This design comes from an exercise in tuning for small area on the open sky130 flow, not from production work. Only simulation tests tie the RTL to the original design; equivalence was not proved. Some runs may be left out. An edit can pass the tests and still lose a function that they never use.

===== design/flow/run.sh =====
#!/bin/bash
# synth_recipe.tcl (not shown) runs the flow's synth.tcl, then flattens the netlist and writes it again
# the make line also repeats each setting of config.mk as NAME=value (left out here)
make -C /OpenROAD-flow-scripts/flow DESIGN_CONFIG=/design/flow/config.mk WORK_HOME=/design/flow/orfs CLKGATE_MAP_FILE= SYNTH_SCRIPT=/design/flow/synth_recipe.tcl finish

===== design/flow/config.mk =====
export PLATFORM = sky130hd
export DESIGN_NAME = speck_uart_top_v3
export DESIGN_NICKNAME = speck_uart_top_v3
export VERILOG_FILES = /design/flow/design.v
export SDC_FILE = /design/flow/constraint.sdc
export NUM_CORES = 4
export LEC_CHECK = 0
export CAP_MARGIN = 20
export CORE_MARGIN = 2
export CORE_UTILIZATION = 40
export SLEW_MARGIN = 20

===== design/flow/constraint.sdc =====
create_clock -name core_clock -period 10.0 [get_ports {clk}]
set_input_delay 2.0000 -clock core_clock [delete_from_list [all_inputs] [get_ports {clk}]]
set_output_delay 2.0000 -clock core_clock [all_outputs]
set_load 0.01 [all_outputs]

===== design/flow/design.v =====
module speck_uart_top_v3 (
    input  wire clk,
    input  wire rst,
    input  wire uart_rxd,
    output wire uart_txd
);
    localparam [3:0] S_CMD   = 4'd0,    
                     S_KEY   = 4'd1,    
                     S_BLK   = 4'd2,    
                     S_FWDW  = 4'd3,    
                     S_FWD   = 4'd4,    
                     S_PREPW = 4'd5,    
                     S_INVA  = 4'd6,    
                     S_INVB  = 4'd7,    
                     S_TX    = 4'd8;    
    reg  [3:0]  st;
    reg  [4:0]  ph;
    reg  [1:0]  sg;
    reg  [4:0]  cnt;       
    reg  [3:0]  bn;        
    reg         rx_busy;
    reg         sp;        
    reg         rb;        
    reg         c0, c1, match;    
    reg         key_ok;
    reg         tx_out;
    reg  [31:0] X, Y, K;
    reg  [95:0] L;
    reg  [7:0]  XS, LS;    
    reg  [3:0]  YS, KS;    
    reg         cd, ck;    
    assign uart_txd = tx_out;
    wire slot_end = (ph == 5'd31);
    wire fwd     = (st == S_FWD);
    wire inva    = (st == S_INVA);
    wire invb    = (st == S_INVB);
    wire invmode = (st == S_PREPW) | inva | invb;
    wire cnt_m1  = (cnt == 5'd31);
    wire cnt_26  = (cnt == 5'd26);
    wire en_df   = fwd & c0;                        
    wire en_kf   = fwd;                             
    wire en_di   = inva & ~c0 & ~cnt_26;            
    wire en_ki   = inva & ~cnt_m1;                  
    wire lo8     = (ph[4:3] == 2'b00);              
    wire late_d  = invb & ~c0 & ~cnt_26 & lo8;
    wire late_k  = invb & ~cnt_m1 & lo8;
    wire ph_hi3  = (ph >= 5'd29);
    wire prep    = ((st == S_PREPW) & (sg == 2'd1) | invb) & ph_hi3;
    wire ph_lt24 = ~(ph[4] & ph[3]);
    reg ib;
    always @(*) begin
        case (ph)
            5'd0:    ib = cnt[0];
            5'd1:    ib = cnt[1];
            5'd2:    ib = cnt[2];
            5'd3:    ib = cnt[3];
            5'd4:    ib = cnt[4];
            default: ib = 1'b0;
        endcase
    end
    wire ynew_i = ph_hi3 ? YS[0] : (Y[3] ^ X[3]);
    wire da     = fwd ? (ph_lt24 ? X[8] : XS[0]) : (X[0] ^ K[0]);
    wire db     = fwd ? Y[0] : ~ynew_i;
    wire dci    = (ph == 5'd0) ? ~fwd : cd;
    wire dsum   = da ^ db ^ dci;
    wire xnew_f = dsum ^ K[0];
    wire ynew_f = YS[1] ^ xnew_f;
    wire knew_i = ph_hi3 ? KS[0] : (K[3] ^ L[3]);
    wire ka     = fwd ? (ph_lt24 ? L[8] : LS[0]) : (L[0] ^ ib);
    wire kb     = fwd ? K[0] : ~knew_i;
    wire kci    = (ph == 5'd0) ? ~fwd : ck;
    wire ksum   = ka ^ kb ^ kci;
    wire lnew_f = ksum ^ ib;
    wire knew_f = KS[1] ^ lnew_f;
    wire rx_win = rx_busy & ~bn[3] & (ph == {cnt[1:0], bn[2:0]});
    wire [1:0] seg  = cnt[3:2] - 2'd1;             
    wire [1:0] dseg = (seg >= sg) ? (seg - sg) : (seg - sg - 2'd1);  
    wire wr_key = rx_win & (st == S_KEY);
    wire wr_blk = rx_win & (st == S_BLK);
    wire wr_K   = wr_key & (cnt[3:2] == 2'd0);
    wire wr_L0  = wr_key & (cnt[3:2] != 2'd0) & (dseg == 2'd0);
    wire wr_L1  = wr_key & (cnt[3:2] != 2'd0) & (dseg == 2'd1);
    wire wr_L2  = wr_key & (cnt[3:2] != 2'd0) & (dseg == 2'd2);
    wire wr_X   = wr_blk & cnt[2];
    wire wr_Y   = wr_blk & ~cnt[2];
    wire xfb = wr_X ? rb :
               en_df ? xnew_f :
               ((en_di & ~lo8) | late_d) ? XS[0] : X[0];
    wire yfb = wr_Y ? rb :
               en_df ? ynew_f :
               en_di ? ynew_i : Y[0];
    wire kfb = wr_K ? rb :
               en_kf ? knew_f :
               en_ki ? knew_i : K[0];
    wire lfb = wr_L0 ? rb :
               en_kf ? lnew_f :
               (en_ki & ~lo8) ? LS[0] : L[0];
    wire l31 = wr_L1 ? rb : L[32];
    wire l63 = wr_L2 ? rb : late_k ? LS[0] : L[64];
    wire xs_in = fwd ? (lo8 ? X[0] : XS[0]) : dsum;
    wire ls_in = fwd ? (lo8 ? L[0] : LS[0]) : ksum;
    wire ys_in = prep ? (Y[3] ^ X[3]) : invmode ? YS[0] : ph_hi3 ? yfb : Y[0];
    wire ks_in = prep ? (K[3] ^ L[3]) : invmode ? KS[0] : ph_hi3 ? kfb : K[0];
    always @(posedge clk) begin
        X  <= {xfb, X[31:1]};
        Y  <= {yfb, Y[31:1]};
        K  <= {kfb, K[31:1]};
        L  <= {lfb, L[95:65], l63, L[63:33], l31, L[31:1]};
        XS <= {xs_in, XS[7:1]};
        LS <= {ls_in, LS[7:1]};
        YS <= {ys_in, YS[3:1]};
        KS <= {ks_in, KS[3:1]};
        cd <= (da & db) | (da & dci) | (db & dci);
        ck <= (ka & kb) | (ka & kci) | (kb & kci);
    end
    wire tapv = cnt[2] ? X[0] : Y[0];
    wire cap  = (st == S_TX) & (ph == {cnt[1:0], bn[2:0]});
    wire rx_open  = (st == S_CMD) | (st == S_KEY) | (st == S_BLK);
    wire rx_start = rx_open & ~rx_busy & ~uart_rxd;
    wire smp      = rx_busy & (ph[3:0] == 4'd0) & (ph[4] == sp);
    wire smp_stop = smp & (bn == 4'd7);
    reg exp_bit;
    always @(*) begin
        case (bn[2:0])
            3'd1:    exp_bit = ~c1;
            3'd2:    exp_bit = c0 & c1;
            3'd3:    exp_bit = ~c0 & c1;
            3'd5:    exp_bit = 1'b1;
            default: exp_bit = 1'b0;
        endcase
    end
    wire tx_last = (st == S_TX) & slot_end & (bn == 4'd9) & (cnt[2:0] == 3'd7);
    wire inv_end = invb & slot_end & cnt_m1;
    always @(posedge clk or posedge rst) begin
        if (rst) begin
            st      <= S_CMD;
            ph      <= 5'd0;
            sg      <= 2'd0;
            rx_busy <= 1'b0;
            key_ok  <= 1'b0;
            tx_out  <= 1'b1;
        end else begin
            ph <= ph + 5'd1;
            if (slot_end)
                sg <= (sg == 2'd2) ? 2'd0 : sg + 2'd1;
            if (rx_start) rx_busy <= 1'b1;
            if (smp_stop) rx_busy <= 1'b0;
            if (smp_stop) begin
                case (st)
                    S_CMD: if (match) begin
                        if (c0 & c1)
                            st <= S_KEY;
                        else if (~c1 & key_ok)
                            st <= S_BLK;
                        else if (~c0 & c1)
                            key_ok <= 1'b0;
                    end
                    S_KEY: if (cnt[3:0] == 4'd15) begin
                        st     <= S_CMD;
                        key_ok <= 1'b1;
                    end
                    default: if (cnt[2:0] == 3'd7) st <= S_FWDW;
                endcase
            end
            if (slot_end) begin
                case (st)
                    S_FWDW:  if (sg == 2'd2) st <= S_FWD;
                    S_FWD:   if (cnt_26) st <= S_PREPW;
                    S_PREPW: if (sg == 2'd1) st <= S_INVA;
                    S_INVA:  st <= S_INVB;
                    S_INVB:  st <= cnt_m1 ? S_TX : S_INVA;
                    S_TX:    if (tx_last) st <= S_CMD;
                    default: ;
                endcase
            end
            if (inv_end)
                tx_out <= 1'b0;
            else if ((st == S_TX) & slot_end)
                tx_out <= (bn == 4'd9) ? tx_last : (bn == 4'd8) ? 1'b1 : (cap ? tapv : rb);
        end
    end
    always @(posedge clk) begin
        if (rx_start) begin
            sp <= ~(ph[4] ^ ph[3]);
            bn <= 4'd14;
        end else if (smp) begin
            bn <= bn + 4'd1;
        end else if (inv_end) begin
            bn <= 4'd0;
        end else if ((st == S_TX) & slot_end) begin
            bn <= (bn == 4'd9) ? 4'd0 : bn + 4'd1;
        end
        if (smp)
            rb <= uart_rxd;
        else if (cap)
            rb <= tapv;
        if (smp & (st == S_CMD)) begin
            if (bn == 4'd15) begin
                c0    <= uart_rxd;
                match <= 1'b1;
            end else if (bn == 4'd0) begin
                c1    <= uart_rxd;
            end else if (~bn[3] & (bn[2:0] != 3'd7)) begin
                if (uart_rxd != exp_bit) match <= 1'b0;
            end
        end
        if (smp_stop)
            cnt <= (st == S_CMD) ? 5'd0 : cnt + 5'd1;
        else if (slot_end) begin
            if ((st == S_FWDW) | inv_end)
                cnt <= 5'd0;
            else if (fwd & ~cnt_26)
                cnt <= cnt + 5'd1;
            else if (invb & ~cnt_m1)
                cnt <= cnt - 5'd1;
            else if ((st == S_TX) & (bn == 4'd9))
                cnt <= cnt + 5'd1;
        end
    end
endmodule

==> notes.md, run 1 <==
- Initial antenna violation count: 0
- Crit path launch type: flip-flop
- Area of the core: 0.01784 mm^2
- Post-cts hold buffer count: 0
- Final Critical Period: 3.585 ns
- Final cycle utilization of the critical path: 35.85%
- Worst R2R Setup Slack: 6.55 ns
- Setup Fix Bufs, Post-CTS: 0
- Sequential fraction of the synthesis area: 70.46%
- Layout cell share with drive strength beyond 1: 9.459%
- Area leader, netlist: dfxtp_1
- Synth warn: 1
- TritonCTS Sinks: 246
- DRT Pass-1 Iters: 4
- Slowest cell on crit path: dfstp_2
- DIE HEIGHT: 138.3 um
- Top Family by Delay on Critical Path: flip-flops
- Worst-path clk slew: 0.06 ns
- Clk buf depth: 3
- Hold depth: 0
- Syn_area_per_cell: 12.71 um^2
- Unrepaired setup endpoints after global routing: false
- Worst Path Arrival: 1.59 ns
- Detailed Place HPWL: 7648 um
- Final Util: 46.20%
- Cell Rows: 49
- Most frequent cells in the layout: dfxtp_1, nor2_1, o21ai_0
- Status: no timing/DRC/antenna violations
- Hold Path Class: flip-flop to flip-flop
- Share of flip-flops with an asynchronous set or reset: 5.691%
## run 1: worst max-delay path by stage
| stage | from | slack (ns) | to | cells past startpoint |
|---|---|---|---|---|
| floorplan | uart_rxd | 6.97 | sp | 1 |
| global placement | uart_rxd | 6.29 | sp | 2 |
| detailed placement | uart_rxd | 6.17 | sp | 2 |
| CTS | tx_out | 6.40 | uart_txd | 1 |
| global route | ph[0] | 6.35 | KS[3] | 12 |
| finish | tx_out | 6.41 | uart_txd | 1 |
## run 1: per-stage QoR
| step | area (um^2) | hold slack (ns) |
|---|---|---|
| final | 8242 | 0.3206 |
| after global routing | 8242 | 0.3274 |
| after floorplan | 7218 | 0.3096 |
| after CTS | 8233 | 0.3227 |
| after global placement | 7445 | 0.3099 |
| after detailed placement | 7445 | 0.3121 |
## run 1: logic make-up (layout without fill, tap and decap cells)
family	after synthesis	count (layout)	synth area share, %
compound gates	80	80	7.107
xor+xnor	20	20	2.427
fa+ha+maj	26	26	4.819
buf+inv	40	64	2.340
flops	246	246	70.46
mux	19	19	2.774
simple gates	137	137	10.07
## run 1: metal layers
| metal | vias to the layer above | global-route usage (%) | share of wire [%] | routed length [um] |
|---|---|---|---|---|
| li1 | 1942 | - | - | - |
| met1 | 1900 | 17.79 | 49 | 5826 |
| met2 | 73 | 19.33 | 44 | 5211 |
| met3 | 28 | 2.771 | 3.9 | 466 |
| met4 | 0 | 4.834 | 2.9 | 340 |
| met5 | - | 0 | 0 | 0 |
## run 1: sequential cells by signal, summed over array words and instances, names as in the netlist, 5 cells and up
signal,cells
K,32
L,96
LS,8
X,32
XS,8
Y,32
cnt,5
ph,5
## run 1: layout make-up
class | count | area, um^2
Clock buffer | 33 | 704.4
Clock inverter | 7 | 83.83
Fill cell | 1553 | 9599
Inverter | 21 | 78.83
Multi-Input combinational cell | 282 | 1972
Sequential cell | 246 | 5086
Tap cell | 229 | 286.5
Timing Repair Buffer | 3 | 30.03
### Wires at chosen ports, followed through buffers, run 1

(3 px per um)
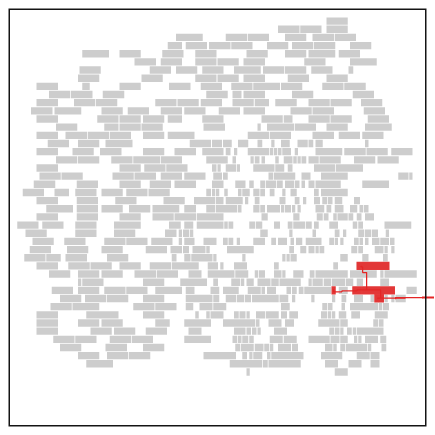
Red marks uart_rxd, direction input, edge east, end cells 5, wire 48.7 um.
I/O Pins: 4
I/O Buffers: 3

### Routed metal, one color a layer, run 1

(3 px per um) Two of the layers only.
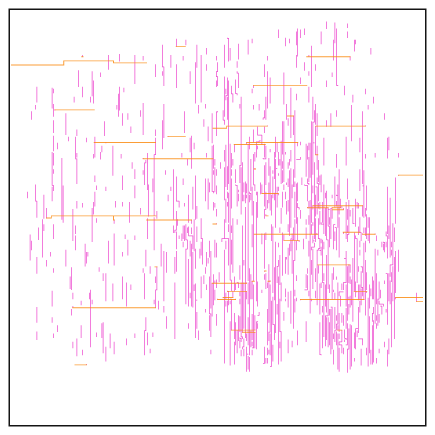
Magenta marks metal 2, wire length 5210 um. Orange marks metal 3, wire length 467 um.
overall routing resource usage: 12.69%
WL per Instance: 14.43 um
final wirelength: 11840 um

### The routed nets, run 1

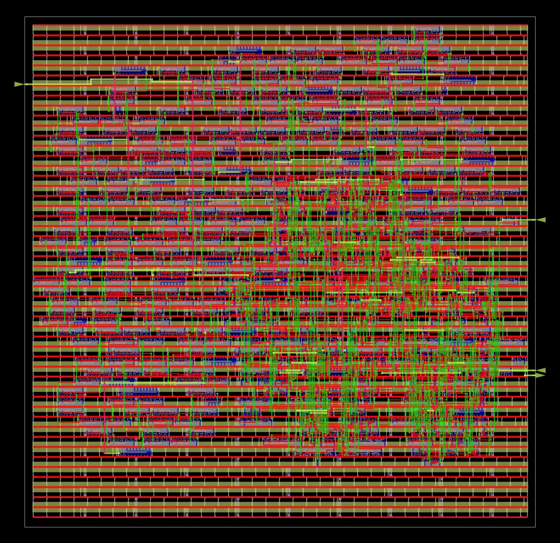
met3 routed WL: 466 um
uppermost layer routed: met4

## Run 2: what changed since run 1
--- a/design/flow/config.mk
+++ b/design/flow/config.mk
@@ -8,4 +8,7 @@
 export CAP_MARGIN = 20
 export CORE_MARGIN = 2
 export CORE_UTILIZATION = 40
+export CTS_BUF_LIST = sky130_fd_sc_hd__clkbuf_8
+export CTS_CLUSTER_DIAMETER = 50
+export CTS_CLUSTER_SIZE = 20
 export SLEW_MARGIN = 20
==> run 2 against run 1 <==
Die area stayed put. Still clean. Global-route usage is 0.32 points lower. Clock skew is 0.0088 ns higher. Count of clock-buffer cells in the layout fell by 13. Non-clock buffer count is the same.
==> notes.md, run 2 <==
- DIE HEIGHT: 138.3 um (unchanged)
- Setup Fix Bufs, Post-CTS: 0 (unchanged)
- Unrepaired setup endpoints after global routing: false
- MaxCap Viol Count: 0
- Area leader, netlist: dfxtp_1
- Cell Rows: 49 (unchanged)
- Post-DP Area: 0.007445 mm^2 (unchanged)
- Slowest cell on crit path: dfstp_2
- Top_reg_cell synth: dfxtp_1
- WL per Instance: 14.33 um (-0.68%)
- Most frequent cells in the layout: dfxtp_1, nor2_1, o21ai_0
- Global route overflow: 0
- Final wirelength: 11640 um (-1.8%)
- I/O Pins: 4 (unchanged)
- Layout cell share with drive strength beyond 1: 8.062% (-1.4 points)
- Design area: 0.007835 mm^2 (-4.9%)
- # resized after CTS: 0
- Area delta synth->final: 8.546%
- Syn_area_per_cell: 12.71 um^2 (unchanged)
- Initial antenna violation count: 0 (unchanged)
- Worst Tran Pin Value: 1.152 ns
- Max Slew Vio Count: 0
- Detailed Place HPWL: 7648 um (unchanged)
- Hold Path Class: flip-flop to flip-flop
- I/O Buffers: 3 (unchanged)
- Worst Path Max Fanout: 2
- Max reg flops: 96 (unchanged)
- CP Class: flip-flop to primary output
- Final Critical Period: 3.600 ns (+0.01463 ns)
- Final cycle utilization of the critical path: 36.00% (+0.15 points)
- Clk buf depth: 3 (unchanged)
- Worst-path clk slew: 0.11 ns (+0.05 ns)
- TritonCTS Sinks: 246 (unchanged)
- Worst Path Arrival: 1.60 ns (about the same)
- Synth warn: 1 (unchanged)
- Status: no timing/DRC/antenna violations
- Via count: 3885
- Crit path launch type: flip-flop
- Share of flip-flops with an asynchronous set or reset: 5.691% (unchanged)
- Fillers: 1593 (+2.6%)
- CP Cell Sequence: clkdlybuf4s50_1
- Post-route antenna net violation count: 0
- Root buf cell: clkbuf_8
- DRT Pass-1 Iters: 5 (+1)
- Post-cts hold buffer count: 0 (unchanged)
- TritonCTS buffer count: 19
- Sequential fraction of the synthesis area: 70.46% (unchanged)
- Worst R2R Setup Slack: 6.54 ns (about the same)
- H-tree levels: 1
- Buf/Inv on CP: 1
- Top Family by Delay on Critical Path: flip-flops
- Worst-Skew Late Latency: 0.53 ns
- Top reg by flops: L
run 2: worst paths after layout:
kind | startpoint | end | cells past startpoint
worst max-delay path | tx_out | uart_txd | 1
worst min-delay path | Y[4] | Y[3] | 0
worst max register to register | ph[0] | KS[3] | 12
worst min register to register | Y[4] | Y[3] | 0
max in group asynchronous | rst | ph[4] | 2
min in group asynchronous | rst | rx_busy | 2
run 2: logic make-up (layout without fill, tap and decap cells):
kind of cell,count (synthesis),after routing,synth area share [%]
buf+inv,40,55,2.340
compound gates,80,80,7.107
flops,246,246,70.46
mux,19,19,2.774
simple gates,137,137,10.07
fa+ha+maj,26,26,4.819
xor+xnor,20,20,2.427
run 2: per-stage QoR:
| stage | util [%] | instances | hold slack, ns | worst slack, ns |
|---|---|---|---|---|
| 2_1_floorplan | - | 568 | 0.3096 | 6.974 |
| 3_3_place_gp | 41.73 | 781 | 0.3099 | 6.291 |
| 3_5_place_dp | 41.73 | 781 | 0.3121 | 6.167 |
| 4_1_cts | 43.87 | 812 | 0.3178 | 6.379 |
| 5_1_grt | 43.92 | 812 | 0.3130 | 6.318 |
| 6_report | 43.92 | 812 | 0.3176 | 6.400 |
run 2: cell type report:
type	count	area [um^2]	area share, %
sequential	246	5086	64.92
multi-input combinational	282	1972	25.17
tap	229	286.5	3.657
clock buffer	20	275.3	3.513
clock inverter	11	106.4	1.357
inverter	21	78.83	1.006
timing repair buffer	3	30.03	0.3833
run 2: routing by layer:
| metal | global-route usage, % | part of all wire, % | wire length [um] | up-vias |
|---|---|---|---|---|
| met5 | 0 | 0 | 0 | - |
| met4 | 3.974 | 2.3 | 269 | 0 |
| li1 | - | - | - | 1928 |
| met1 | 17.85 | 50 | 5787 | 1844 |
| met2 | 18.68 | 43 | 5012 | 92 |
| met3 | 2.598 | 4.9 | 565 | 21 |
### Metal 4, run 2

(3 px per um)
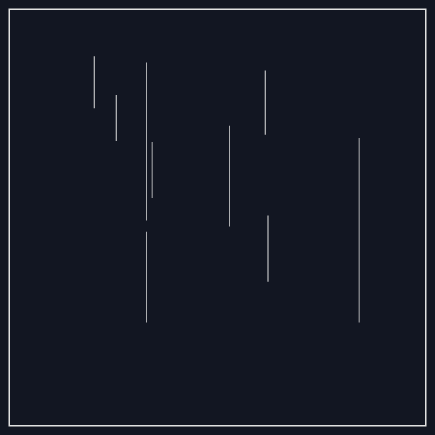
The wires run mostly vertical. The layer carries 270 um of wire.

### The routed nets, run 2

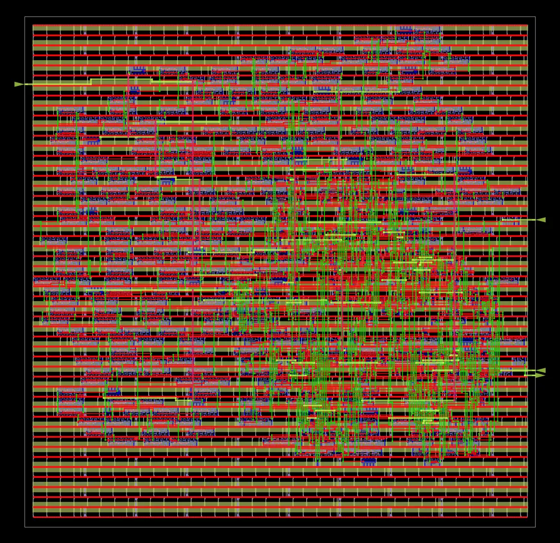
met3 routed WL: 565 um
overall routing resource usage: 12.37%
M1 WL: 5787 um

### Local utilization, run 2

(3 px per um) The die is cut into 14 by 14 equal tiles; dark purple is low, yellow is high, 0 to 100% covered.
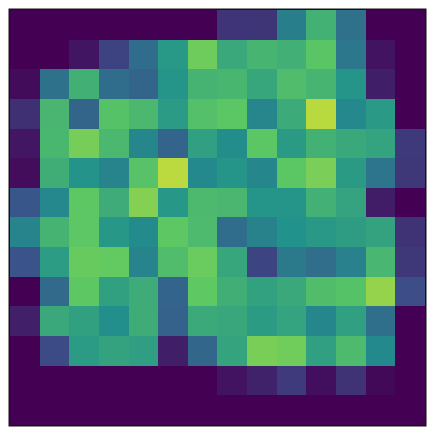
The mean over all tiles is 39%. 21% of the tiles are nearly empty. The emptiest ninth of the die: south-west.
area of the core: 0.01784 mm^2
Final Util: 43.92%

## Run 3: what changed since run 2
==> design/flow/config.mk (replaced) <==
export PLATFORM = sky130hd
export DESIGN_NAME = speck_uart_top_v3
export DESIGN_NICKNAME = speck_uart_top_v3
export VERILOG_FILES = /design/flow/design.v
export SDC_FILE = /design/flow/constraint.sdc
export NUM_CORES = 4
export LEC_CHECK = 0
export CAP_MARGIN = 20
export CORE_MARGIN = 2
export CORE_UTILIZATION = 60
export CTS_BUF_LIST = sky130_fd_sc_hd__clkbuf_16
export CTS_CLUSTER_DIAMETER = 60
export CTS_CLUSTER_SIZE = 36
export SLEW_MARGIN = 20
### Routed metal, one color a layer, run 3

(3 px per um) Two of the layers only.
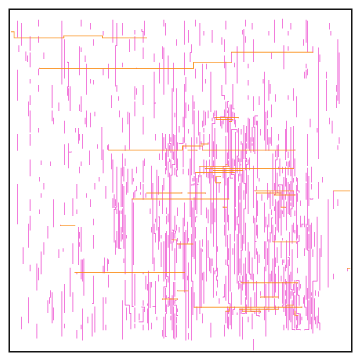
Magenta marks metal 2, wire length 4940 um. Orange marks metal 3, wire length 529 um.
via count: 3832
final wirelength: 11440 um

### Local utilization, run 3

(3 px per um) The die is cut into 11 by 11 equal tiles; dark purple is low, yellow is high, 0 to 100% covered.
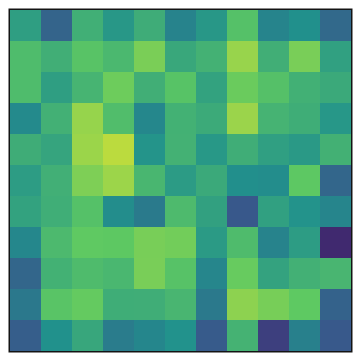
The fullest tile reaches 90%. 16% of the tiles are over 75% full. The mean over all tiles is 60%.

==> run 3 against run 2 <==
Synthesized cell count unchanged. Area after synthesis unchanged. Count of clock-buffer cells in the layout shrank 5. Worst setup slack gained 0.074 ns. Hold slack worse by 0.0041 ns. Critical endpoint unchanged. Non-clock buffer count up 1.
==> notes.md, run 3 <==
- Sequential fraction of the synthesis area: 70.46% (unchanged)
- Unrepaired setup endpoints after global routing: false
- Area of the core: 0.01186 mm^2 (-34%)
- Worst-Skew Late Latency: 0.49 ns (-0.04 ns)
- Pre-CTS WS: 6.226 ns (+0.05877 ns)
- Global route overflow: 0 (unchanged)
- DIE HEIGHT: 113.7 um (-18%)
- Post-route antenna net violation count: 0 (unchanged)
- I/O Pins: 4 (unchanged)
- Top reg by flops: L
- Most frequent cells in the layout: dfxtp_1, nor2_1, o21ai_0
- H-tree levels: 1 (unchanged)
- Worst Path Arrival: 1.53 ns (-0.07 ns)
- Cell Rows: 40 (-18%)
- CP Class: flip-flop to primary output
- DRT Pass-1 Iters: 4 (-1)
- Top_reg_cell synth: dfxtp_1
- CP Cell Sequence: clkdlybuf4s50_1
- Worst-path clk slew: 0.11 ns (about the same)
- Initial antenna violation count: 0 (unchanged)
- TritonCTS Sinks: 246 (unchanged)
- Root buf cell: clkbuf_16
- Slowest cell on crit path: dfstp_2
- Top Family by Delay on Critical Path: flip-flops
- Detailed Place HPWL: 7560 um (-1.1%)
- Final Critical Period: 3.526 ns (-0.07407 ns)
- Layout cell share with drive strength beyond 1: 7.130% (-0.93 points)
- # resized after CTS: 0 (unchanged)
- TritonCTS buffer count: 14 (-5)
- Setup WS post-layout: 6.474 ns (+0.07407 ns)
- I/O Buffers: 3 (unchanged)
- Final cycle utilization of the critical path: 35.26% (-0.74 points)
- Synth warn: 1 (unchanged)
- Share of flip-flops with an asynchronous set or reset: 5.691% (unchanged)
- Max reg flops: 96 (unchanged)
- Buf/Inv on CP: 1 (unchanged)
- Status: no timing/DRC/antenna violations
- Hold Path Class: flip-flop to flip-flop
- Worst Path Max Fanout: 2 (unchanged)
### Where the registers sit, run 3

(4 px per um) Other sequential cells in the stronger gray, the rest of the logic in the fainter gray.
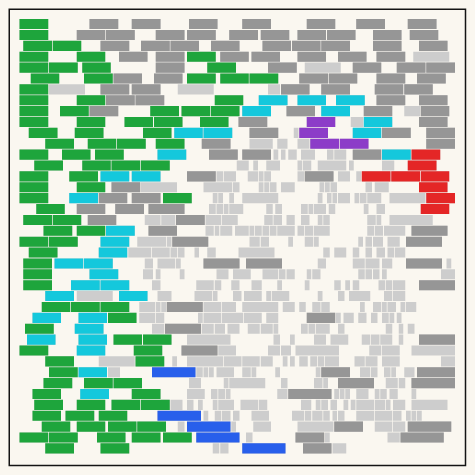
Cyan marks X, flops 32. Green marks L, flops 96. Purple marks YS, flops 4. Blue marks cnt, flops 5, where south. Red marks XS, flops 8.
Another 101 sequential cells are not colored.
register area: 0.005086 mm^2
Final Util: 66.45%
sequential fraction of total cell area: 64.53%

-- run 3: cell counts after synthesis --
Identical to the previous run, type by type.
-- run 3: layout make-up --
| cell class | instances | area share [%] |
|---|---|---|
| inverters | 21 | 1.000 |
| flip-flops and latches | 246 | 64.53 |
| clock inverters | 7 | 1.984 |
| clock buffers | 15 | 4.763 |
| multi-input cells | 282 | 24.91 |
| well taps | 147 | 2.334 |
| repair buffers | 4 | 0.4763 |
-- run 3: metrics by stage --
step / cell area [um^2] / std cells / utilization (%) / hold slack, ns
after floorplan: 7218 / 568 / - / 0.3096
after global placement: 7350 / 700 / 61.96 / 0.3102
after detailed placement: 7350 / 700 / 61.96 / 0.3121
after CTS: 7881 / 722 / 66.45 / 0.3144
after global routing: 7881 / 722 / 66.45 / 0.3099
final: 7881 / 722 / 66.45 / 0.3135
-- run 3: cells by family (layout without fill, tap and decap cells) --
family,after synthesis,count (layout),synth area share (%)
flops,246,246,70.46
simple gates,137,137,10.07
compound gates,80,80,7.107
buf+inv,40,47,2.340
fa+ha+maj,26,26,4.819
xor+xnor,20,20,2.427
mux,19,19,2.774
-- run 3: per-layer routing --
layer	track usage [%]	part of all wire, %
met1	26.81	51
met3	3.719	4.6
met2	28.82	43
met4	5.285	1.5
met5	0	0
-- run 3: final timing paths --
kind | startpoint | end | cells past startpoint
min in group asynchronous | rst | ph[3] | 2
max in group asynchronous | rst | rx_busy | 2
worst max-delay path | tx_out | uart_txd | 1
worst max register to register | ph[0] | KS[3] | 12
worst min register to register | XS[6] | XS[5] | 0
worst min-delay path | XS[6] | XS[5] | 0
## Run 4: what changed since run 3
==> design/flow/flow/run.sh (new file) <==
#!/bin/bash
set -euo pipefail
export CTS_ARGS="-sink_clustering_enable -repair_clock_nets -dont_use_dummy_load -buf_list sky130_fd_sc_hd__clkbuf_4 -sink_clustering_size 10 -sink_clustering_max_diameter 40"
bash standard.sh > flow.log 2>&1
==> design/flow/standard.sh (new file) <==
#!/bin/bash
# synth_recipe.tcl (not shown) runs the flow's synth.tcl, then flattens the netlist and writes it again
# the make line also repeats each setting of config.mk as NAME=value (left out here)
make -C /OpenROAD-flow-scripts/flow DESIGN_CONFIG=/design/flow/config.mk WORK_HOME=/design/flow/orfs CLKGATE_MAP_FILE= SYNTH_SCRIPT=/design/flow/synth_recipe.tcl "${@:-finish}"
==> design/flow/config.mk (replaced) <==
export PLATFORM = sky130hd
export DESIGN_NAME = speck_uart_top_v3
export DESIGN_NICKNAME = speck_uart_top_v3
export VERILOG_FILES = /design/flow/design.v
export SDC_FILE = /design/flow/constraint.sdc
export NUM_CORES = 4
export LEC_CHECK = 0
export CAP_MARGIN = 20
export CORE_MARGIN = 2
export CORE_UTILIZATION = 40
export SLEW_MARGIN = 20
removed: design/flow/run.sh
==> run 4 against run 3 <==
Largest cell class unchanged. Worst setup slack worse by 0.16 ns. Highest routed layer unchanged. Hold slack worse by 0.043 ns. Routed wire length up 0.74%. Flip-flop and latch count unchanged. Still clean.
==> notes.md, run 4 <==
- Status: no timing/DRC/antenna violations
- Min-Delay Startpoint: L[53]
- Top reg by flops: L
- # resized after CTS: 0 (unchanged)
- Hold path endpoint: L[52]
- I/O Pins: 4 (unchanged)
- FF-to-FF path depth: 12 (unchanged)
- Global route overflow: 0 (unchanged)
- Initial antenna violation count: 0 (unchanged)
- Worst R2R End: KS[3]
- TritonCTS buffer count: 31 (+17)
- DRT Pass-1 Iters: 5 (+1)
- Hold Path Class: flip-flop to flip-flop
- Unrepaired setup endpoints after global routing: false
- Area of the core: 0.01784 mm^2 (+50%)
- Final Critical Period: 3.687 ns (+0.1608 ns)
- Worst Path Max Fanout: 2 (unchanged)
- Final cycle utilization of the critical path: 36.87% (+1.6 points)
- Synth warn: 1 (unchanged)
- Share of flip-flops with an asynchronous set or reset: 5.691% (unchanged)
- DIE HEIGHT: 138.3 um (+22%)
- Hold depth: 0 (unchanged)
- Cell Rows: 49 (+23%)
- Met3 Use GR: 2.910% (-0.81 points)
- CP Class: flip-flop to primary output
- Top Family by Delay on Critical Path: flip-flops
- Worst-path clk slew: 0.09 ns (-0.02 ns)
- R2r startpoint: ph[0]
- Post-route antenna net violation count: 0 (unchanged)
- Sequential fraction of the synthesis area: 70.46% (unchanged)
[run 4: cell families after synthesis]
| family | share of synthesized area, % |
|---|---|
| AND/OR/NAND/NOR | 10.07 |
| adder cells (fa/ha/maj) | 4.819 |
| AO/OA/AOI/OAI | 7.107 |
| buffers and inverters | 2.340 |
| multiplexers | 2.774 |
| flip-flops | 70.46 |
| XOR/XNOR | 2.427 |
[run 4: area by class of cell]
type                    count  area (um^2)
repair buffers              3        30.03
well taps                 229        286.5
fillers                  1630        10150
inverters                  21        78.83
multi-input cells         282         1972
flip-flops and latches    246         5086
clock buffers              31        232.7
[run 4: how the worst max path moves through the flow]
stage,start,to,slack [ns],cells after the start
2_1_floorplan,uart_rxd,sp,6.97,1
3_3_place_gp,uart_rxd,sp,6.29,2
3_5_place_dp,uart_rxd,sp,6.17,2
4_1_cts,tx_out,uart_txd,6.25,1
5_1_grt,tx_out,uart_txd,6.23,1
6_report,tx_out,uart_txd,6.31,1
[run 4: metrics by stage]
stage | instances
global route | 812
detailed placement | 781
global placement | 781
CTS | 812
floorplan | 568
finish | 812
[run 4: layer usage]
metal,share of wire [%],routed length [um]
met5,0,0
met4,2.7,308
met3,4.3,498
met2,44,5065
met1,49,5656
### The routed nets, run 4

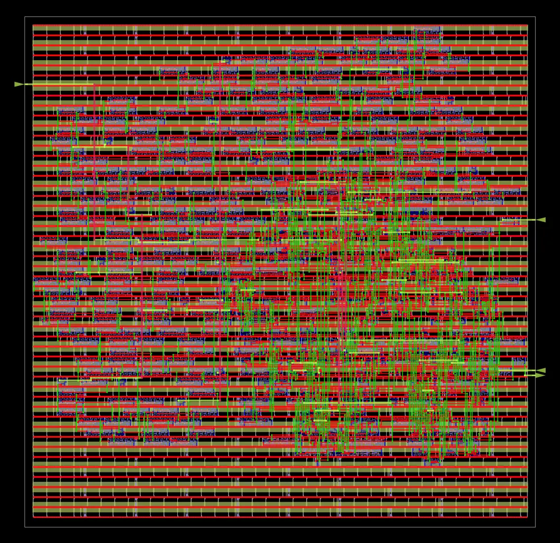
overall routing resource usage: 12.47%
via count: 3909
met3 routed WL: 498 um
met2 WL: 5065 um
M1 WL: 5656 um

### Routed metal, one color a layer, run 4

(3 px per um) Two of the layers only.
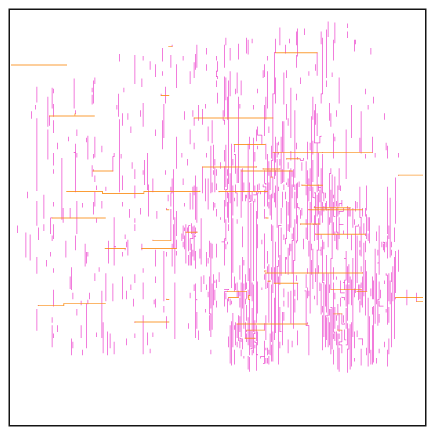
Orange marks metal 3, wire length 498 um. Magenta marks metal 2, wire length 5070 um.
WL per Instance: 14.20 um
final wirelength: 11530 um

### Local utilization, run 4

(3 px per um) The die is cut into 14 by 14 equal tiles; dark purple is low, yellow is high, 0 to 100% covered.
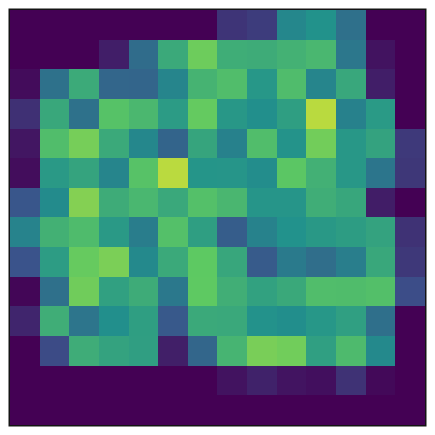
The mean over all tiles is 39%. The fullest tile reaches 89%. 6.6% of the tiles are over 75% full. 21% of the tiles are nearly empty.
Initial Util: 40.46%
Final Util: 43.08%

### Wires at chosen ports, followed through buffers, run 4

(3 px per um)
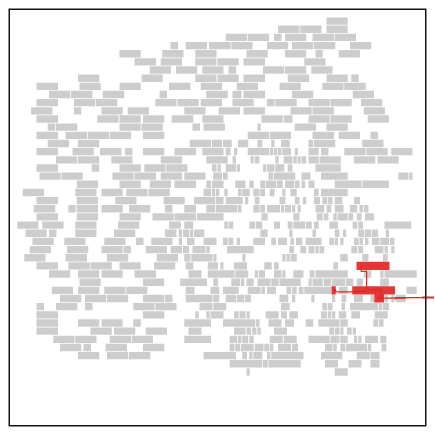

## Run 5: what changed since run 4
==> design/flow/flow/run.sh (replaced) <==
#!/bin/bash
set -euo pipefail
export CTS_ARGS="-sink_clustering_enable -repair_clock_nets -dont_use_dummy_load -buf_list sky130_fd_sc_hd__clkbuf_8 -sink_clustering_size 20 -sink_clustering_max_diameter 50"
bash standard.sh > flow.log 2>&1
### Wires at chosen ports, followed through buffers, run 5

(3 px per um)
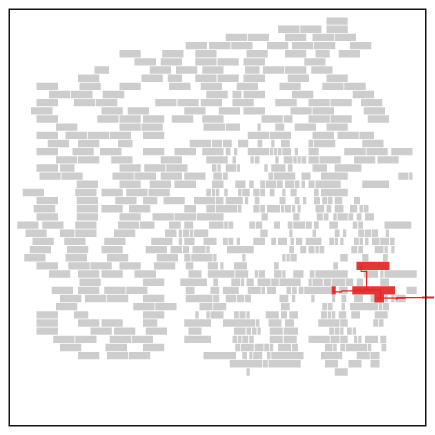
Red marks uart_rxd, direction input, edge east, end cells 5, wire 49.4 um.

### Metal 4, run 5

(3 px per um)
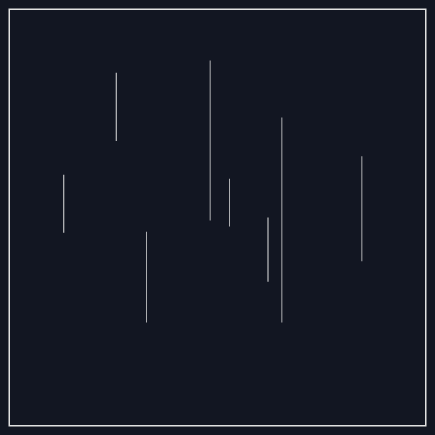
5 nets have wire on it. The layer holds 2.3% of the routed length. The longest straight run is 68.0 um. The layer carries 264 um of wire.

### Local utilization, run 5

(3 px per um) The die is cut into 14 by 14 equal tiles; dark purple is low, yellow is high, 0 to 100% covered.
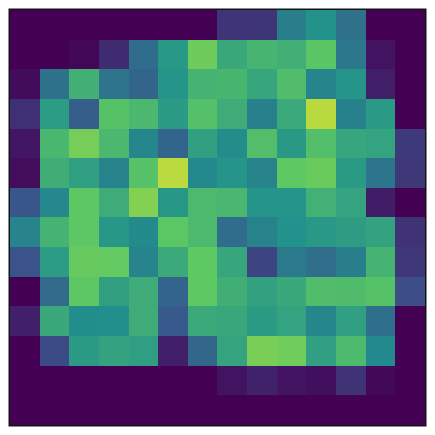
The fullest tile reaches 89%. 5.6% of the tiles are over 75% full. 21% of the tiles are nearly empty. The mean over all tiles is 39%.

==> run 5 against run 4 <==
Die area did not move. Register-to-register slack got worse by 0.04 ns. Design area rose by 0.37%. Area after synthesis did not move.
==> notes.md, run 5 <==
- I/O Buffers: 3
- Post-Place Cells: 781 (unchanged)
- Top reg by flops: L
- Final cycle utilization of the critical path: 35.29% (-1.6 points)
- Finished Layout Cells: 800 (-1.5%)
- Share of flip-flops with an asynchronous set or reset: 5.691% (unchanged)
- Status: no timing/DRC/antenna violations
- Final Critical Period: 3.529 ns (-0.1578 ns)
- DIE HEIGHT: 138.3 um (unchanged)
- Hold Path Class: flip-flop to flip-flop
- Unrepaired setup endpoints after global routing: false
- Initial antenna violation count: 0 (unchanged)
- Final wirelength: 11610 um (+0.72%)
- TritonCTS buffer count: 19 (-39%)
- Top Family by Delay on Critical Path: flip-flops
- Syn_area_per_cell: 12.71 um^2
- Fillers: 1603 (-1.7%)
- Worst Path Max Fanout: 2 (unchanged)
- Global route overflow: 0 (unchanged)
- Sequential fraction of the synthesis area: 70.46% (unchanged)
- Overall routing resource usage: 12.41% (-0.060 points)
- Synth warn: 1 (unchanged)
- Initial Util: 40.46% (unchanged)
- DRT Pass-1 Iters: 5 (unchanged)
- # resized after CTS: 0 (unchanged)
- Via count: 3867 (-1.1%)
- CP Cell Sequence: clkdlybuf4s50_1
- Area of the core: 0.01784 mm^2 (unchanged)
- WL per Instance: 14.51 um (+2.2%)
- I/O Pins: 4 (unchanged)
- Cell Rows: 49 (unchanged)
- CP Class: flip-flop to primary output
- Slowest cell on crit path: dfstp_2
- Final Util: 43.24% (+0.16 points)
- Fmax: 283.4 MHz
[run 5: cell count changes in the layout (fill, tap and decap cells not counted), sizes merged]
cell    before  now
clkbuf      31   19
[run 5: per-layer routing]
layer  GRT usage (%)  wire, um  vias to the layer above
li1                -         -                     1911
met1           17.80      5827                     1861
met2           18.84      5066                       76
met3           2.425       453                       19
met4           4.350       263                        0
met5               0         0                        -
[run 5: cells by family after synthesis]
family	synth area share (%)
AOI/OAI and AO/OA	7.107
xor gates and xnor gates	2.427
adders and majority gates	4.819
buffers and inverters	2.340
DFF	70.46
muxes	2.774
and+or+nand+nor	10.07
[run 5: final cells by class]
class | count | area, um^2 | share of cell area [%]
multi-input combinational | 282 | 1972 | 25.56
tap | 229 | 286.5 | 3.714
timing repair buffer | 3 | 30.03 | 0.3892
sequential | 246 | 5086 | 65.93
inverter | 21 | 78.83 | 1.022
clock buffer | 19 | 261.5 | 3.390
[run 5: worst paths after layout]
path	from	to	slack, ns	cells past startpoint
max	tx_out	uart_txd	6.47	1
min	Y[4]	Y[3]	0.28	0
max reg2reg	ph[0]	KS[3]	6.52	12
min reg2reg	Y[4]	Y[3]	0.28	0
max in group asynchronous	rst	key_ok	7.65	2
min in group asynchronous	rst	ph[2]	1.87	2
[run 5: worst register-to-register path, delay by kind of cell (launching register included)]
kind                       cells  cell delay, ns
adders and majority gates      2            0.76
DFF                            1            0.48
and+or+nand+nor                1            0.11
xor gates and xnor gates       3            0.57
AOI/OAI and AO/OA              5            1.27
buffers and inverters          1            0.14
[run 5: through the flow]
stage	hold WS (ns)
6_report	0.2827
5_1_grt	0.2800
4_1_cts	0.2814
3_5_place_dp	0.3121
3_3_place_gp	0.3099
2_1_floorplan	0.3096
==> run 6: a larger rewrite; changed files in full <==
==> design/flow/design.v <==
module speck_uart_top_v3 (
    input  wire clk,
    input  wire rst,
    input  wire uart_rxd,
    output wire uart_txd
);
    localparam [2:0] S_CMD  = 3'd0,    
                     S_KEY  = 3'd1,    
                     S_BLK  = 3'd2,    
                     S_WAIT = 3'd3,    
                     S_RUN  = 3'd4,    
                     S_TX   = 3'd5;    
    reg  [2:0]  st;
    reg         fwd;       
    reg         dk;        
    reg         pk, pd;    
    reg  [4:0]  ph;
    reg  [4:0]  cnt;       
    reg  [3:0]  bn;        
    reg         rx_busy;
    reg         sp;        
    reg         rb;        
    reg         c0, c1, match;    
    reg         key_ok;
    reg         tx_out;
    reg  [31:0] X, Y, K, L0, L1, L2;
    reg  [7:0]  S8;        
    reg  [3:0]  S4;        
    reg         cy;        
    assign uart_txd = tx_out;
    wire slot_end = (ph == 5'd31);
    wire ph_0     = (ph == 5'd0);
    wire lo8      = (ph[4:3] == 2'b00);                        
    wire lo3      = lo8 & ~(ph[2] | (ph[1] & ph[0]));          
    wire hi3      = (ph[4:2] == 3'b111) & (ph[1] | ph[0]);     
    wire lt24     = ~(ph[4] & ph[3]);
    wire run  = (st == S_RUN);
    wire f_d  = run & fwd & ~dk;
    wire f_k  = run & fwd & dk;
    wire i_d  = run & ~fwd & ~dk;
    wire i_k  = run & ~fwd & dk;
    reg cb;
    always @(*) begin
        case (ph[2:0])
            3'd0:    cb = cnt[0];
            3'd1:    cb = cnt[1];
            3'd2:    cb = cnt[2];
            3'd3:    cb = cnt[3];
            default: cb = cnt[4];
        endcase
    end
    wire ib = lo8 & ~(ph[2] & (ph[1] | ph[0])) & (cb ^ ~fwd);
    wire p0  = ~dk ? X[0] : (fwd ? L0[0] : L2[0]);
    wire p8  = ~dk ? X[8] : L0[8];
    wire p3  = ~dk ? X[3] : L2[3];
    wire q0  = ~dk ? Y[0] : K[0];
    wire q3  = ~dk ? Y[3] : K[3];
    wire q29 = ~dk ? Y[29] : K[29];
    wire r   = ~dk ? K[0] : ib;
    wire qnew_i = hi3 ? S4[3] : (q3 ^ p3);
    wire ea     = fwd ? (lt24 ? p8 : S8[0]) : (p0 ^ r);
    wire eb     = fwd ? q0 : ~qnew_i;
    wire eci    = ph_0 ? ~fwd : cy;
    wire esum   = ea ^ eb ^ eci;
    wire pnew_f = esum ^ r;
    wire qnew_f = (lo3 ? q29 : S4[1]) ^ pnew_f;
    wire s8_in = fwd ? (lo8 ? p0 : S8[0]) : esum;
    wire s4_in = fwd ? q0 : (lo3 ? (q0 ^ p0) : S4[0]);
    wire hit    = (ph == {cnt[1:0], bn[2:0]});
    wire rx_win = rx_busy & ~bn[3] & hit;
    wire wr_key = rx_win & (st == S_KEY);
    wire wr_blk = rx_win & (st == S_BLK);
    wire wr_K   = wr_key & (cnt[3:2] == 2'd0);
    wire wr_L0  = wr_key & (cnt[3:2] == 2'd1);
    wire wr_L1  = wr_key & (cnt[3:2] == 2'd2);
    wire wr_L2  = wr_key & (cnt[3:2] == 2'd3);
    wire wr_X   = wr_blk & cnt[2];
    wire wr_Y   = wr_blk & ~cnt[2];
    wire late_x = (i_d & ~lo8) | (pd & lo8);
    wire xfb  = wr_X ? rb : f_d ? pnew_f : late_x ? S8[0] : X[0];
    wire yfb  = wr_Y ? rb : f_d ? qnew_f : i_d ? qnew_i : Y[0];
    wire kfb  = wr_K ? rb : f_k ? qnew_f : i_k ? qnew_i : K[0];
    wire l0fb = wr_L0 ? rb : f_k ? L1[0] : (i_k | (pk & lo8)) ? S8[0] : L0[0];
    wire l1fb = wr_L1 ? rb : f_k ? L2[0] : i_k ? ((pk & lo8) ? S8[0] : L0[0]) : L1[0];
    wire l2fb = wr_L2 ? rb : f_k ? pnew_f : i_k ? L1[0] : L2[0];
    always @(posedge clk) begin
        X  <= {xfb,  X[31:1]};
        Y  <= {yfb,  Y[31:1]};
        K  <= {kfb,  K[31:1]};
        L0 <= {l0fb, L0[31:1]};
        L1 <= {l1fb, L1[31:1]};
        L2 <= {l2fb, L2[31:1]};
        S8 <= {s8_in, S8[7:1]};
        S4 <= {s4_in, S4[3:1]};
        cy <= (ea & eb) | (ea & eci) | (eb & eci);
    end
    wire tapv = cnt[2] ? X[0] : Y[0];
    wire s_tx = (st == S_TX);
    wire cap  = s_tx & hit;
    wire rx_start = ~rx_busy & ~uart_rxd;
    wire smp      = rx_busy & (ph[3:0] == 4'd0) & (ph[4] == sp);
    wire smp_stop = smp & (bn == 4'd7);
    reg exp_bit;
    always @(*) begin
        case (bn[2:0])
            3'd1:    exp_bit = ~c1;
            3'd2:    exp_bit = c0 & c1;
            3'd3:    exp_bit = ~c0 & c1;
            3'd5:    exp_bit = 1'b1;
            default: exp_bit = 1'b0;
        endcase
    end
    wire cnt_26   = (cnt == 5'd26);
    wire cnt_31   = (cnt == 5'd31);
    wire pair_end = ~fwd & (~dk | c0);               
    wire run_end  = run & slot_end & pair_end & cnt_31;
    wire tx_last  = (bn == 4'd9) & (cnt[2:0] == 3'd7);
    always @(posedge clk or posedge rst) begin
        if (rst) begin
            st      <= S_CMD;
            rx_busy <= 1'b0;
            key_ok  <= 1'b0;
            tx_out  <= 1'b1;
        end else begin
            if (rx_start) rx_busy <= 1'b1;
            if (smp_stop) rx_busy <= 1'b0;
            if (smp_stop) begin
                case (st)
                    S_CMD: if (match) begin
                        if (c0 & c1)
                            st <= S_KEY;
                        else if (~c1 & key_ok)
                            st <= S_BLK;
                        else if (~c0 & c1)
                            key_ok <= 1'b0;
                    end
                    S_KEY: if (cnt[3:0] == 4'd15) begin
                        st     <= S_CMD;
                        key_ok <= 1'b1;
                    end
                    default: if (cnt[2:0] == 3'd7) st <= S_WAIT;
                endcase
            end
            if (slot_end) begin
                if (st == S_WAIT) st <= S_RUN;
                if (run_end)      st <= S_TX;
                if (s_tx & tx_last) st <= S_CMD;
            end
            if (run_end)
                tx_out <= 1'b0;
            else if (s_tx & slot_end)
                tx_out <= (bn == 4'd9) ? tx_last : (bn == 4'd8) ? 1'b1 : (cap ? tapv : rb);
        end
    end
    always @(posedge clk) begin
        ph <= ph + 5'd1;
        if (slot_end) begin
            pk <= i_k;
            pd <= i_d;
            if (st == S_WAIT) begin
                fwd <= 1'b1;
                dk  <= ~c0;
            end else if (run) begin
                if (fwd) begin
                    if (dk & cnt_26) fwd <= 1'b0;
                    dk <= ~dk | ~c0 | cnt_26;
                end else begin
                    dk <= pair_end;
                end
            end
        end
        if (rx_start) begin
            sp <= ~(ph[4] ^ ph[3]);
            bn <= 4'd14;
        end else if (smp) begin
            bn <= bn + 4'd1;
        end else if (run_end) begin
            bn <= 4'd0;
        end else if (s_tx & slot_end) begin
            bn <= (bn == 4'd9) ? 4'd0 : bn + 4'd1;
        end
        if (smp)
            rb <= uart_rxd;
        else if (cap)
            rb <= tapv;
        if (smp & (st == S_CMD)) begin
            if (bn == 4'd15) begin
                c0    <= uart_rxd;
                match <= 1'b1;
            end else if (bn == 4'd0) begin
                c1    <= uart_rxd;
            end else if (~bn[3] & (bn[2:0] != 3'd7)) begin
                if (uart_rxd != exp_bit) match <= 1'b0;
            end
        end
        if (smp_stop)
            cnt <= (st == S_CMD) ? {~c1, ~c1, 3'b000} : cnt + 5'd1;
        else if (slot_end) begin
            if (run & fwd & dk & cnt_26)
                cnt <= ~cnt;
            else if ((run & (fwd ? dk : pair_end)) | (s_tx & (bn == 4'd9)))
                cnt <= cnt + 5'd1;
        end
    end
endmodule
==> design/flow/flow/run.sh <==
#!/bin/bash
set -euo pipefail
export CTS_ARGS="-sink_clustering_enable -repair_clock_nets -dont_use_dummy_load -buf_list sky130_fd_sc_hd__clkbuf_4 -sink_clustering_size 10 -sink_clustering_max_diameter 40"
bash standard.sh > flow.log 2>&1
### Local utilization, run 6

(3 px per um) The die is cut into 13 by 13 equal tiles; dark purple is low, yellow is high, 0 to 100% covered.
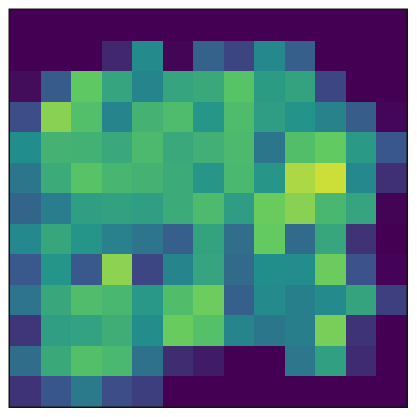
The fullest tile reaches 92%. 7.7% of the tiles are over 75% full. 23% of the tiles are nearly empty. The emptiest ninth of the die: north-east. The mean over all tiles is 39%.

### Routed metal, one color a layer, run 6

(3 px per um) Two of the layers only.
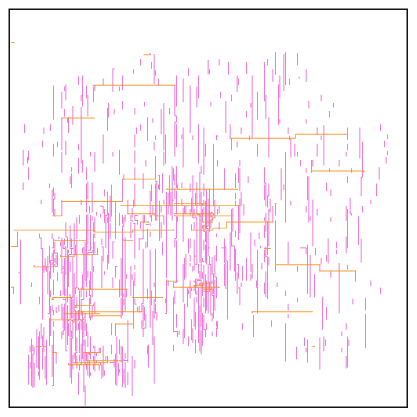
Orange marks metal 3, wire length 604 um. Magenta marks metal 2, wire length 4140 um.

==> run 6 against run 5 <==
Worst setup slack worse by 0.14 ns. Register-to-register slack better by 0.16 ns. Critical path type unchanged. Routed wire length down 13%. Highest routed layer unchanged. Critical path depth unchanged. Via count down 10%. Still clean. Largest cell class unchanged.
==> notes.md, run 6 <==
- CP Class: flip-flop to primary output
- I/O Pins: 4 (unchanged)
- Via count: 3481 (-10%)
- Hold Path Class: flip-flop to flip-flop
- Fillers: 1503 (-6.2%)
- CP Cell Sequence: clkdlybuf4s50_1
- Hold depth: 0 (unchanged)
- Syn_area_per_cell: 13.07 um^2 (+2.8%)
- Worst Path Max Fanout: 2 (unchanged)
- Final Critical Period: 3.669 ns (+0.1404 ns)
- Share of flip-flops with an asynchronous set or reset: 2.564% (-3.1 points)
- Status: no timing/DRC/antenna violations
- Area of the core: 0.01600 mm^2 (-10%)
- I/O Buffers: 3 (unchanged)
- # resized after CTS: 0 (unchanged)
- WL per Instance: 13.56 um (-6.6%)
- R2r startpoint: ph[2]
- Synth warn: 1 (unchanged)
- Hold path endpoint: L2[14]
- Register area: 0.004846 mm^2 (-4.7%)
- Overall routing resource usage: 11.93% (-0.49 points)
- DRT Pass-1 Iters: 5 (unchanged)
- Top Family by Delay on Critical Path: flip-flops
- Worst R2R Setup Slack: 6.68 ns (+0.16 ns)
- Met1 Use GR: 17.05% (-0.75 points)
- Worst R2R End: K[31]
- Min-Delay Startpoint: L2[15]
- Multi-input gate area: 0.001589 mm^2 (-19%)
- TritonCTS buffer count: 29 (+10)
### The routed nets, run 6

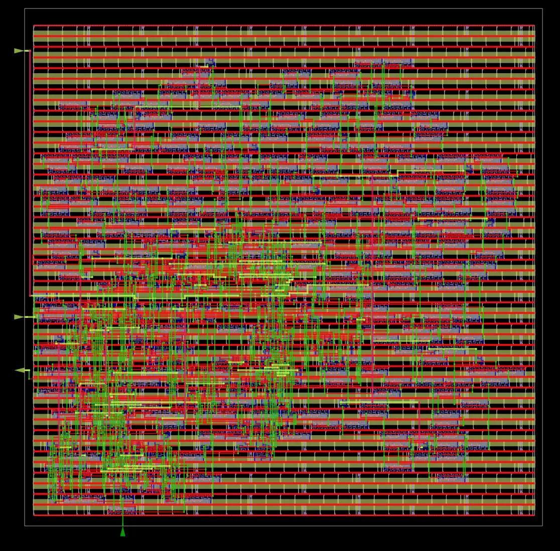
final wirelength: 10050 um
met2 WL: 4141 um
M1 WL: 5041 um

## run 6: cell families after synthesis
group                    synth area share [%]
AO/OA/AOI/OAI                           6.852
flip-flops                              73.72
multiplexers                            2.322
XOR/XNOR                                2.113
buffers and inverters                   2.112
adder cells (fa/ha/maj)                 3.921
AND/OR/NAND/NOR                         8.965
## run 6: how the worst max path moves through the flow
stage	startpoint	endpoint	slack, ns
after floorplan	ph[0]	K[31]	6.96
after global placement	uart_rxd	match	6.56
after detailed placement	uart_rxd	match	6.52
after CTS	tx_out	uart_txd	6.27
after global routing	tx_out	uart_txd	6.25
final	tx_out	uart_txd	6.33
## run 6: area by class of cell
cell class / count / area share [%]
Timing Repair Buffer: 3 / 0.4264
Clock buffer: 29 / 3.092
Inverter: 23 / 1.226
Multi-Input combinational cell: 235 / 22.57
Sequential cell: 234 / 68.82
Tap cell: 216 / 3.838
Antenna cell: 1 / 0.03554
## run 6: stage by stage
step	util, %	cells
floorplan	-	503
global placement	42.63	711
detailed placement	42.63	711
CTS	43.99	740
global route	44.01	741
finish	44.01	741
## run 6: layer usage
| layer | wire length (um) | up-vias |
|---|---|---|
| met5 | 0 | - |
| met4 | 261 | 0 |
| met3 | 603 | 25 |
| met2 | 4141 | 104 |
| met1 | 5041 | 1618 |
| li1 | - | 1734 |
## Run 7: what changed since run 6
==> design/flow/flow/run.sh (replaced) <==
#!/bin/bash
set -euo pipefail
export CTS_ARGS="-sink_clustering_enable -repair_clock_nets -dont_use_dummy_load -buf_list {sky130_fd_sc_hd__clkbuf_2 sky130_fd_sc_hd__clkbuf_4 sky130_fd_sc_hd__clkbuf_8} -sink_clustering_size 14 -sink_clustering_max_diameter 35"

bash standard.sh synth > synth.log 2>&1

R=orfs/results/${FLOW_PLATFORM}/speck_uart_top_v3/base
LIB=${FLOW_HOME}/platforms/${FLOW_PLATFORM}/lib/sky130_fd_sc_hd__tt_025C_1v80.lib
YOSYS=${FLOW_HOME}/../tools/install/yosys/bin/yosys
[ -x "$YOSYS" ] || YOSYS=yosys

cp $R/1_2_yosys.v std_netlist.v
SEQ=$(grep -o "sky130_fd_sc_hd__[a-z]*df[a-z0-9_]*" std_netlist.v | sort -u | tr '\n' ' ')

cat > reopt.ys <<EOY
read_liberty -ignore_miss_func $LIB
blackbox $SEQ
read_verilog std_netlist.v
hierarchy -top ${FLOW_TOP}
flatten
opt -purge
abc -liberty $LIB -dont_use *probe* -dont_use *lpflow*
opt_clean -purge
hilomap -singleton -hicell sky130_fd_sc_hd__conb_1 HI -locell sky130_fd_sc_hd__conb_1 LO
splitnets
opt_clean -purge
insbuf -buf sky130_fd_sc_hd__buf_4 A X
stat -liberty $LIB
write_verilog -noattr -noexpr -nohex -nodec reopt_netlist.v
EOY

cat > equiv.ys <<EOY
read_liberty -ignore_miss_func $LIB
blackbox $SEQ
read_verilog std_netlist.v
rename ${FLOW_TOP} gold
read_verilog reopt_netlist.v
rename ${FLOW_TOP} gate
flatten gold gate
rename -hide w:_*
rename -hide w:*.*
opt_clean
equiv_make gold gate equiv
hierarchy -top equiv
equiv_simple -seq 0
equiv_status -assert
EOY

if "$YOSYS" -l reopt.log -s reopt.ys > /dev/null 2>&1 && \
   "$YOSYS" -l equiv.log -s equiv.ys > /dev/null 2>&1; then
    cp reopt_netlist.v $R/1_2_yosys.v
    touch $R/1_2_yosys.v
    echo "re-mapped netlist in use" > reopt_status.txt
else
    echo "re-mapping failed or not proven; standard netlist in use" > reopt_status.txt
fi

bash standard.sh > flow.log 2>&1
--- a/design/flow/config.mk
+++ b/design/flow/config.mk
@@ -7,5 +7,5 @@
 export LEC_CHECK = 0
 export CAP_MARGIN = 20
 export CORE_MARGIN = 2
-export CORE_UTILIZATION = 40
+export CORE_UTILIZATION = 60
 export SLEW_MARGIN = 20
### Metal 4, run 7

(4 px per um)
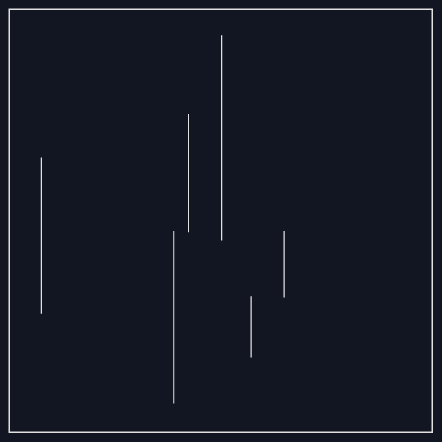
The longest straight run is 51.0 um. The wires run mostly vertical.
final wirelength: 9126 um
via count: 3263

### The routed nets, run 7

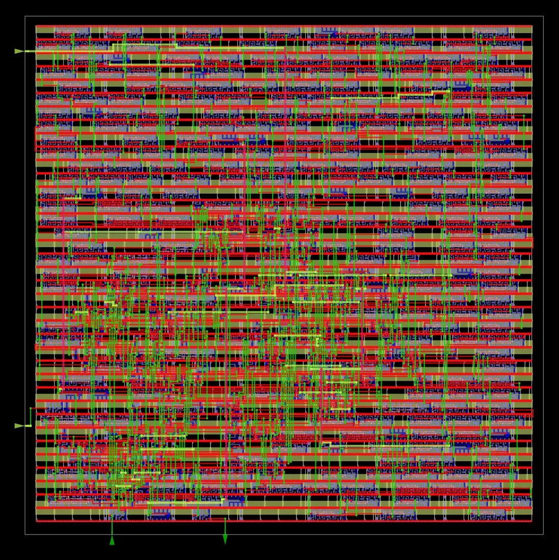
met2 WL: 3817 um
met3 routed WL: 377 um
WL per Instance: 14.35 um
overall routing resource usage: 17.28%
M1 WL: 4738 um

### Wires at chosen ports, followed through buffers, run 7

(4 px per um)
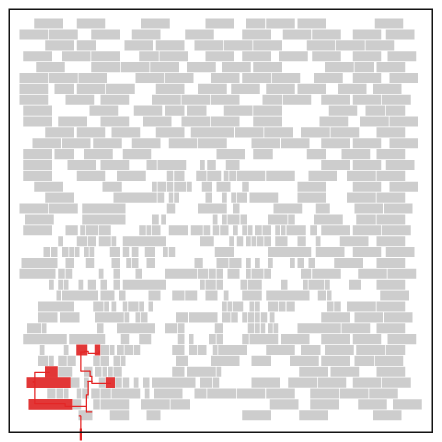
Red marks uart_rxd, direction input, edge south, end cells 6, wire 61.3 um.

==> run 7 against run 6 <==
Still clean on timing, DRC and antenna. Die area down 36%. Sequential share of layout area grew 2.9 points. Routed wire length fell by 9.2%. Clock skew is 0.0096 ns higher. Synthesized cell count fell by 6.8%. Global-route usage grew 5.3 points. Critical path depth is the same. Flip-flop and latch count stayed put. Area after synthesis fell by 6.2%. Critical path type unchanged.
==> notes.md, run 7 <==
- TritonCTS Sinks: 234
- Synth warn: 1 (unchanged)
- Syn_area_per_cell: 13.15 um^2 (+0.64%)
- Root buf cell: clkbuf_8
- Initial DRC Count: 228
- DRT Pass-1 Iters: 4 (-1)
- H-tree levels: 1
- # resized after CTS: 0 (unchanged)
- Post-cts hold buffer count: 0
- Final Util: 66.62% (+23 points)
- Crit path launch type: flip-flop
- Status: no timing/DRC/antenna violations
- Final setup violation count: 0
- I/O Buffers: 3 (unchanged)
- Worst Path Max Fanout: 2 (unchanged)
- Unrepaired setup endpoints after global routing: false
- TritonCTS buffer count: 28 (-3.4%)
- Fillers: 743 (-51%)
- Final Critical Period: 3.522 ns (-0.1471 ns)
- Slowest cell on crit path: clkdlybuf4s50_1
- Max Slew Vio Count: 0
- I/O Pins: 4 (unchanged)
- Fmax: 283.9 MHz
- Hold Path Class: flip-flop to flip-flop
- CP Cell Sequence: clkdlybuf4s50_1
- Min-Delay Startpoint: L2[15]
- R2r startpoint: cnt[2]
- Crit path launch: tx_out
- Top Family by Delay on Critical Path: buffers and inverters
- Most frequent cells in the layout: dfxtp_1, nand2_1, nor2_1
- Global-route wire length before repair: 15350 um
- Clk buf depth: 3
- Routability cong.: 0.8981
- Diode count: 0 (-1)
- Area of the core: 0.01014 mm^2 (-37%)
- CP Class: flip-flop to primary output
- Syn nets: 472
==> run 7: cell count changes in the layout (fill, tap and decap cells not counted), moves of 6 or more <==
cell	change
mux2i_1	-6
ha_1	-19
inv_1	-22
o21ai_1	-6
nor2_1	+7
clkbuf_4	-29
clkinv_1	+11
clkbuf_8	+28
o21ai_0	+10
==> run 7: final timing paths <==
| path | endpoint | depth (start not counted) | slack, ns |
|---|---|---|---|
| worst max-delay path | uart_txd | 1 | 6.48 |
| worst min-delay path | L2[14] | 0 | 0.30 |
| worst max register to register | K[31] | 11 | 6.84 |
| worst min register to register | L2[14] | 0 | 0.30 |
| max in group asynchronous | tx_out | 2 | 8.05 |
| min in group asynchronous | st[2] | 2 | 1.69 |
==> run 7: layout make-up <==
cell class | count | area (um^2) | share of cell area (%)
flip-flops and latches | 234 | 4846 | 71.75
multi-input cells | 224 | 1281 | 18.97
clock buffers | 28 | 385.4 | 5.706
well taps | 136 | 170.2 | 2.519
inverters | 11 | 41.29 | 0.6113
repair buffers | 3 | 30.03 | 0.4446
==> run 7: layer usage <==
| layer | GRT usage [%] | up-vias | part of all wire (%) |
|---|---|---|---|
| li1 | - | 1655 | - |
| met3 | 3.772 | 14 | 4.1 |
| met1 | 26.69 | 1529 | 52 |
| met4 | 6.000 | 0 | 2.1 |
| met2 | 24.01 | 65 | 42 |
| met5 | 0 | - | 0 |
==> run 7: metrics by stage <==
stage          std cells  hold slack (ns)  setup WS [ns]  area [um^2]
3_3_place_gp         608           0.3099          6.774         6369
6_report             636           0.3024          6.478         6754
4_1_cts              636           0.3044          6.446         6754
3_5_place_dp         608           0.3121          6.745         6369
5_1_grt              636           0.3059          6.435         6754
2_1_floorplan        469           0.3096          7.133         6168
## Run 8: what changed since run 7
--- a/design/flow/flow/run.sh
+++ b/design/flow/flow/run.sh
@@ -1,6 +1,6 @@
 #!/bin/bash
 set -euo pipefail
-export CTS_ARGS="-sink_clustering_enable -repair_clock_nets -dont_use_dummy_load -buf_list {sky130_fd_sc_hd__clkbuf_2 sky130_fd_sc_hd__clkbuf_4 sky130_fd_sc_hd__clkbuf_8} -sink_clustering_size 14 -sink_clustering_max_diameter 35"
+export CTS_ARGS="-sink_clustering_enable -repair_clock_nets -dont_use_dummy_load -buf_list sky130_fd_sc_hd__clkbuf_4 -sink_clustering_size 13 -sink_clustering_max_diameter 30"
 
 bash standard.sh synth > synth.log 2>&1
 
--- a/design/flow/config.mk
+++ b/design/flow/config.mk
@@ -7,5 +7,5 @@
 export LEC_CHECK = 0
 export CAP_MARGIN = 20
 export CORE_MARGIN = 2
-export CORE_UTILIZATION = 60
+export CORE_UTILIZATION = 55
 export SLEW_MARGIN = 20
### Local utilization, run 8

(3 px per um) The die is cut into 11 by 11 equal tiles; dark purple is low, yellow is high, 0 to 100% covered.
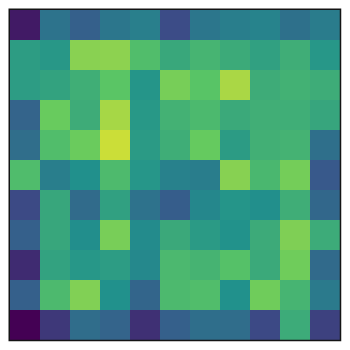
13% of the tiles are over 75% full. The mean over all tiles is 53%. The fullest tile reaches 92%.

### The routed nets, run 8

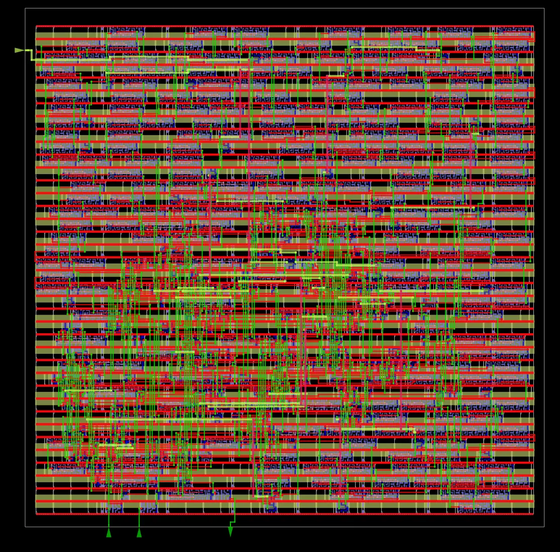
met2 WL: 3829 um
via count: 3341
met3 routed WL: 447 um
overall routing resource usage: 16.24%
WL per Instance: 14.24 um

==> run 8 against run 7 <==
Sequential share of layout area increased by 1.4 points. First-iteration DRC count decreased by 0.44%. Register-to-register slack got worse by 0.05 ns. Area after synthesis unchanged. Flip-flop and latch count unchanged. Still clean on timing, DRC and antenna. Fmax decreased by 1.4%. Die area increased by 8.7%. Worst setup slack got worse by 0.049 ns. Synthesized cell count unchanged. Via count increased by 2.4%.
==> notes.md, run 8 <==
- Most frequent cells in the layout: dfxtp_1, nand2_1, clkbuf_4
- Global-route wire length before repair: 15210 um (-0.90%)
- Initial antenna violation count: 0
- Post-DP Area: 0.006374 mm^2 (about the same)
- Final Util: 60.88% (-5.7 points)
- Synth warn: 1 (unchanged)
- Hold depth: 0 (unchanged)
- Cell Rows: 38
- Crit path launch type: flip-flop
- Unrepaired setup endpoints after global routing: false
- Hold Path Class: flip-flop to flip-flop
- Final setup violation count: 0 (unchanged)
- Top Family by Delay on Critical Path: flip-flops
- Final Critical Period: 3.571 ns (+0.04914 ns)
- Area of the core: 0.01089 mm^2 (+7.4%)
- DRT Pass-1 Iters: 4 (unchanged)
- Worst Path Max Fanout: 2 (unchanged)
- Pre-CTS WS: 6.723 ns (-0.02203 ns)
- CP Class: flip-flop to primary output
- Setup WS post-layout: 6.429 ns (-0.04914 ns)
- FF-to-FF path depth: 11 (unchanged)
- # DRC: 0
- Diode count: 0 (unchanged)
- Post-cts hold buffer count: 0 (unchanged)
- Crit path launch: tx_out
- TritonCTS Sinks: 234 (unchanged)
- Syn nets: 472 (unchanged)
- I/O Buffers: 3 (unchanged)
- Routability cong.: 0.8289 (-7.7%)
- # resized after CTS: 0 (unchanged)
- Status: no timing/DRC/antenna violations
- I/O Pins: 4 (unchanged)
- Slowest cell on crit path: dfstp_2
- Worst R2R End: K[31]
- H-tree levels: 2 (+1)
- CP Cell Sequence: clkdlybuf4s50_1
- Initial DRC Count: 227 (-0.44%)
- Root buf cell: clkbuf_4
- Initial Util: 56.65%
- TritonCTS buffer count: 34 (+21%)
- Syn_area_per_cell: 13.15 um^2 (unchanged)
- Fmax: 280.0 MHz (-1.4%)
- Clk buf depth: 3 (unchanged)
- WP depth: 1 (unchanged)
- Worst-path clk slew: 0.11 ns
- Fillers: 886 (+19%)
### Metal 4, run 8

(4 px per um)
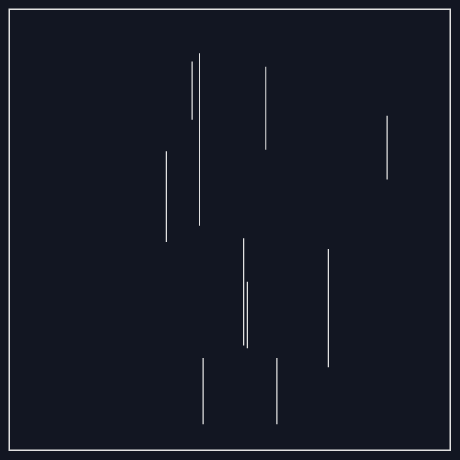
8 nets have wire on it. The layer carries 220 um of wire. The longest straight run is 42.8 um. The wires run mostly vertical. The layer holds 2.4% of the routed length.
final wirelength: 9200 um

## run 8: worst min-delay path by stage
stage          start  endpoint  slack (ns)
2_1_floorplan   K[1]      K[0]        0.31
4_1_cts        S8[7]     S8[6]        0.27
3_3_place_gp   X[17]     X[16]        0.31
5_1_grt        S8[7]     S8[6]        0.26
6_report       S8[7]     S8[6]        0.27
3_5_place_dp   X[23]     X[22]        0.31
## run 8: metrics by stage
stage / std cells / hold WS, ns
3_3_place_gp: 612 / 0.3098
2_1_floorplan: 469 / 0.3096
4_1_cts: 646 / 0.2677
5_1_grt: 646 / 0.2584
3_5_place_dp: 612 / 0.3121
6_report: 646 / 0.2675
## run 8: cell type report
| cell class | count | area (um^2) | area share [%] |
|---|---|---|---|
| clock buffers | 34 | 255.2 | 3.851 |
| inverters | 11 | 41.29 | 0.6229 |
| multi-input cells | 224 | 1281 | 19.33 |
| flip-flops and latches | 234 | 4846 | 73.10 |
| well taps | 140 | 175.2 | 2.643 |
| repair buffers | 3 | 30.03 | 0.4530 |
## run 8: routing by layer
layer  routed length [um]  global-route usage, %  vias up  part of all wire (%)
met2                 3829                  22.35       64                    42
met5                    0                      0        -                     0
li1                     -                      -     1682                     -
met1                 4703                  23.69     1572                    51
met4                  220                  7.685        0                   2.4
met3                  447                  4.386       23                   4.9
## Run 9: what changed since run 8
--- a/design/flow/flow/run.sh
+++ b/design/flow/flow/run.sh
@@ -1,6 +1,6 @@
 #!/bin/bash
 set -euo pipefail
-export CTS_ARGS="-sink_clustering_enable -repair_clock_nets -dont_use_dummy_load -buf_list sky130_fd_sc_hd__clkbuf_4 -sink_clustering_size 13 -sink_clustering_max_diameter 30"
+export CTS_ARGS="-sink_clustering_enable -repair_clock_nets -dont_use_dummy_load -buf_list sky130_fd_sc_hd__clkbuf_4 -sink_clustering_size 10 -sink_clustering_max_diameter 40"
 
 bash standard.sh synth > synth.log 2>&1
 
--- a/design/flow/config.mk
+++ b/design/flow/config.mk
@@ -7,5 +7,5 @@
 export LEC_CHECK = 0
 export CAP_MARGIN = 20
 export CORE_MARGIN = 2
-export CORE_UTILIZATION = 55
+export CORE_UTILIZATION = 40
 export SLEW_MARGIN = 20
### Metal 4, run 9

(4 px per um)
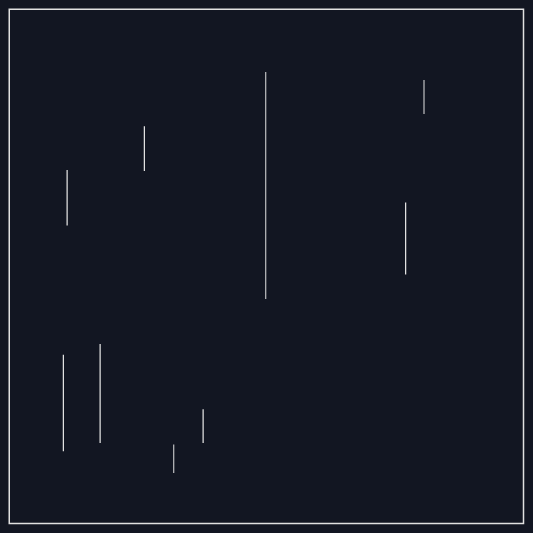
5 nets have wire on it. The layer carries 170 um of wire.

### The routed nets, run 9

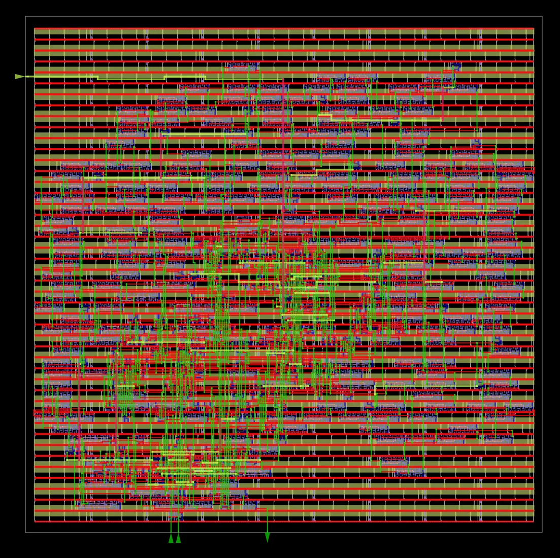
met3 routed WL: 563 um
met2 WL: 4024 um
WL per Instance: 13.56 um
M1 WL: 4601 um
overall routing resource usage: 11.79%

### Local utilization, run 9

(3 px per um) The die is cut into 13 by 13 equal tiles; dark purple is low, yellow is high, 0 to 100% covered.
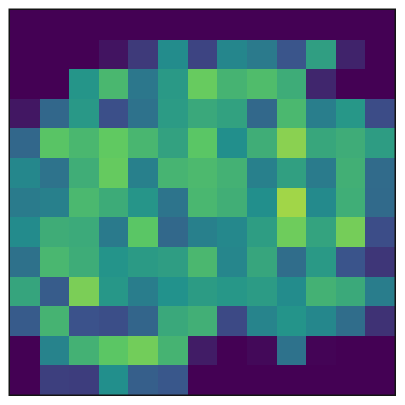
The fullest tile reaches 86%. The emptiest ninth of the die: north-west. The mean over all tiles is 39%. 5.3% of the tiles are over 75% full. 20% of the tiles are nearly empty.
area of the core: 0.01515 mm^2
Final Util: 43.93%
Initial Util: 40.73%

==> run 9 against run 8 <==
Hold slack improved by 0.023 ns. Register-to-register slack improved by 0.03 ns. Utilization decreased by 17 points. Critical endpoint unchanged. Die area increased by 36%. Via count decreased by 0.93%. Flip-flop and latch count unchanged. Sequential share of layout area decreased by 0.27 points. Design area increased by 0.38%. Fmax decreased by 2.0%. Count of clock-buffer cells in the layout decreased by 5. First-iteration DRC count decreased by 21%. Global-route usage decreased by 4.5 points.
==> notes.md, run 9 <==
- Synth warn: 1 (unchanged)
- Status: no timing/DRC/antenna violations
- # DRC: 0 (unchanged)
- Fmax: 274.3 MHz (-2.0%)
- TritonCTS buffer count: 29 (-15%)
- Worst-path clk slew: 0.09 ns (-0.02 ns)
- Multi-input gate area: 0.001281 mm^2 (unchanged)
- Routability cong.: 0.8870 (+7.0%)
- CP Cell Sequence: clkdlybuf4s50_1
- Initial DRC Count: 180 (-21%)
- Hold Vio Cnt, Final: 0
- Nets: 506
- DRT Pass-1 Iters: 4 (unchanged)
- Vias in the first global route: 3228
- Hold WS: 0.2907 ns (+0.02317 ns)
- Initial antenna violation count: 1 (+1)
- Max Slew Vio Count: 0
- # resized after CTS: 0 (unchanged)
- Layout Skew: 0.04314 ns
- Req. time, crit path: 8.00 ns
- Setup TNS: 0 ns
- Crit path launch type: flip-flop
- Unrepaired setup endpoints after global routing: false
- I/O Buffers: 3 (unchanged)
- Detailed Place HPWL: 5995 um
- Cell Rows: 45 (+18%)
- Via count: 3310 (-0.93%)
- TritonCTS Sinks: 234 (unchanged)
- Top Family by Delay on Critical Path: flip-flops
- Worst-Skew Late Latency: 0.62 ns
- Global-route wire length before repair: 15570 um (+2.4%)
- Root buf cell: clkbuf_4
- Global route overflow: 0
- Post-cts hold buffer count: 0 (unchanged)
- MaxCap Viol Count: 0
- Most frequent cells in the layout: dfxtp_1, nand2_1, nor2_1
- Worst Path Max Fanout: 2 (unchanged)
- Fillers: 1358 (+53%)
- CP Class: flip-flop to primary output
- I/O Pins: 4 (unchanged)
- Syn nets: 472 (unchanged)
- Register area: 0.004846 mm^2 (unchanged)
- Final Critical Period: 3.645 ns (+0.07384 ns)
- Final cycle utilization of the critical path: 36.45%
- Most common cell after layout, fill and taps aside: dfxtp_1
- H-tree levels: 1 (-1)
- Syn_area_per_cell: 13.15 um^2 (unchanged)
- Final setup violation count: 0 (unchanged)
- Clk buf depth: 3 (unchanged)
- Setup Fix Bufs, Post-CTS: 0
- Hold Path Class: flip-flop to flip-flop
- Final wirelength: 9359 um (+1.7%)
- Slowest cell on crit path: dfstp_2
run 9: through the flow:
step	instance area, um^2	cells	setup WS [ns]
after floorplan	6168	469	7.133
after global placement	6434	660	6.762
after detailed placement	6434	660	6.731
after CTS	6651	689	6.290
after global routing	6654	690	6.274
final	6654	690	6.355
run 9: layout make-up:
type | count | share of cell area (%)
timing repair buffer | 3 | 0.4513
inverter | 11 | 0.6205
antenna | 1 | 0.03761
sequential | 234 | 72.83
tap | 188 | 3.535
clock buffer | 29 | 3.272
multi-input combinational | 224 | 19.26
run 9: path summary, 6_finish.rpt:
kind	start	to	slack (ns)	cells past startpoint
max in group asynchronous	rst	tx_out	8.17	2
hold / removal	L1[10]	L1[9]	0.29	0
setup / recovery	tx_out	uart_txd	6.35	1
min in group asynchronous	rst	st[0]	1.59	2
setup reg to reg	ph[0]	K[31]	6.82	11
hold reg to reg	L1[10]	L1[9]	0.29	0
run 9: per-layer routing:
metal  up-vias  routed length, um  track usage [%]
li1       1669                  -                -
met1      1541               4601            16.89
met2        81               4024            16.80
met3        19                563            3.381
met4         0                170            4.590
met5         -                  0                0
run 9: worst register-to-register path, stage by stage, from the launching register on:
cell	delay [ns]
dfxtp_1	0.54
mux4_2	0.56
a21oi_1	0.14
o21ai_0	0.09
a211o_1	0.37
xnor2_1	0.13
o21ai_0	0.27
xor2_1	0.29
xnor2_1	0.23
xnor2_1	0.15
a211oi_1	0.26
a21oi_1	0.07
## Run 10: what changed since run 9
--- a/design/flow/design.v
+++ b/design/flow/design.v
@@ -13,7 +13,6 @@
     reg  [2:0]  st;
     reg         fwd;       
     reg         dk;        
-    reg         pk, pd;    
     reg  [4:0]  ph;
     reg  [4:0]  cnt;       
     reg  [3:0]  bn;        
@@ -76,18 +75,20 @@
     wire wr_L2  = wr_key & (cnt[3:2] == 2'd3);
     wire wr_X   = wr_blk & cnt[2];
     wire wr_Y   = wr_blk & ~cnt[2];
-    wire late_x = (i_d & ~lo8) | (pd & lo8);
-    wire xfb  = wr_X ? rb : f_d ? pnew_f : late_x ? S8[0] : X[0];
+    wire hi8  = ph[4] & ph[3];                                  
+    wire xfb  = wr_X ? rb : f_d ? pnew_f : (i_d & ~lo8) ? S8[0] : X[0];
+    wire x7   = (i_d & hi8) ? esum : X[8];
     wire yfb  = wr_Y ? rb : f_d ? qnew_f : i_d ? qnew_i : Y[0];
     wire kfb  = wr_K ? rb : f_k ? qnew_f : i_k ? qnew_i : K[0];
-    wire l0fb = wr_L0 ? rb : f_k ? L1[0] : (i_k | (pk & lo8)) ? S8[0] : L0[0];
-    wire l1fb = wr_L1 ? rb : f_k ? L2[0] : i_k ? ((pk & lo8) ? S8[0] : L0[0]) : L1[0];
+    wire l0fb = wr_L0 ? rb : f_k ? L1[0] : i_k ? S8[0] : L0[0];
+    wire l07  = (i_k & hi8) ? esum : L0[8];
+    wire l1fb = wr_L1 ? rb : f_k ? L2[0] : i_k ? L0[0] : L1[0];
     wire l2fb = wr_L2 ? rb : f_k ? pnew_f : i_k ? L1[0] : L2[0];
     always @(posedge clk) begin
-        X  <= {xfb,  X[31:1]};
+        X  <= {xfb,  X[31:9], x7, X[7:1]};
         Y  <= {yfb,  Y[31:1]};
         K  <= {kfb,  K[31:1]};
-        L0 <= {l0fb, L0[31:1]};
+        L0 <= {l0fb, L0[31:9], l07, L0[7:1]};
         L1 <= {l1fb, L1[31:1]};
         L2 <= {l2fb, L2[31:1]};
         S8 <= {s8_in, S8[7:1]};
@@ -134,11 +135,11 @@
                         else if (~c0 & c1)
                             key_ok <= 1'b0;
                     end
-                    S_KEY: if (cnt[3:0] == 4'd15) begin
+                    S_KEY: if (cnt_31) begin
                         st     <= S_CMD;
                         key_ok <= 1'b1;
                     end
-                    default: if (cnt[2:0] == 3'd7) st <= S_WAIT;
+                    default: if (cnt_31) st <= S_WAIT;
                 endcase
             end
             if (slot_end) begin
@@ -155,8 +156,6 @@
     always @(posedge clk) begin
         ph <= ph + 5'd1;
         if (slot_end) begin
-            pk <= i_k;
-            pd <= i_d;
             if (st == S_WAIT) begin
                 fwd <= 1'b1;
                 dk  <= ~c0;
@@ -194,7 +193,7 @@
             end
         end
         if (smp_stop)
-            cnt <= (st == S_CMD) ? {~c1, ~c1, 3'b000} : cnt + 5'd1;
+            cnt <= (st == S_CMD) ? {1'b1, ~c1, 3'b000} : cnt + 5'd1;
         else if (slot_end) begin
             if (run & fwd & dk & cnt_26)
                 cnt <= ~cnt;
### Routed metal, one color a layer, run 10

(3 px per um) Two of the layers only.
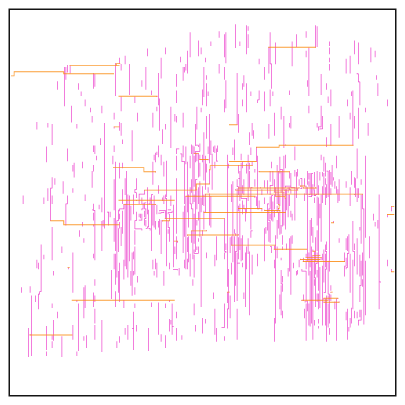
Magenta marks metal 2, wire length 4180 um. Orange marks metal 3, wire length 593 um.

### Metal 4, run 10

(4 px per um)
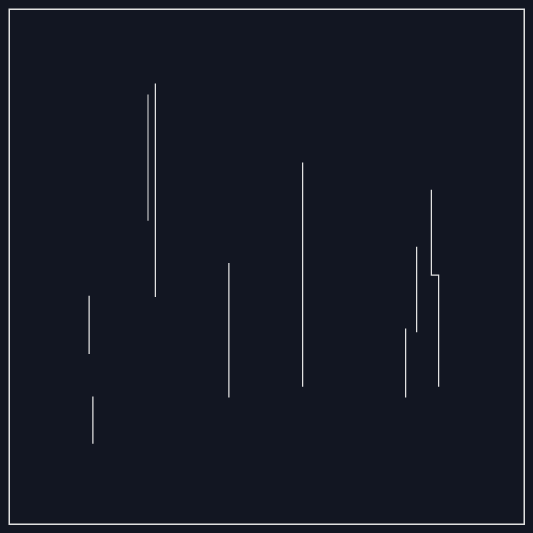
The layer holds 2.9% of the routed length. The longest straight run is 55.8 um.

==> run 10 against run 9 <==
Non-clock buffer count stayed put. Utilization is 0.11 points higher. Global-route usage is 1.0 points higher. Highest routed layer unchanged. Critical endpoint unchanged. Fmax is 0.46% lower. Area after synthesis is 0.30% higher. Design area is 0.24% higher. Critical path depth stayed put. Register-to-register slack worse by 0.15 ns.
==> notes.md, run 10 <==
- TritonCTS Sinks: 232 (-0.85%)
- Initial DRC Count: 240 (+33%)
- Final Critical Period: 3.662 ns (+0.01679 ns)
- Diode count: 0 (-1)
- Slowest cell on crit path: dfstp_2
- Drt via density: 4.891
- Initial antenna violation count: 0 (-1)
- Vias in the first global route: 3354 (+3.9%)
- Top Family by Delay on Critical Path: flip-flops
- Detailed Place HPWL: 6547 um (+9.2%)
- Multi-input gate area: 0.001356 mm^2 (+5.9%)
- Hold WS: 0.3096 ns (+0.01889 ns)
- MaxCap Viol Count: 0 (unchanged)
- Setup TNS: 0 ns (unchanged)
- Max Slew Vio Count: 0 (unchanged)
- Initial Util: 40.85% (+0.12 points)
- Unrepaired setup endpoints after global routing: false
- H-tree levels: 1 (unchanged)
- Area delta synth->final: 7.806%
- Syn_area_per_cell: 13.00 um^2 (-1.2%)
- Routability cong.: 0.8245 (-7.0%)
- I/O Pins: 4 (unchanged)
- Most frequent cells in the layout: dfxtp_1, nor2_1, nand2_1
- Final cycle utilization of the critical path: 36.62% (+0.17 points)
- Register area: 0.004786 mm^2 (-1.2%)
- TritonCTS buffer count: 29 (unchanged)
- WL per Instance: 14.48 um (+6.8%)
- Fmax: 273.1 MHz (-0.46%)
- Global route overflow: 0 (unchanged)
- Worst-path clk slew: 0.10 ns (about the same)
- Worst-Skew Late Latency: 0.62 ns (about the same)
- Final setup violation count: 0 (unchanged)
- CP Cell Sequence: clkdlybuf4s50_1
- Crit path launch type: flip-flop
- CP Class: flip-flop to primary output
- Hold Path Class: flip-flop to flip-flop
- Nets: 513 (+1.4%)
- Global-route wire length before repair: 16990 um (+9.1%)
- Final wirelength: 10080 um (+7.7%)
- Root buf cell: clkbuf_4
- Layout Skew: 0.04166 ns (-0.001479 ns)
- Fillers: 1423 (+4.8%)
- Status: no timing/DRC/antenna violations
- Via count: 3404 (+2.8%)
- Final Util: 44.04% (+0.11 points)
- # resized after CTS: 0 (unchanged)
- Worst Path Arrival: 1.66 ns
- Cell Rows: 45 (unchanged)
- Post-cts hold buffer count: 0 (unchanged)
- Overall routing resource usage: 12.84% (+1.0 points)
- Setup Fix Bufs, Post-CTS: 0 (unchanged)
- Clk buf depth: 3 (unchanged)
### Wires at chosen ports, followed through buffers, run 10

(4 px per um)
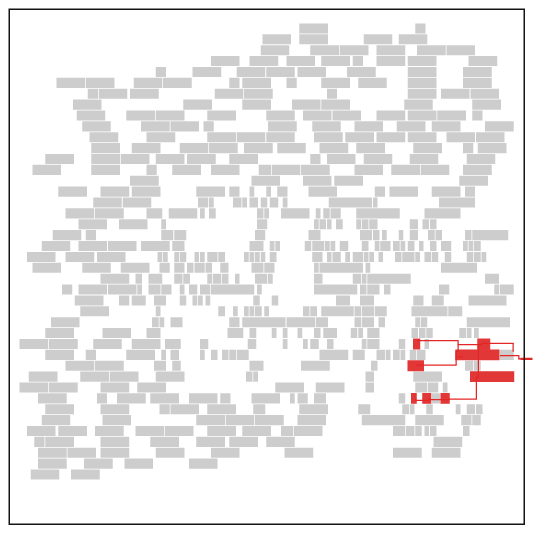
Red marks uart_rxd, direction input, edge east, end cells 8, wire 81.7 um.

run 10: metrics by stage:
stage	cell area, um^2	instances	worst slack (ns)
after floorplan	6187	476	7.163
after detailed placement	6452	667	6.698
after CTS	6670	696	6.268
final	6670	696	6.338
after global routing	6670	696	6.253
after global placement	6452	667	6.732
run 10: worst paths after layout:
kind,start,to,slack (ns),cells after the start
max in group asynchronous,rst,tx_out,8.19,2
min in group asynchronous,rst,rx_busy,1.58,2
min,Y[28],Y[27],0.31,0
min reg2reg,Y[28],Y[27],0.31,0
max reg2reg,fwd,Y[31],6.67,10
max,tx_out,uart_txd,6.34,1
run 10: layout make-up:
cell class,instances,area share [%]
Timing Repair Buffer,3,0.4502
Tap cell,188,3.527
Inverter,12,0.6753
Multi-Input combinational cell,232,20.33
Sequential cell,232,71.75
Clock buffer,29,3.264
run 10: per-layer routing:
| metal | share of wire (%) | wire (um) | GRT usage [%] | up-vias |
|---|---|---|---|---|
| met3 | 5.9 | 592 | 3.451 | 24 |
| met1 | 50 | 5018 | 18.55 | 1596 |
| li1 | - | - | - | 1692 |
| met4 | 2.9 | 288 | 4.977 | 0 |
| met2 | 41 | 4182 | 18.40 | 92 |
| met5 | 0 | 0 | 0 | - |
## Run 11: what changed since run 10
--- a/design/flow/design.v
+++ b/design/flow/design.v
@@ -9,7 +9,8 @@
                      S_BLK  = 3'd2,    
                      S_WAIT = 3'd3,    
                      S_RUN  = 3'd4,    
-                     S_TX   = 3'd5;    
+                     S_TX   = 3'd5,    
+                     S_DEC  = 3'd6;    
     reg  [2:0]  st;
     reg         fwd;       
     reg         dk;        
@@ -19,12 +20,12 @@
     reg         rx_busy;
     reg         sp;        
     reg         rb;        
-    reg         c0, c1, match;    
+    reg         c0;        
     reg         key_ok;
     reg         tx_out;
     reg  [31:0] X, Y, K, L0, L1, L2;
     reg  [7:0]  S8;        
-    reg  [3:0]  S4;        
+    reg  [2:0]  S3;        
     reg         cy;        
     assign uart_txd = tx_out;
     wire slot_end = (ph == 5'd31);
@@ -56,16 +57,17 @@
     wire q3  = ~dk ? Y[3] : K[3];
     wire q29 = ~dk ? Y[29] : K[29];
     wire r   = ~dk ? K[0] : ib;
-    wire qnew_i = hi3 ? S4[3] : (q3 ^ p3);
+    wire qnew_i = hi3 ? S3[1] : (q3 ^ p3);
     wire ea     = fwd ? (lt24 ? p8 : S8[0]) : (p0 ^ r);
     wire eb     = fwd ? q0 : ~qnew_i;
     wire eci    = ph_0 ? ~fwd : cy;
     wire esum   = ea ^ eb ^ eci;
     wire pnew_f = esum ^ r;
-    wire qnew_f = (lo3 ? q29 : S4[1]) ^ pnew_f;
+    wire qnew_f = (lo3 ? q29 : S3[0]) ^ pnew_f;
     wire s8_in = fwd ? (lo8 ? p0 : S8[0]) : esum;
-    wire s4_in = fwd ? q0 : (lo3 ? (q0 ^ p0) : S4[0]);
-    wire hit    = (ph == {cnt[1:0], bn[2:0]});
+    wire s3_in = fwd ? q0 : (lo3 ? (q0 ^ p0) : S3[0]);
+    wire s_cmd  = (st == S_CMD);
+    wire hit    = (ph == {cnt[1:0] & {2{~s_cmd}}, bn[2:0]});
     wire rx_win = rx_busy & ~bn[3] & hit;
     wire wr_key = rx_win & (st == S_KEY);
     wire wr_blk = rx_win & (st == S_BLK);
@@ -73,7 +75,7 @@
     wire wr_L0  = wr_key & (cnt[3:2] == 2'd1);
     wire wr_L1  = wr_key & (cnt[3:2] == 2'd2);
     wire wr_L2  = wr_key & (cnt[3:2] == 2'd3);
-    wire wr_X   = wr_blk & cnt[2];
+    wire wr_X   = (wr_blk & cnt[2]) | (rx_win & s_cmd);
     wire wr_Y   = wr_blk & ~cnt[2];
     wire hi8  = ph[4] & ph[3];                                  
     wire xfb  = wr_X ? rb : f_d ? pnew_f : (i_d & ~lo8) ? S8[0] : X[0];
@@ -92,7 +94,7 @@
         L1 <= {l1fb, L1[31:1]};
         L2 <= {l2fb, L2[31:1]};
         S8 <= {s8_in, S8[7:1]};
-        S4 <= {s4_in, S4[3:1]};
+        S3 <= {s3_in, S3[2:1]};
         cy <= (ea & eb) | (ea & eci) | (eb & eci);
     end
     wire tapv = cnt[2] ? X[0] : Y[0];
@@ -101,16 +103,11 @@
     wire rx_start = ~rx_busy & ~uart_rxd;
     wire smp      = rx_busy & (ph[3:0] == 4'd0) & (ph[4] == sp);
     wire smp_stop = smp & (bn == 4'd7);
-    reg exp_bit;
-    always @(*) begin
-        case (bn[2:0])
-            3'd1:    exp_bit = ~c1;
-            3'd2:    exp_bit = c0 & c1;
-            3'd3:    exp_bit = ~c0 & c1;
-            3'd5:    exp_bit = 1'b1;
-            default: exp_bit = 1'b0;
-        endcase
-    end
+    wire [7:0] cmd   = X[8:1];
+    wire       is_k  = (cmd == 8'h4B);
+    wire       is_ed = (cmd[7:1] == 7'b0100_010);   
+    wire       is_r  = (cmd == 8'h52);
+    wire       dec   = (st == S_DEC) & slot_end;
     wire cnt_26   = (cnt == 5'd26);
     wire cnt_31   = (cnt == 5'd31);
     wire pair_end = ~fwd & (~dk | c0);               
@@ -125,16 +122,19 @@
         end else begin
             if (rx_start) rx_busy <= 1'b1;
             if (smp_stop) rx_busy <= 1'b0;
+            if (dec) begin
+                if (is_k)
+                    st <= S_KEY;
+                else if (is_ed & key_ok)
+                    st <= S_BLK;
+                else
+                    st <= S_CMD;
+                if (is_r)
+                    key_ok <= 1'b0;
+            end
             if (smp_stop) begin
                 case (st)
-                    S_CMD: if (match) begin
-                        if (c0 & c1)
-                            st <= S_KEY;
-                        else if (~c1 & key_ok)
-                            st <= S_BLK;
-                        else if (~c0 & c1)
-                            key_ok <= 1'b0;
-                    end
+                    S_CMD: st <= S_DEC;
                     S_KEY: if (cnt_31) begin
                         st     <= S_CMD;
                         key_ok <= 1'b1;
@@ -182,18 +182,12 @@
             rb <= uart_rxd;
         else if (cap)
             rb <= tapv;
-        if (smp & (st == S_CMD)) begin
-            if (bn == 4'd15) begin
-                c0    <= uart_rxd;
-                match <= 1'b1;
-            end else if (bn == 4'd0) begin
-                c1    <= uart_rxd;
-            end else if (~bn[3] & (bn[2:0] != 3'd7)) begin
-                if (uart_rxd != exp_bit) match <= 1'b0;
-            end
-        end
-        if (smp_stop)
-            cnt <= (st == S_CMD) ? {1'b1, ~c1, 3'b000} : cnt + 5'd1;
+        if (dec)
+            c0 <= cmd[0];
+        if (dec)
+            cnt <= {1'b1, ~cmd[1], 3'b000};
+        else if (smp_stop)
+            cnt <= cnt + 5'd1;
         else if (slot_end) begin
             if (run & fwd & dk & cnt_26)
                 cnt <= ~cnt;
--- a/design/flow/config.mk
+++ b/design/flow/config.mk
@@ -7,5 +7,6 @@
 export LEC_CHECK = 0
 export CAP_MARGIN = 20
 export CORE_MARGIN = 2
-export CORE_UTILIZATION = 40
+export CORE_UTILIZATION = 65
+export PLACE_DENSITY = 0.8
 export SLEW_MARGIN = 20
==> run 11 against run 10 <==
Register-to-register slack worse by 0.07 ns. Area after synthesis down 1.5%. Worst setup slack better by 0.069 ns. Critical path depth unchanged. Utilization up 27 points. Design area down 3.0%. Global-route usage up 7.8 points. Sequential share of layout area up 0.34 points. Die area down 38%. Highest routed layer unchanged.
==> notes.md, run 11 <==
- Slowest cell on crit path: dfstp_2
- Finished Layout Cells: 609 (-13%)
- Diode count: 0 (unchanged)
- Uppermost layer routed: met4
- Post-cts hold buffer count: 0 (unchanged)
- Worst R2R End: Y[31]
- Final setup violation count: 0 (unchanged)
- Drt via density: 5.598 (+14%)
- Status: no timing/DRC/antenna violations
- I/O Pins: 4 (unchanged)
- Worst-Skew Late Latency: 0.60 ns (-0.02 ns)
- Setup Fix Bufs, Post-CTS: 0 (unchanged)
- Detailed Place HPWL: 6505 um (-0.64%)
- Fillers: 643 (-55%)
- R2r startpoint: cnt[3]
- CP Cell Sequence: clkdlybuf4s50_1
- Overall routing resource usage: 20.66% (+7.8 points)
- Vias in the first global route: 3345 (-0.27%)
- TritonCTS Sinks: 229 (-1.3%)
- # resized after CTS: 0 (unchanged)
- Hold depth: 0 (unchanged)
- Unrepaired setup endpoints after global routing: false
- MaxCap Viol Count: 0 (unchanged)
- Worst-path clk slew: 0.10 ns (about the same)
run 11: cell count changes in the layout (fill, tap and decap cells not counted), sizes merged, moves of 3 or more:
| cell | previous run | this run |
|---|---|---|
| a21oi | 26 | 23 |
| dfxtp | 215 | 218 |
| edfxtp | 11 | 5 |
| mux2i | 5 | 9 |
| nand2b | 5 | 1 |
| nor2 | 38 | 30 |
| nor3 | 17 | 5 |
| nor3b | 1 | 4 |
| or2 | 0 | 4 |
| xnor2 | 11 | 7 |
run 11: cell type report:
type	instances	area [um^2]	area share, %
well taps	111	138.9	2.146
repair buffers	3	30.03	0.4639
flip-flops and latches	229	4666	72.09
clock buffers	28	210.2	3.248
multi-input cells	224	1375	21.24
inverters	14	52.55	0.8119
run 11: routing by layer:
| layer | vias up | global-route usage (%) |
|---|---|---|
| met4 | 0 | 6.744 |
| met1 | 1627 | 29.61 |
| met2 | 105 | 31.33 |
| met3 | 15 | 4.716 |
| li1 | 1662 | - |
| met5 | - | 0 |
run 11: metrics by stage:
stage | hold slack, ns | util [%] | cell area [um^2] | setup WS, ns
global placement | 0.3111 | 68.42 | 6262 | 6.903
global route | 0.2819 | 70.72 | 6472 | 6.307
finish | 0.3022 | 70.72 | 6472 | 6.407
floorplan | 0.3096 | - | 6093 | 7.085
detailed placement | 0.3121 | 68.42 | 6262 | 6.692
CTS | 0.2865 | 70.72 | 6472 | 6.354
run 11: worst max-delay path by stage:
stage / start / slack (ns) / endpoint / depth (start not counted)
3_3_place_gp: ph[1] / 6.90 / K[31] / 9
6_report: tx_out / 6.41 / uart_txd / 1
3_5_place_dp: ph[1] / 6.69 / Y[31] / 9
5_1_grt: tx_out / 6.31 / uart_txd / 1
4_1_cts: tx_out / 6.35 / uart_txd / 1
2_1_floorplan: ph[1] / 7.09 / K[31] / 8
### The routed nets, run 11

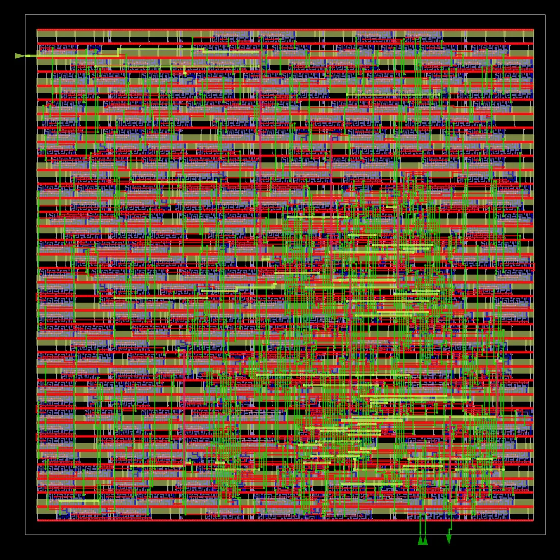
met3 routed WL: 559 um
M1 WL: 4550 um
WL per Instance: 16.10 um
met2 WL: 4533 um

### Wires at chosen ports, followed through buffers, run 11

(4 px per um)
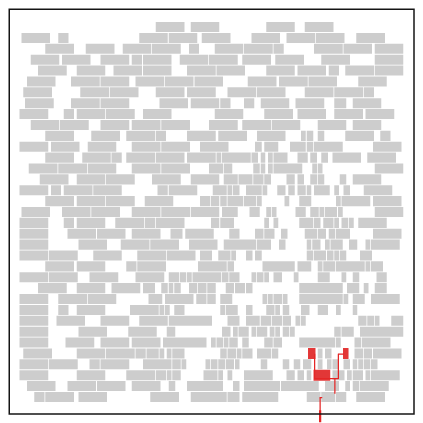
Red marks uart_rxd, direction input, edge south, end cells 3, wire 27.4 um.

### Routed metal, one color a layer, run 11

(4 px per um) Two of the layers only.
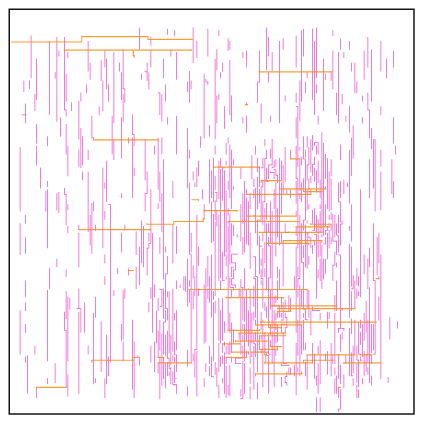
Magenta marks metal 2, wire length 4530 um. Orange marks metal 3, wire length 560 um.

## Run 12: what changed since run 11
--- a/design/flow/config.mk
+++ b/design/flow/config.mk
@@ -7,6 +7,5 @@
 export LEC_CHECK = 0
 export CAP_MARGIN = 20
 export CORE_MARGIN = 2
-export CORE_UTILIZATION = 65
-export PLACE_DENSITY = 0.8
+export CORE_UTILIZATION = 40
 export SLEW_MARGIN = 20
### Metal 4, run 12

(4 px per um)
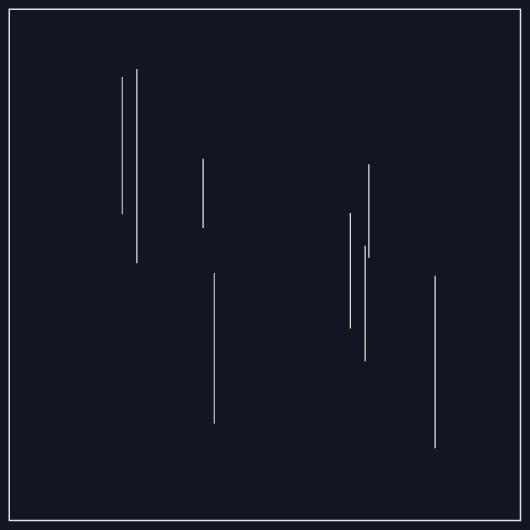
The longest straight run is 48.3 um. The layer holds 2.7% of the routed length. The layer carries 260 um of wire. 5 nets have wire on it. The wires run mostly vertical.
final wirelength: 9664 um
via count: 3357

### The routed nets, run 12

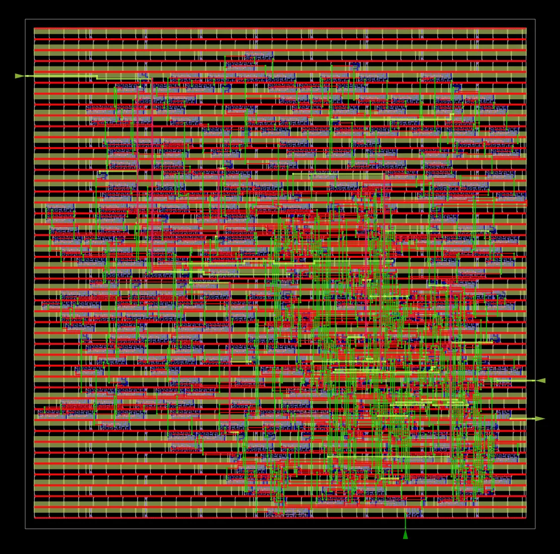
M1 WL: 4785 um
met3 routed WL: 416 um
overall routing resource usage: 12.35%

### Routed metal, one color a layer, run 12

(3 px per um) Two of the layers only.
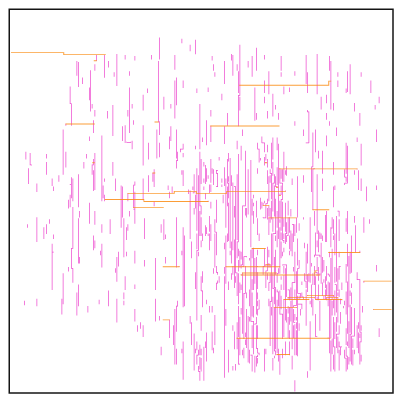
Magenta marks metal 2, wire length 4200 um. Orange marks metal 3, wire length 417 um.
WL per Instance: 14.05 um

==> run 12 against run 11 <==
First-iteration DRC count up 31%. Count of clock-buffer cells in the layout up 2. Sequential share of layout area down 1.2 points. Non-clock buffer count unchanged. Die area up 60%. Critical path type unchanged.
==> notes.md, run 12 <==
- Met2 WL: 4203 um (-7.3%)
- Drt via density: 4.879 (-13%)
- Syn nets: 470
- Area delta synth->final: 8.049%
- Multi-input gate area: 0.001375 mm^2 (unchanged)
- Synth warn: 1
- Most common cell after layout, fill and taps aside: dfxtp_1
- Worst-path clk slew: 0.10 ns (about the same)
- Req. time, crit path: 8.00 ns
- Buf/Inv on CP: 1
- CP Capture Type: primary output
- Unrepaired setup endpoints after global routing: false
- Status: no timing/DRC/antenna violations
- Initial Util: 40.53%
- I/O Pins: 4 (unchanged)
- Post-route antenna net violation count: 0
- Register area: 0.004666 mm^2 (unchanged)
- Worst-Skew Late Latency: 0.61 ns (about the same)
- Global route overflow: 0
- Fillers: 1393 (+120%)
- Setup TNS: 0 ns
- TritonCTS Sinks: 229 (unchanged)
- Initial DRC Count: 188
- MaxCap Viol Count: 0 (unchanged)
- Diode count: 0 (unchanged)
- Cell Rows: 45
- DIE HEIGHT: 127.4 um
- Crit path launch type: flip-flop
- Hold WS: 0.2963 ns (-0.005893 ns)
- Detailed Place HPWL: 6235 um (-4.2%)
- Uppermost layer routed: met4
- Vias in the first global route: 3317 (-0.84%)
- Slowest cell on crit path: dfstp_2
- CP Cell Sequence: clkdlybuf4s50_1
- Post-cts hold buffer count: 0 (unchanged)
- Final Critical Period: 3.674 ns
- # resized after CTS: 0 (unchanged)
- Setup Fix Bufs, Post-CTS: 0 (unchanged)
- Worst Path Max Fanout: 2
- Final setup violation count: 0 (unchanged)
## run 12: cell types whose count changed in the layout (fill, tap and decap cells not counted), sizes merged
cell / delta
clkbuf: +2
## run 12: cell type report
type / count / area share, %
Clock buffer: 30 / 3.421
Inverter: 14 / 0.7982
Multi-Input combinational cell: 224 / 20.89
Sequential cell: 229 / 70.87
Tap cell: 188 / 3.573
Timing Repair Buffer: 3 / 0.4561
## run 12: final timing paths
kind	from	to	slack, ns	cells past startpoint
max in group asynchronous	rst	tx_out	8.21	2
hold / removal	Y[4]	Y[3]	0.30	0
min in group asynchronous	rst	st[0]	1.56	2
setup / recovery	tx_out	uart_txd	6.33	1
hold reg to reg	Y[4]	Y[3]	0.30	0
setup reg to reg	ph[1]	Y[31]	6.72	9
## run 12: stage by stage
step           cells  worst slack, ns  area, um^2  utilization (%)
2_1_floorplan    467            7.085        6093                -
3_3_place_gp     658            6.876        6359            42.30
3_5_place_dp     658            6.767        6359            42.30
4_1_cts          688            6.267        6584            43.80
5_1_grt          688            6.218        6584            43.80
6_report         688            6.326        6584            43.80
## run 12: routing by layer
metal / GRT usage (%) / vias to the layer above
met2: 18.28 / 59
li1: - / 1670
met4: 4.848 / 0
met1: 17.13 / 1608
met5: 0 / -
met3: 3.559 / 20
## Run 13: what changed since run 12
==> design/flow/flow/run.sh (replaced) <==
#!/bin/bash
set -euo pipefail
export BUFFER_PORTS_ARGS="-buffer_cell sky130_fd_sc_hd__buf_1"
export CTS_ARGS="-sink_clustering_enable -repair_clock_nets -dont_use_dummy_load -buf_list sky130_fd_sc_hd__clkbuf_4 -sink_clustering_size 10 -sink_clustering_max_diameter 40"

bash standard.sh synth > synth.log 2>&1

R=orfs/results/${FLOW_PLATFORM}/speck_uart_top_v3/base
LIB=${FLOW_HOME}/platforms/${FLOW_PLATFORM}/lib/sky130_fd_sc_hd__tt_025C_1v80.lib
YOSYS=${FLOW_HOME}/../tools/install/yosys/bin/yosys
[ -x "$YOSYS" ] || YOSYS=yosys

cp $R/1_2_yosys.v std_netlist.v
SEQ=$(grep -o "sky130_fd_sc_hd__[a-z]*df[a-z0-9_]*" std_netlist.v | sort -u | tr '\n' ' ')

SCRIPTS=(
  ""
  "-script +&get,-n;&st;&dch,-f;&nf,-R,1000;&put"
  "-script +&get,-n;&st;&dch,-f;&nf,-a,-R,1000,-F,5;&put"
  "-script +&get,-n;&st;&syn2;&dch,-f;&nf,-R,1000;&put"
)

best=""
best_area=""
for n in "${!SCRIPTS[@]}"; do
  cat > reopt_$n.ys <<EOY
read_liberty -ignore_miss_func $LIB
blackbox $SEQ
read_verilog std_netlist.v
hierarchy -top ${FLOW_TOP}
flatten
opt -purge
abc -liberty $LIB -dont_use *probe* -dont_use *lpflow* ${SCRIPTS[$n]}
opt_clean -purge
hilomap -singleton -hicell sky130_fd_sc_hd__conb_1 HI -locell sky130_fd_sc_hd__conb_1 LO
splitnets
opt_clean -purge
insbuf -buf sky130_fd_sc_hd__buf_4 A X
tee -o reopt_$n.stat stat -liberty $LIB
write_verilog -noattr -noexpr -nohex -nodec reopt_$n.v
EOY
  cat > equiv_$n.ys <<EOY
read_liberty -ignore_miss_func $LIB
blackbox $SEQ
read_verilog std_netlist.v
rename ${FLOW_TOP} gold
read_verilog reopt_$n.v
rename ${FLOW_TOP} gate
flatten gold gate
rename -hide w:_*
rename -hide w:*.*
opt_clean
equiv_make gold gate equiv
hierarchy -top equiv
equiv_simple -seq 0
equiv_status -assert
EOY
  if "$YOSYS" -l reopt_$n.log -s reopt_$n.ys > /dev/null 2>&1 && \
     "$YOSYS" -l equiv_$n.log -s equiv_$n.ys > /dev/null 2>&1; then
    area=$(awk '/Chip area for module/ {print $NF}' reopt_$n.stat | tail -1)
    echo "script $n: area $area, proven" >> reopt_status.txt
    if [ -z "$best" ] || awk -v a="$area" -v b="$best_area" 'BEGIN {exit !(a < b)}'; then
      best=$n
      best_area=$area
    fi
  else
    echo "script $n: failed or not proven" >> reopt_status.txt
  fi
done

if [ -n "$best" ]; then
  cp reopt_$best.v $R/1_2_yosys.v
  touch $R/1_2_yosys.v
  echo "re-mapped netlist $best in use (area $best_area)" >> reopt_status.txt
else
  echo "standard netlist in use" >> reopt_status.txt
fi

bash standard.sh > flow.log 2>&1
--- a/design/flow/config.mk
+++ b/design/flow/config.mk
@@ -7,5 +7,6 @@
 export LEC_CHECK = 0
 export CAP_MARGIN = 20
 export CORE_MARGIN = 2
-export CORE_UTILIZATION = 40
+export CORE_UTILIZATION = 65
+export PLACE_DENSITY = 0.8
 export SLEW_MARGIN = 20
==> run 13 against run 12 <==
Critical endpoint is now K[31]. Critical path depth rose by 9. Count of clock-buffer cells in the layout fell by 3. Critical path type is now flip-flop to flip-flop. Routed wire length fell by 3.5%. Synthesized cell count rose by 1.7%.
==> notes.md, run 13 <==
- Status: no timing/DRC/antenna violations
- CP Cell Sequence: mux4_2, nor2b_1, o31ai_1, xor2_1, o21ai_0, xnor2_1, xnor2_1, xnor2_1, xnor2_1, a31oi_1
- Diode count: 0 (unchanged)
- Cell Rows: 35 (-22%)
- Setup TNS: 0 ns (unchanged)
- Pre-CTS WS: 6.729 ns (-0.03769 ns)
- Detailed Place HPWL: 6203 um (-0.52%)
- Drt via density: 5.549 (+14%)
- Slowest cell on crit path: mux4_2
- Worst Path Max Fanout: 7 (+5)
- Initial DRC Count: 228 (+21%)
- Setup Fix Bufs, Post-CTS: 0 (unchanged)
- Min-Delay Startpoint: X[11]
- Crit path launch type: flip-flop
- Post-route antenna net violation count: 0 (unchanged)
- Worst R2R Setup Slack: 6.63 ns (-0.09 ns)
- Worst R2R End: K[31]
- Vias in the first global route: 3336 (+0.57%)
- MaxCap Viol Count: 0 (unchanged)
- Setup WS post-layout: 6.633 ns (+0.3078 ns)
- Hold depth: 0 (unchanged)
- I/O Pins: 4 (unchanged)
- Worst-Skew Late Latency: 0.59 ns (-0.02 ns)
- Hold path endpoint: X[10]
- Finished Layout Cells: 616 (-10%)
- Syn nets: 478 (+1.7%)
- Global route overflow: 0 (unchanged)
- DIE HEIGHT: 100.4 um (-21%)
- Final Critical Period: 3.367 ns (-0.3078 ns)
- Most common cell after layout, fill and taps aside: dfxtp_1
- TritonCTS Sinks: 229 (unchanged)
- R2r startpoint: ph[1]
- Req. time, crit path: 10.43 ns (+2.43 ns)
- Post-Place Cells: 589 (-10%)
- Overall routing resource usage: 19.20% (+6.9 points)
- Unrepaired setup endpoints after global routing: false
- Post-cts hold buffer count: 0 (unchanged)
- # resized after CTS: 0 (unchanged)
- Synth warn: 1 (unchanged)
- Final wirelength: 9324 um (-3.5%)
- Buf/Inv on CP: 0 (-1)
-- run 13: per-layer routing --
metal	track usage, %	vias up	wire (um)	part of all wire (%)
met4	7.060	0	220	2.4
met2	30.10	119	4206	45
met3	4.178	25	532	5.7
met1	26.51	1597	4365	47
li1	-	1677	-	-
met5	0	-	0	0
-- run 13: final cells by class --
type	instances	area, um^2
clock buffers	27	202.7
repair buffers	3	11.26
fillers	655	2718
inverters	13	48.80
flip-flops and latches	229	4666
multi-input cells	233	1324
well taps	111	138.9
-- run 13: worst max path at each step --
stage	from	depth (start not counted)	endpoint
floorplan	ph[1]	10	K[31]
detailed placement	ph[1]	10	K[31]
global placement	ph[1]	10	K[31]
CTS	tx_out	1	uart_txd
global route	ph[1]	10	Y[31]
finish	ph[1]	10	K[31]
-- run 13: metrics by stage --
stage,area (um^2),hold WS [ns]
after detailed placement,6188,0.3121
final,6391,0.3082
after global placement,6188,0.3100
after floorplan,6038,0.3096
after CTS,6391,0.3034
after global routing,6391,0.3216
-- run 13: worst register-to-register path: cells and delay by family (launching register included) --
family	cells	cell delay, ns
AND/OR/NAND/NOR	1	0.15
XOR/XNOR	5	1.06
multiplexers	1	0.54
AO/OA/AOI/OAI	3	0.97
flip-flops	1	0.50
### Wires at chosen ports, followed through buffers, run 13

(4 px per um)
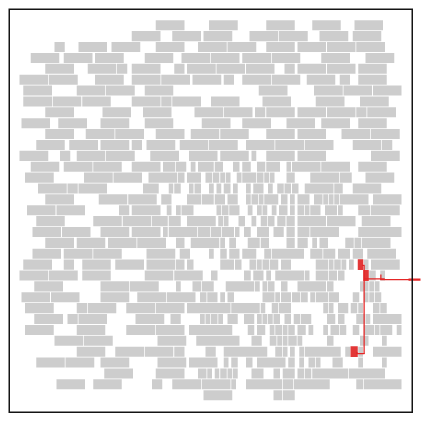
Red marks uart_rxd, direction input, edge east, end cells 3, wire 38.1 um.

### Local utilization, run 13

(4 px per um) The die is cut into 10 by 10 equal tiles; dark purple is low, yellow is high, 0 to 100% covered.
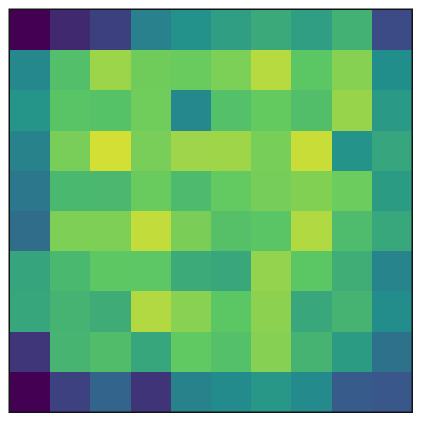
The fullest tile reaches 93%. The mean over all tiles is 62%. 32% of the tiles are over 75% full. 2.0% of the tiles are nearly empty. The densest ninth of the die: center.
Final Util: 70.16%
area of the core: 0.009109 mm^2
Initial Util: 66.29%

### The routed nets, run 13

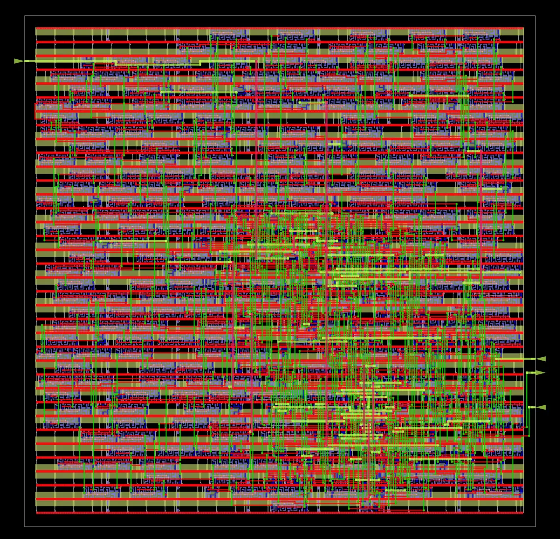
M1 WL: 4365 um
met3 routed WL: 532 um
WL per Instance: 15.14 um

### Metal 4, run 13

(4 px per um)
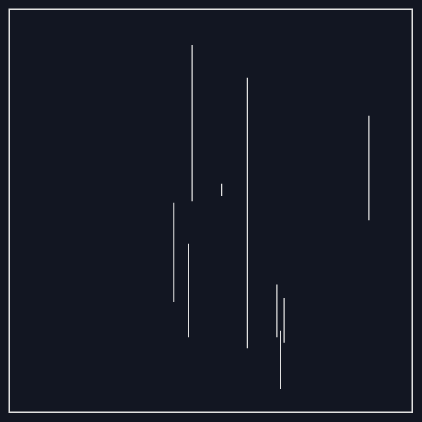

## Run 14: what changed since run 13
--- a/design/flow/flow/run.sh
+++ b/design/flow/flow/run.sh
@@ -1,6 +1,5 @@
 #!/bin/bash
 set -euo pipefail
-export BUFFER_PORTS_ARGS="-buffer_cell sky130_fd_sc_hd__buf_1"
 export CTS_ARGS="-sink_clustering_enable -repair_clock_nets -dont_use_dummy_load -buf_list sky130_fd_sc_hd__clkbuf_4 -sink_clustering_size 10 -sink_clustering_max_diameter 40"
 
 bash standard.sh synth > synth.log 2>&1
### Metal 4, run 14

(4 px per um)
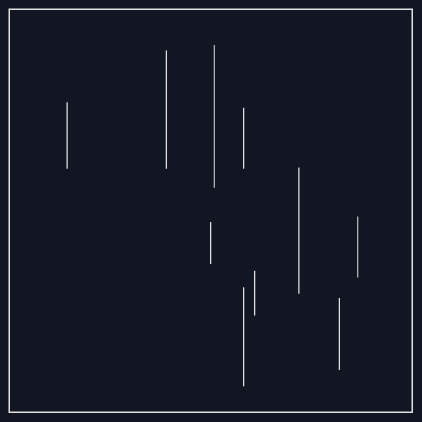
The layer holds 2.2% of the routed length. The wires run mostly vertical. The layer carries 205 um of wire.

### Local utilization, run 14

(4 px per um) The die is cut into 10 by 10 equal tiles; dark purple is low, yellow is high, 0 to 100% covered.
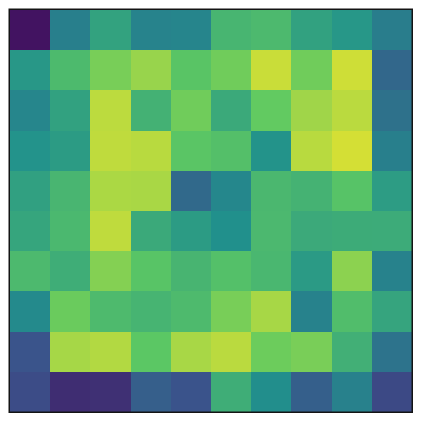
The fullest tile reaches 94%. 29% of the tiles are over 75% full. The mean over all tiles is 62%.

==> run 14 against run 13 <==
Still clean on timing, DRC and antenna. Routed wire length fell by 0.19%. Worst setup slack got worse by 0.24 ns. Via count fell by 0.53%. Global-route usage rose by 0.26 points. First-iteration DRC count fell by 24%. Flip-flop and latch count did not move. Area after synthesis did not move. Clock skew rose by 0.050 ns. Synthesized cell count did not move. Largest cell class unchanged. Highest routed layer unchanged.
==> notes.md, run 14 <==
- Final Critical Period: 3.604 ns (+0.2370 ns)
- Min-Delay Startpoint: L1[1]
- Post-route antenna net violation count: 0 (unchanged)
- Req. time, crit path: 8.00 ns (-2.43 ns)
- Post-Place Cells: 589 (unchanged)
- Buf/Inv on CP: 1 (+1)
- Overall routing resource usage: 19.46% (+0.26 points)
- Drt via density: 5.519 (-0.53%)
- Vias in the first global route: 3220 (-3.5%)
- Area of the core: 0.009109 mm^2 (unchanged)
- Fillers: 663 (+1.2%)
- MaxCap Viol Count: 0 (unchanged)
- Cell Rows: 35 (unchanged)
- DIE HEIGHT: 100.4 um (unchanged)
- Unrepaired setup endpoints after global routing: false
- Detailed Place HPWL: 6113 um (-1.4%)
- Initial Util: 66.29% (unchanged)
- TritonCTS Sinks: 229 (unchanged)
- # resized after CTS: 0 (unchanged)
- Synth warn: 1 (unchanged)
- Status: no timing/DRC/antenna violations
- Global route overflow: 0 (unchanged)
- Slowest cell on crit path: dfstp_2
### Wires at chosen ports, followed through buffers, run 14

(4 px per um)
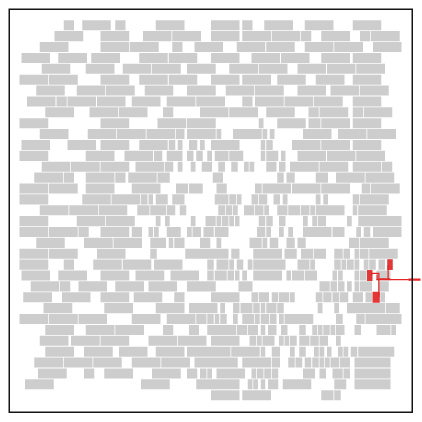
Red marks uart_rxd, direction input, edge east, end cells 3, wire 23.4 um.

-- run 14: worst max-delay path by stage --
stage,end,from,slack [ns]
4_1_cts,uart_txd,tx_out,6.34
5_1_grt,uart_txd,tx_out,6.31
3_5_place_dp,Y[31],cnt[3],6.83
2_1_floorplan,K[31],ph[1],7.22
6_report,uart_txd,tx_out,6.40
3_3_place_gp,K[31],cnt[3],6.94
-- run 14: cell type report --
| class | instances | share of cell area [%] |
|---|---|---|
| clock buffer | 27 | 3.162 |
| inverter | 13 | 0.7613 |
| timing repair buffer | 3 | 0.4685 |
| sequential | 229 | 72.79 |
| multi-input combinational | 233 | 20.65 |
| tap | 111 | 2.167 |
-- run 14: per-layer routing --
metal / wire [um] / track usage, % / share of wire, % / up-vias
li1: - / - / - / 1682
met1: 4424 / 28.09 / 48 / 1583
met2: 4072 / 29.07 / 44 / 113
met3: 604 / 4.666 / 6.5 / 22
met4: 205 / 6.639 / 2.2 / 0
met5: 0 / 0 / 0 / -
-- run 14: through the flow --
stage | instance area [um^2] | hold slack [ns]
after global placement | 6207 | 0.3102
final | 6410 | 0.2904
after global routing | 6410 | 0.2945
after CTS | 6410 | 0.2896
after floorplan | 6038 | 0.3096
after detailed placement | 6207 | 0.3121

## static timing again, ports no longer ideal
Ports are ideal in the flow. The routed layouts listed here were re-timed in OpenROAD.
Step 1 assumes that a clkbuf_16 drives the clock port and a buf_2 every other input.
Step 2, shift: input delay + t, output delay - t, t = (earliest + latest rising clock arrival at the registers) / 2. This alone moves slack from input paths to output paths.
a / b / c = ideal ports / drivers / drivers and shift; a / b = the first two.
| run | t, ns | setup slack, ns | latest minus earliest clock arrival (ns) | pins driven straight from the clock port |
|---|---|---|---|---|
| run 1 | 0.551 | 6.415 / 6.374 / 6.129 | 0.012 / 0.012 | 1 |
| run 2 | 0.556 | 6.400 / 6.364 / 6.095 | 0.020 / 0.019 | 1 |
| run 3 | 0.515 | 6.474 / 6.434 / 6.197 | 0.044 / 0.044 | 1 |
| run 4 | 0.645 | 6.313 / 6.282 / 6.101 | 0.067 / 0.067 | 1 |
| run 5 | 0.526 | 6.471 / 6.435 / 6.092 | 0.055 / 0.055 | 1 |
| run 6 | 0.642 | 6.331 / 6.297 / 6.495 | 0.041 / 0.040 | 1 |
| run 7 | 0.530 | 6.478 / 6.443 / 6.719 | 0.054 / 0.053 | 1 |
| run 8 | 0.550 | 6.429 / 6.397 / 6.719 | 0.074 / 0.073 | 1 |
| run 9 | 0.633 | 6.355 / 6.318 / 6.695 | 0.049 / 0.049 | 1 |
| run 10 | 0.627 | 6.338 / 6.308 / 6.670 | 0.042 / 0.042 | 1 |
| run 11 | 0.595 | 6.407 / 6.377 / 6.599 | 0.082 / 0.083 | 1 |
| run 12 | 0.624 | 6.326 / 6.293 / 6.721 | 0.044 / 0.044 | 1 |
| run 13 | 0.607 | 6.633 / 6.633 / 6.633 | 0.030 / 0.030 | 1 |
| run 14 | 0.587 | 6.396 / 6.367 / 6.789 | 0.076 / 0.076 | 1 |
After both steps setup and hold are still met in every run listed. The setup slack of run 5, which loses most, moves by -0.036 ns with the drivers and by -0.379 ns with both steps.
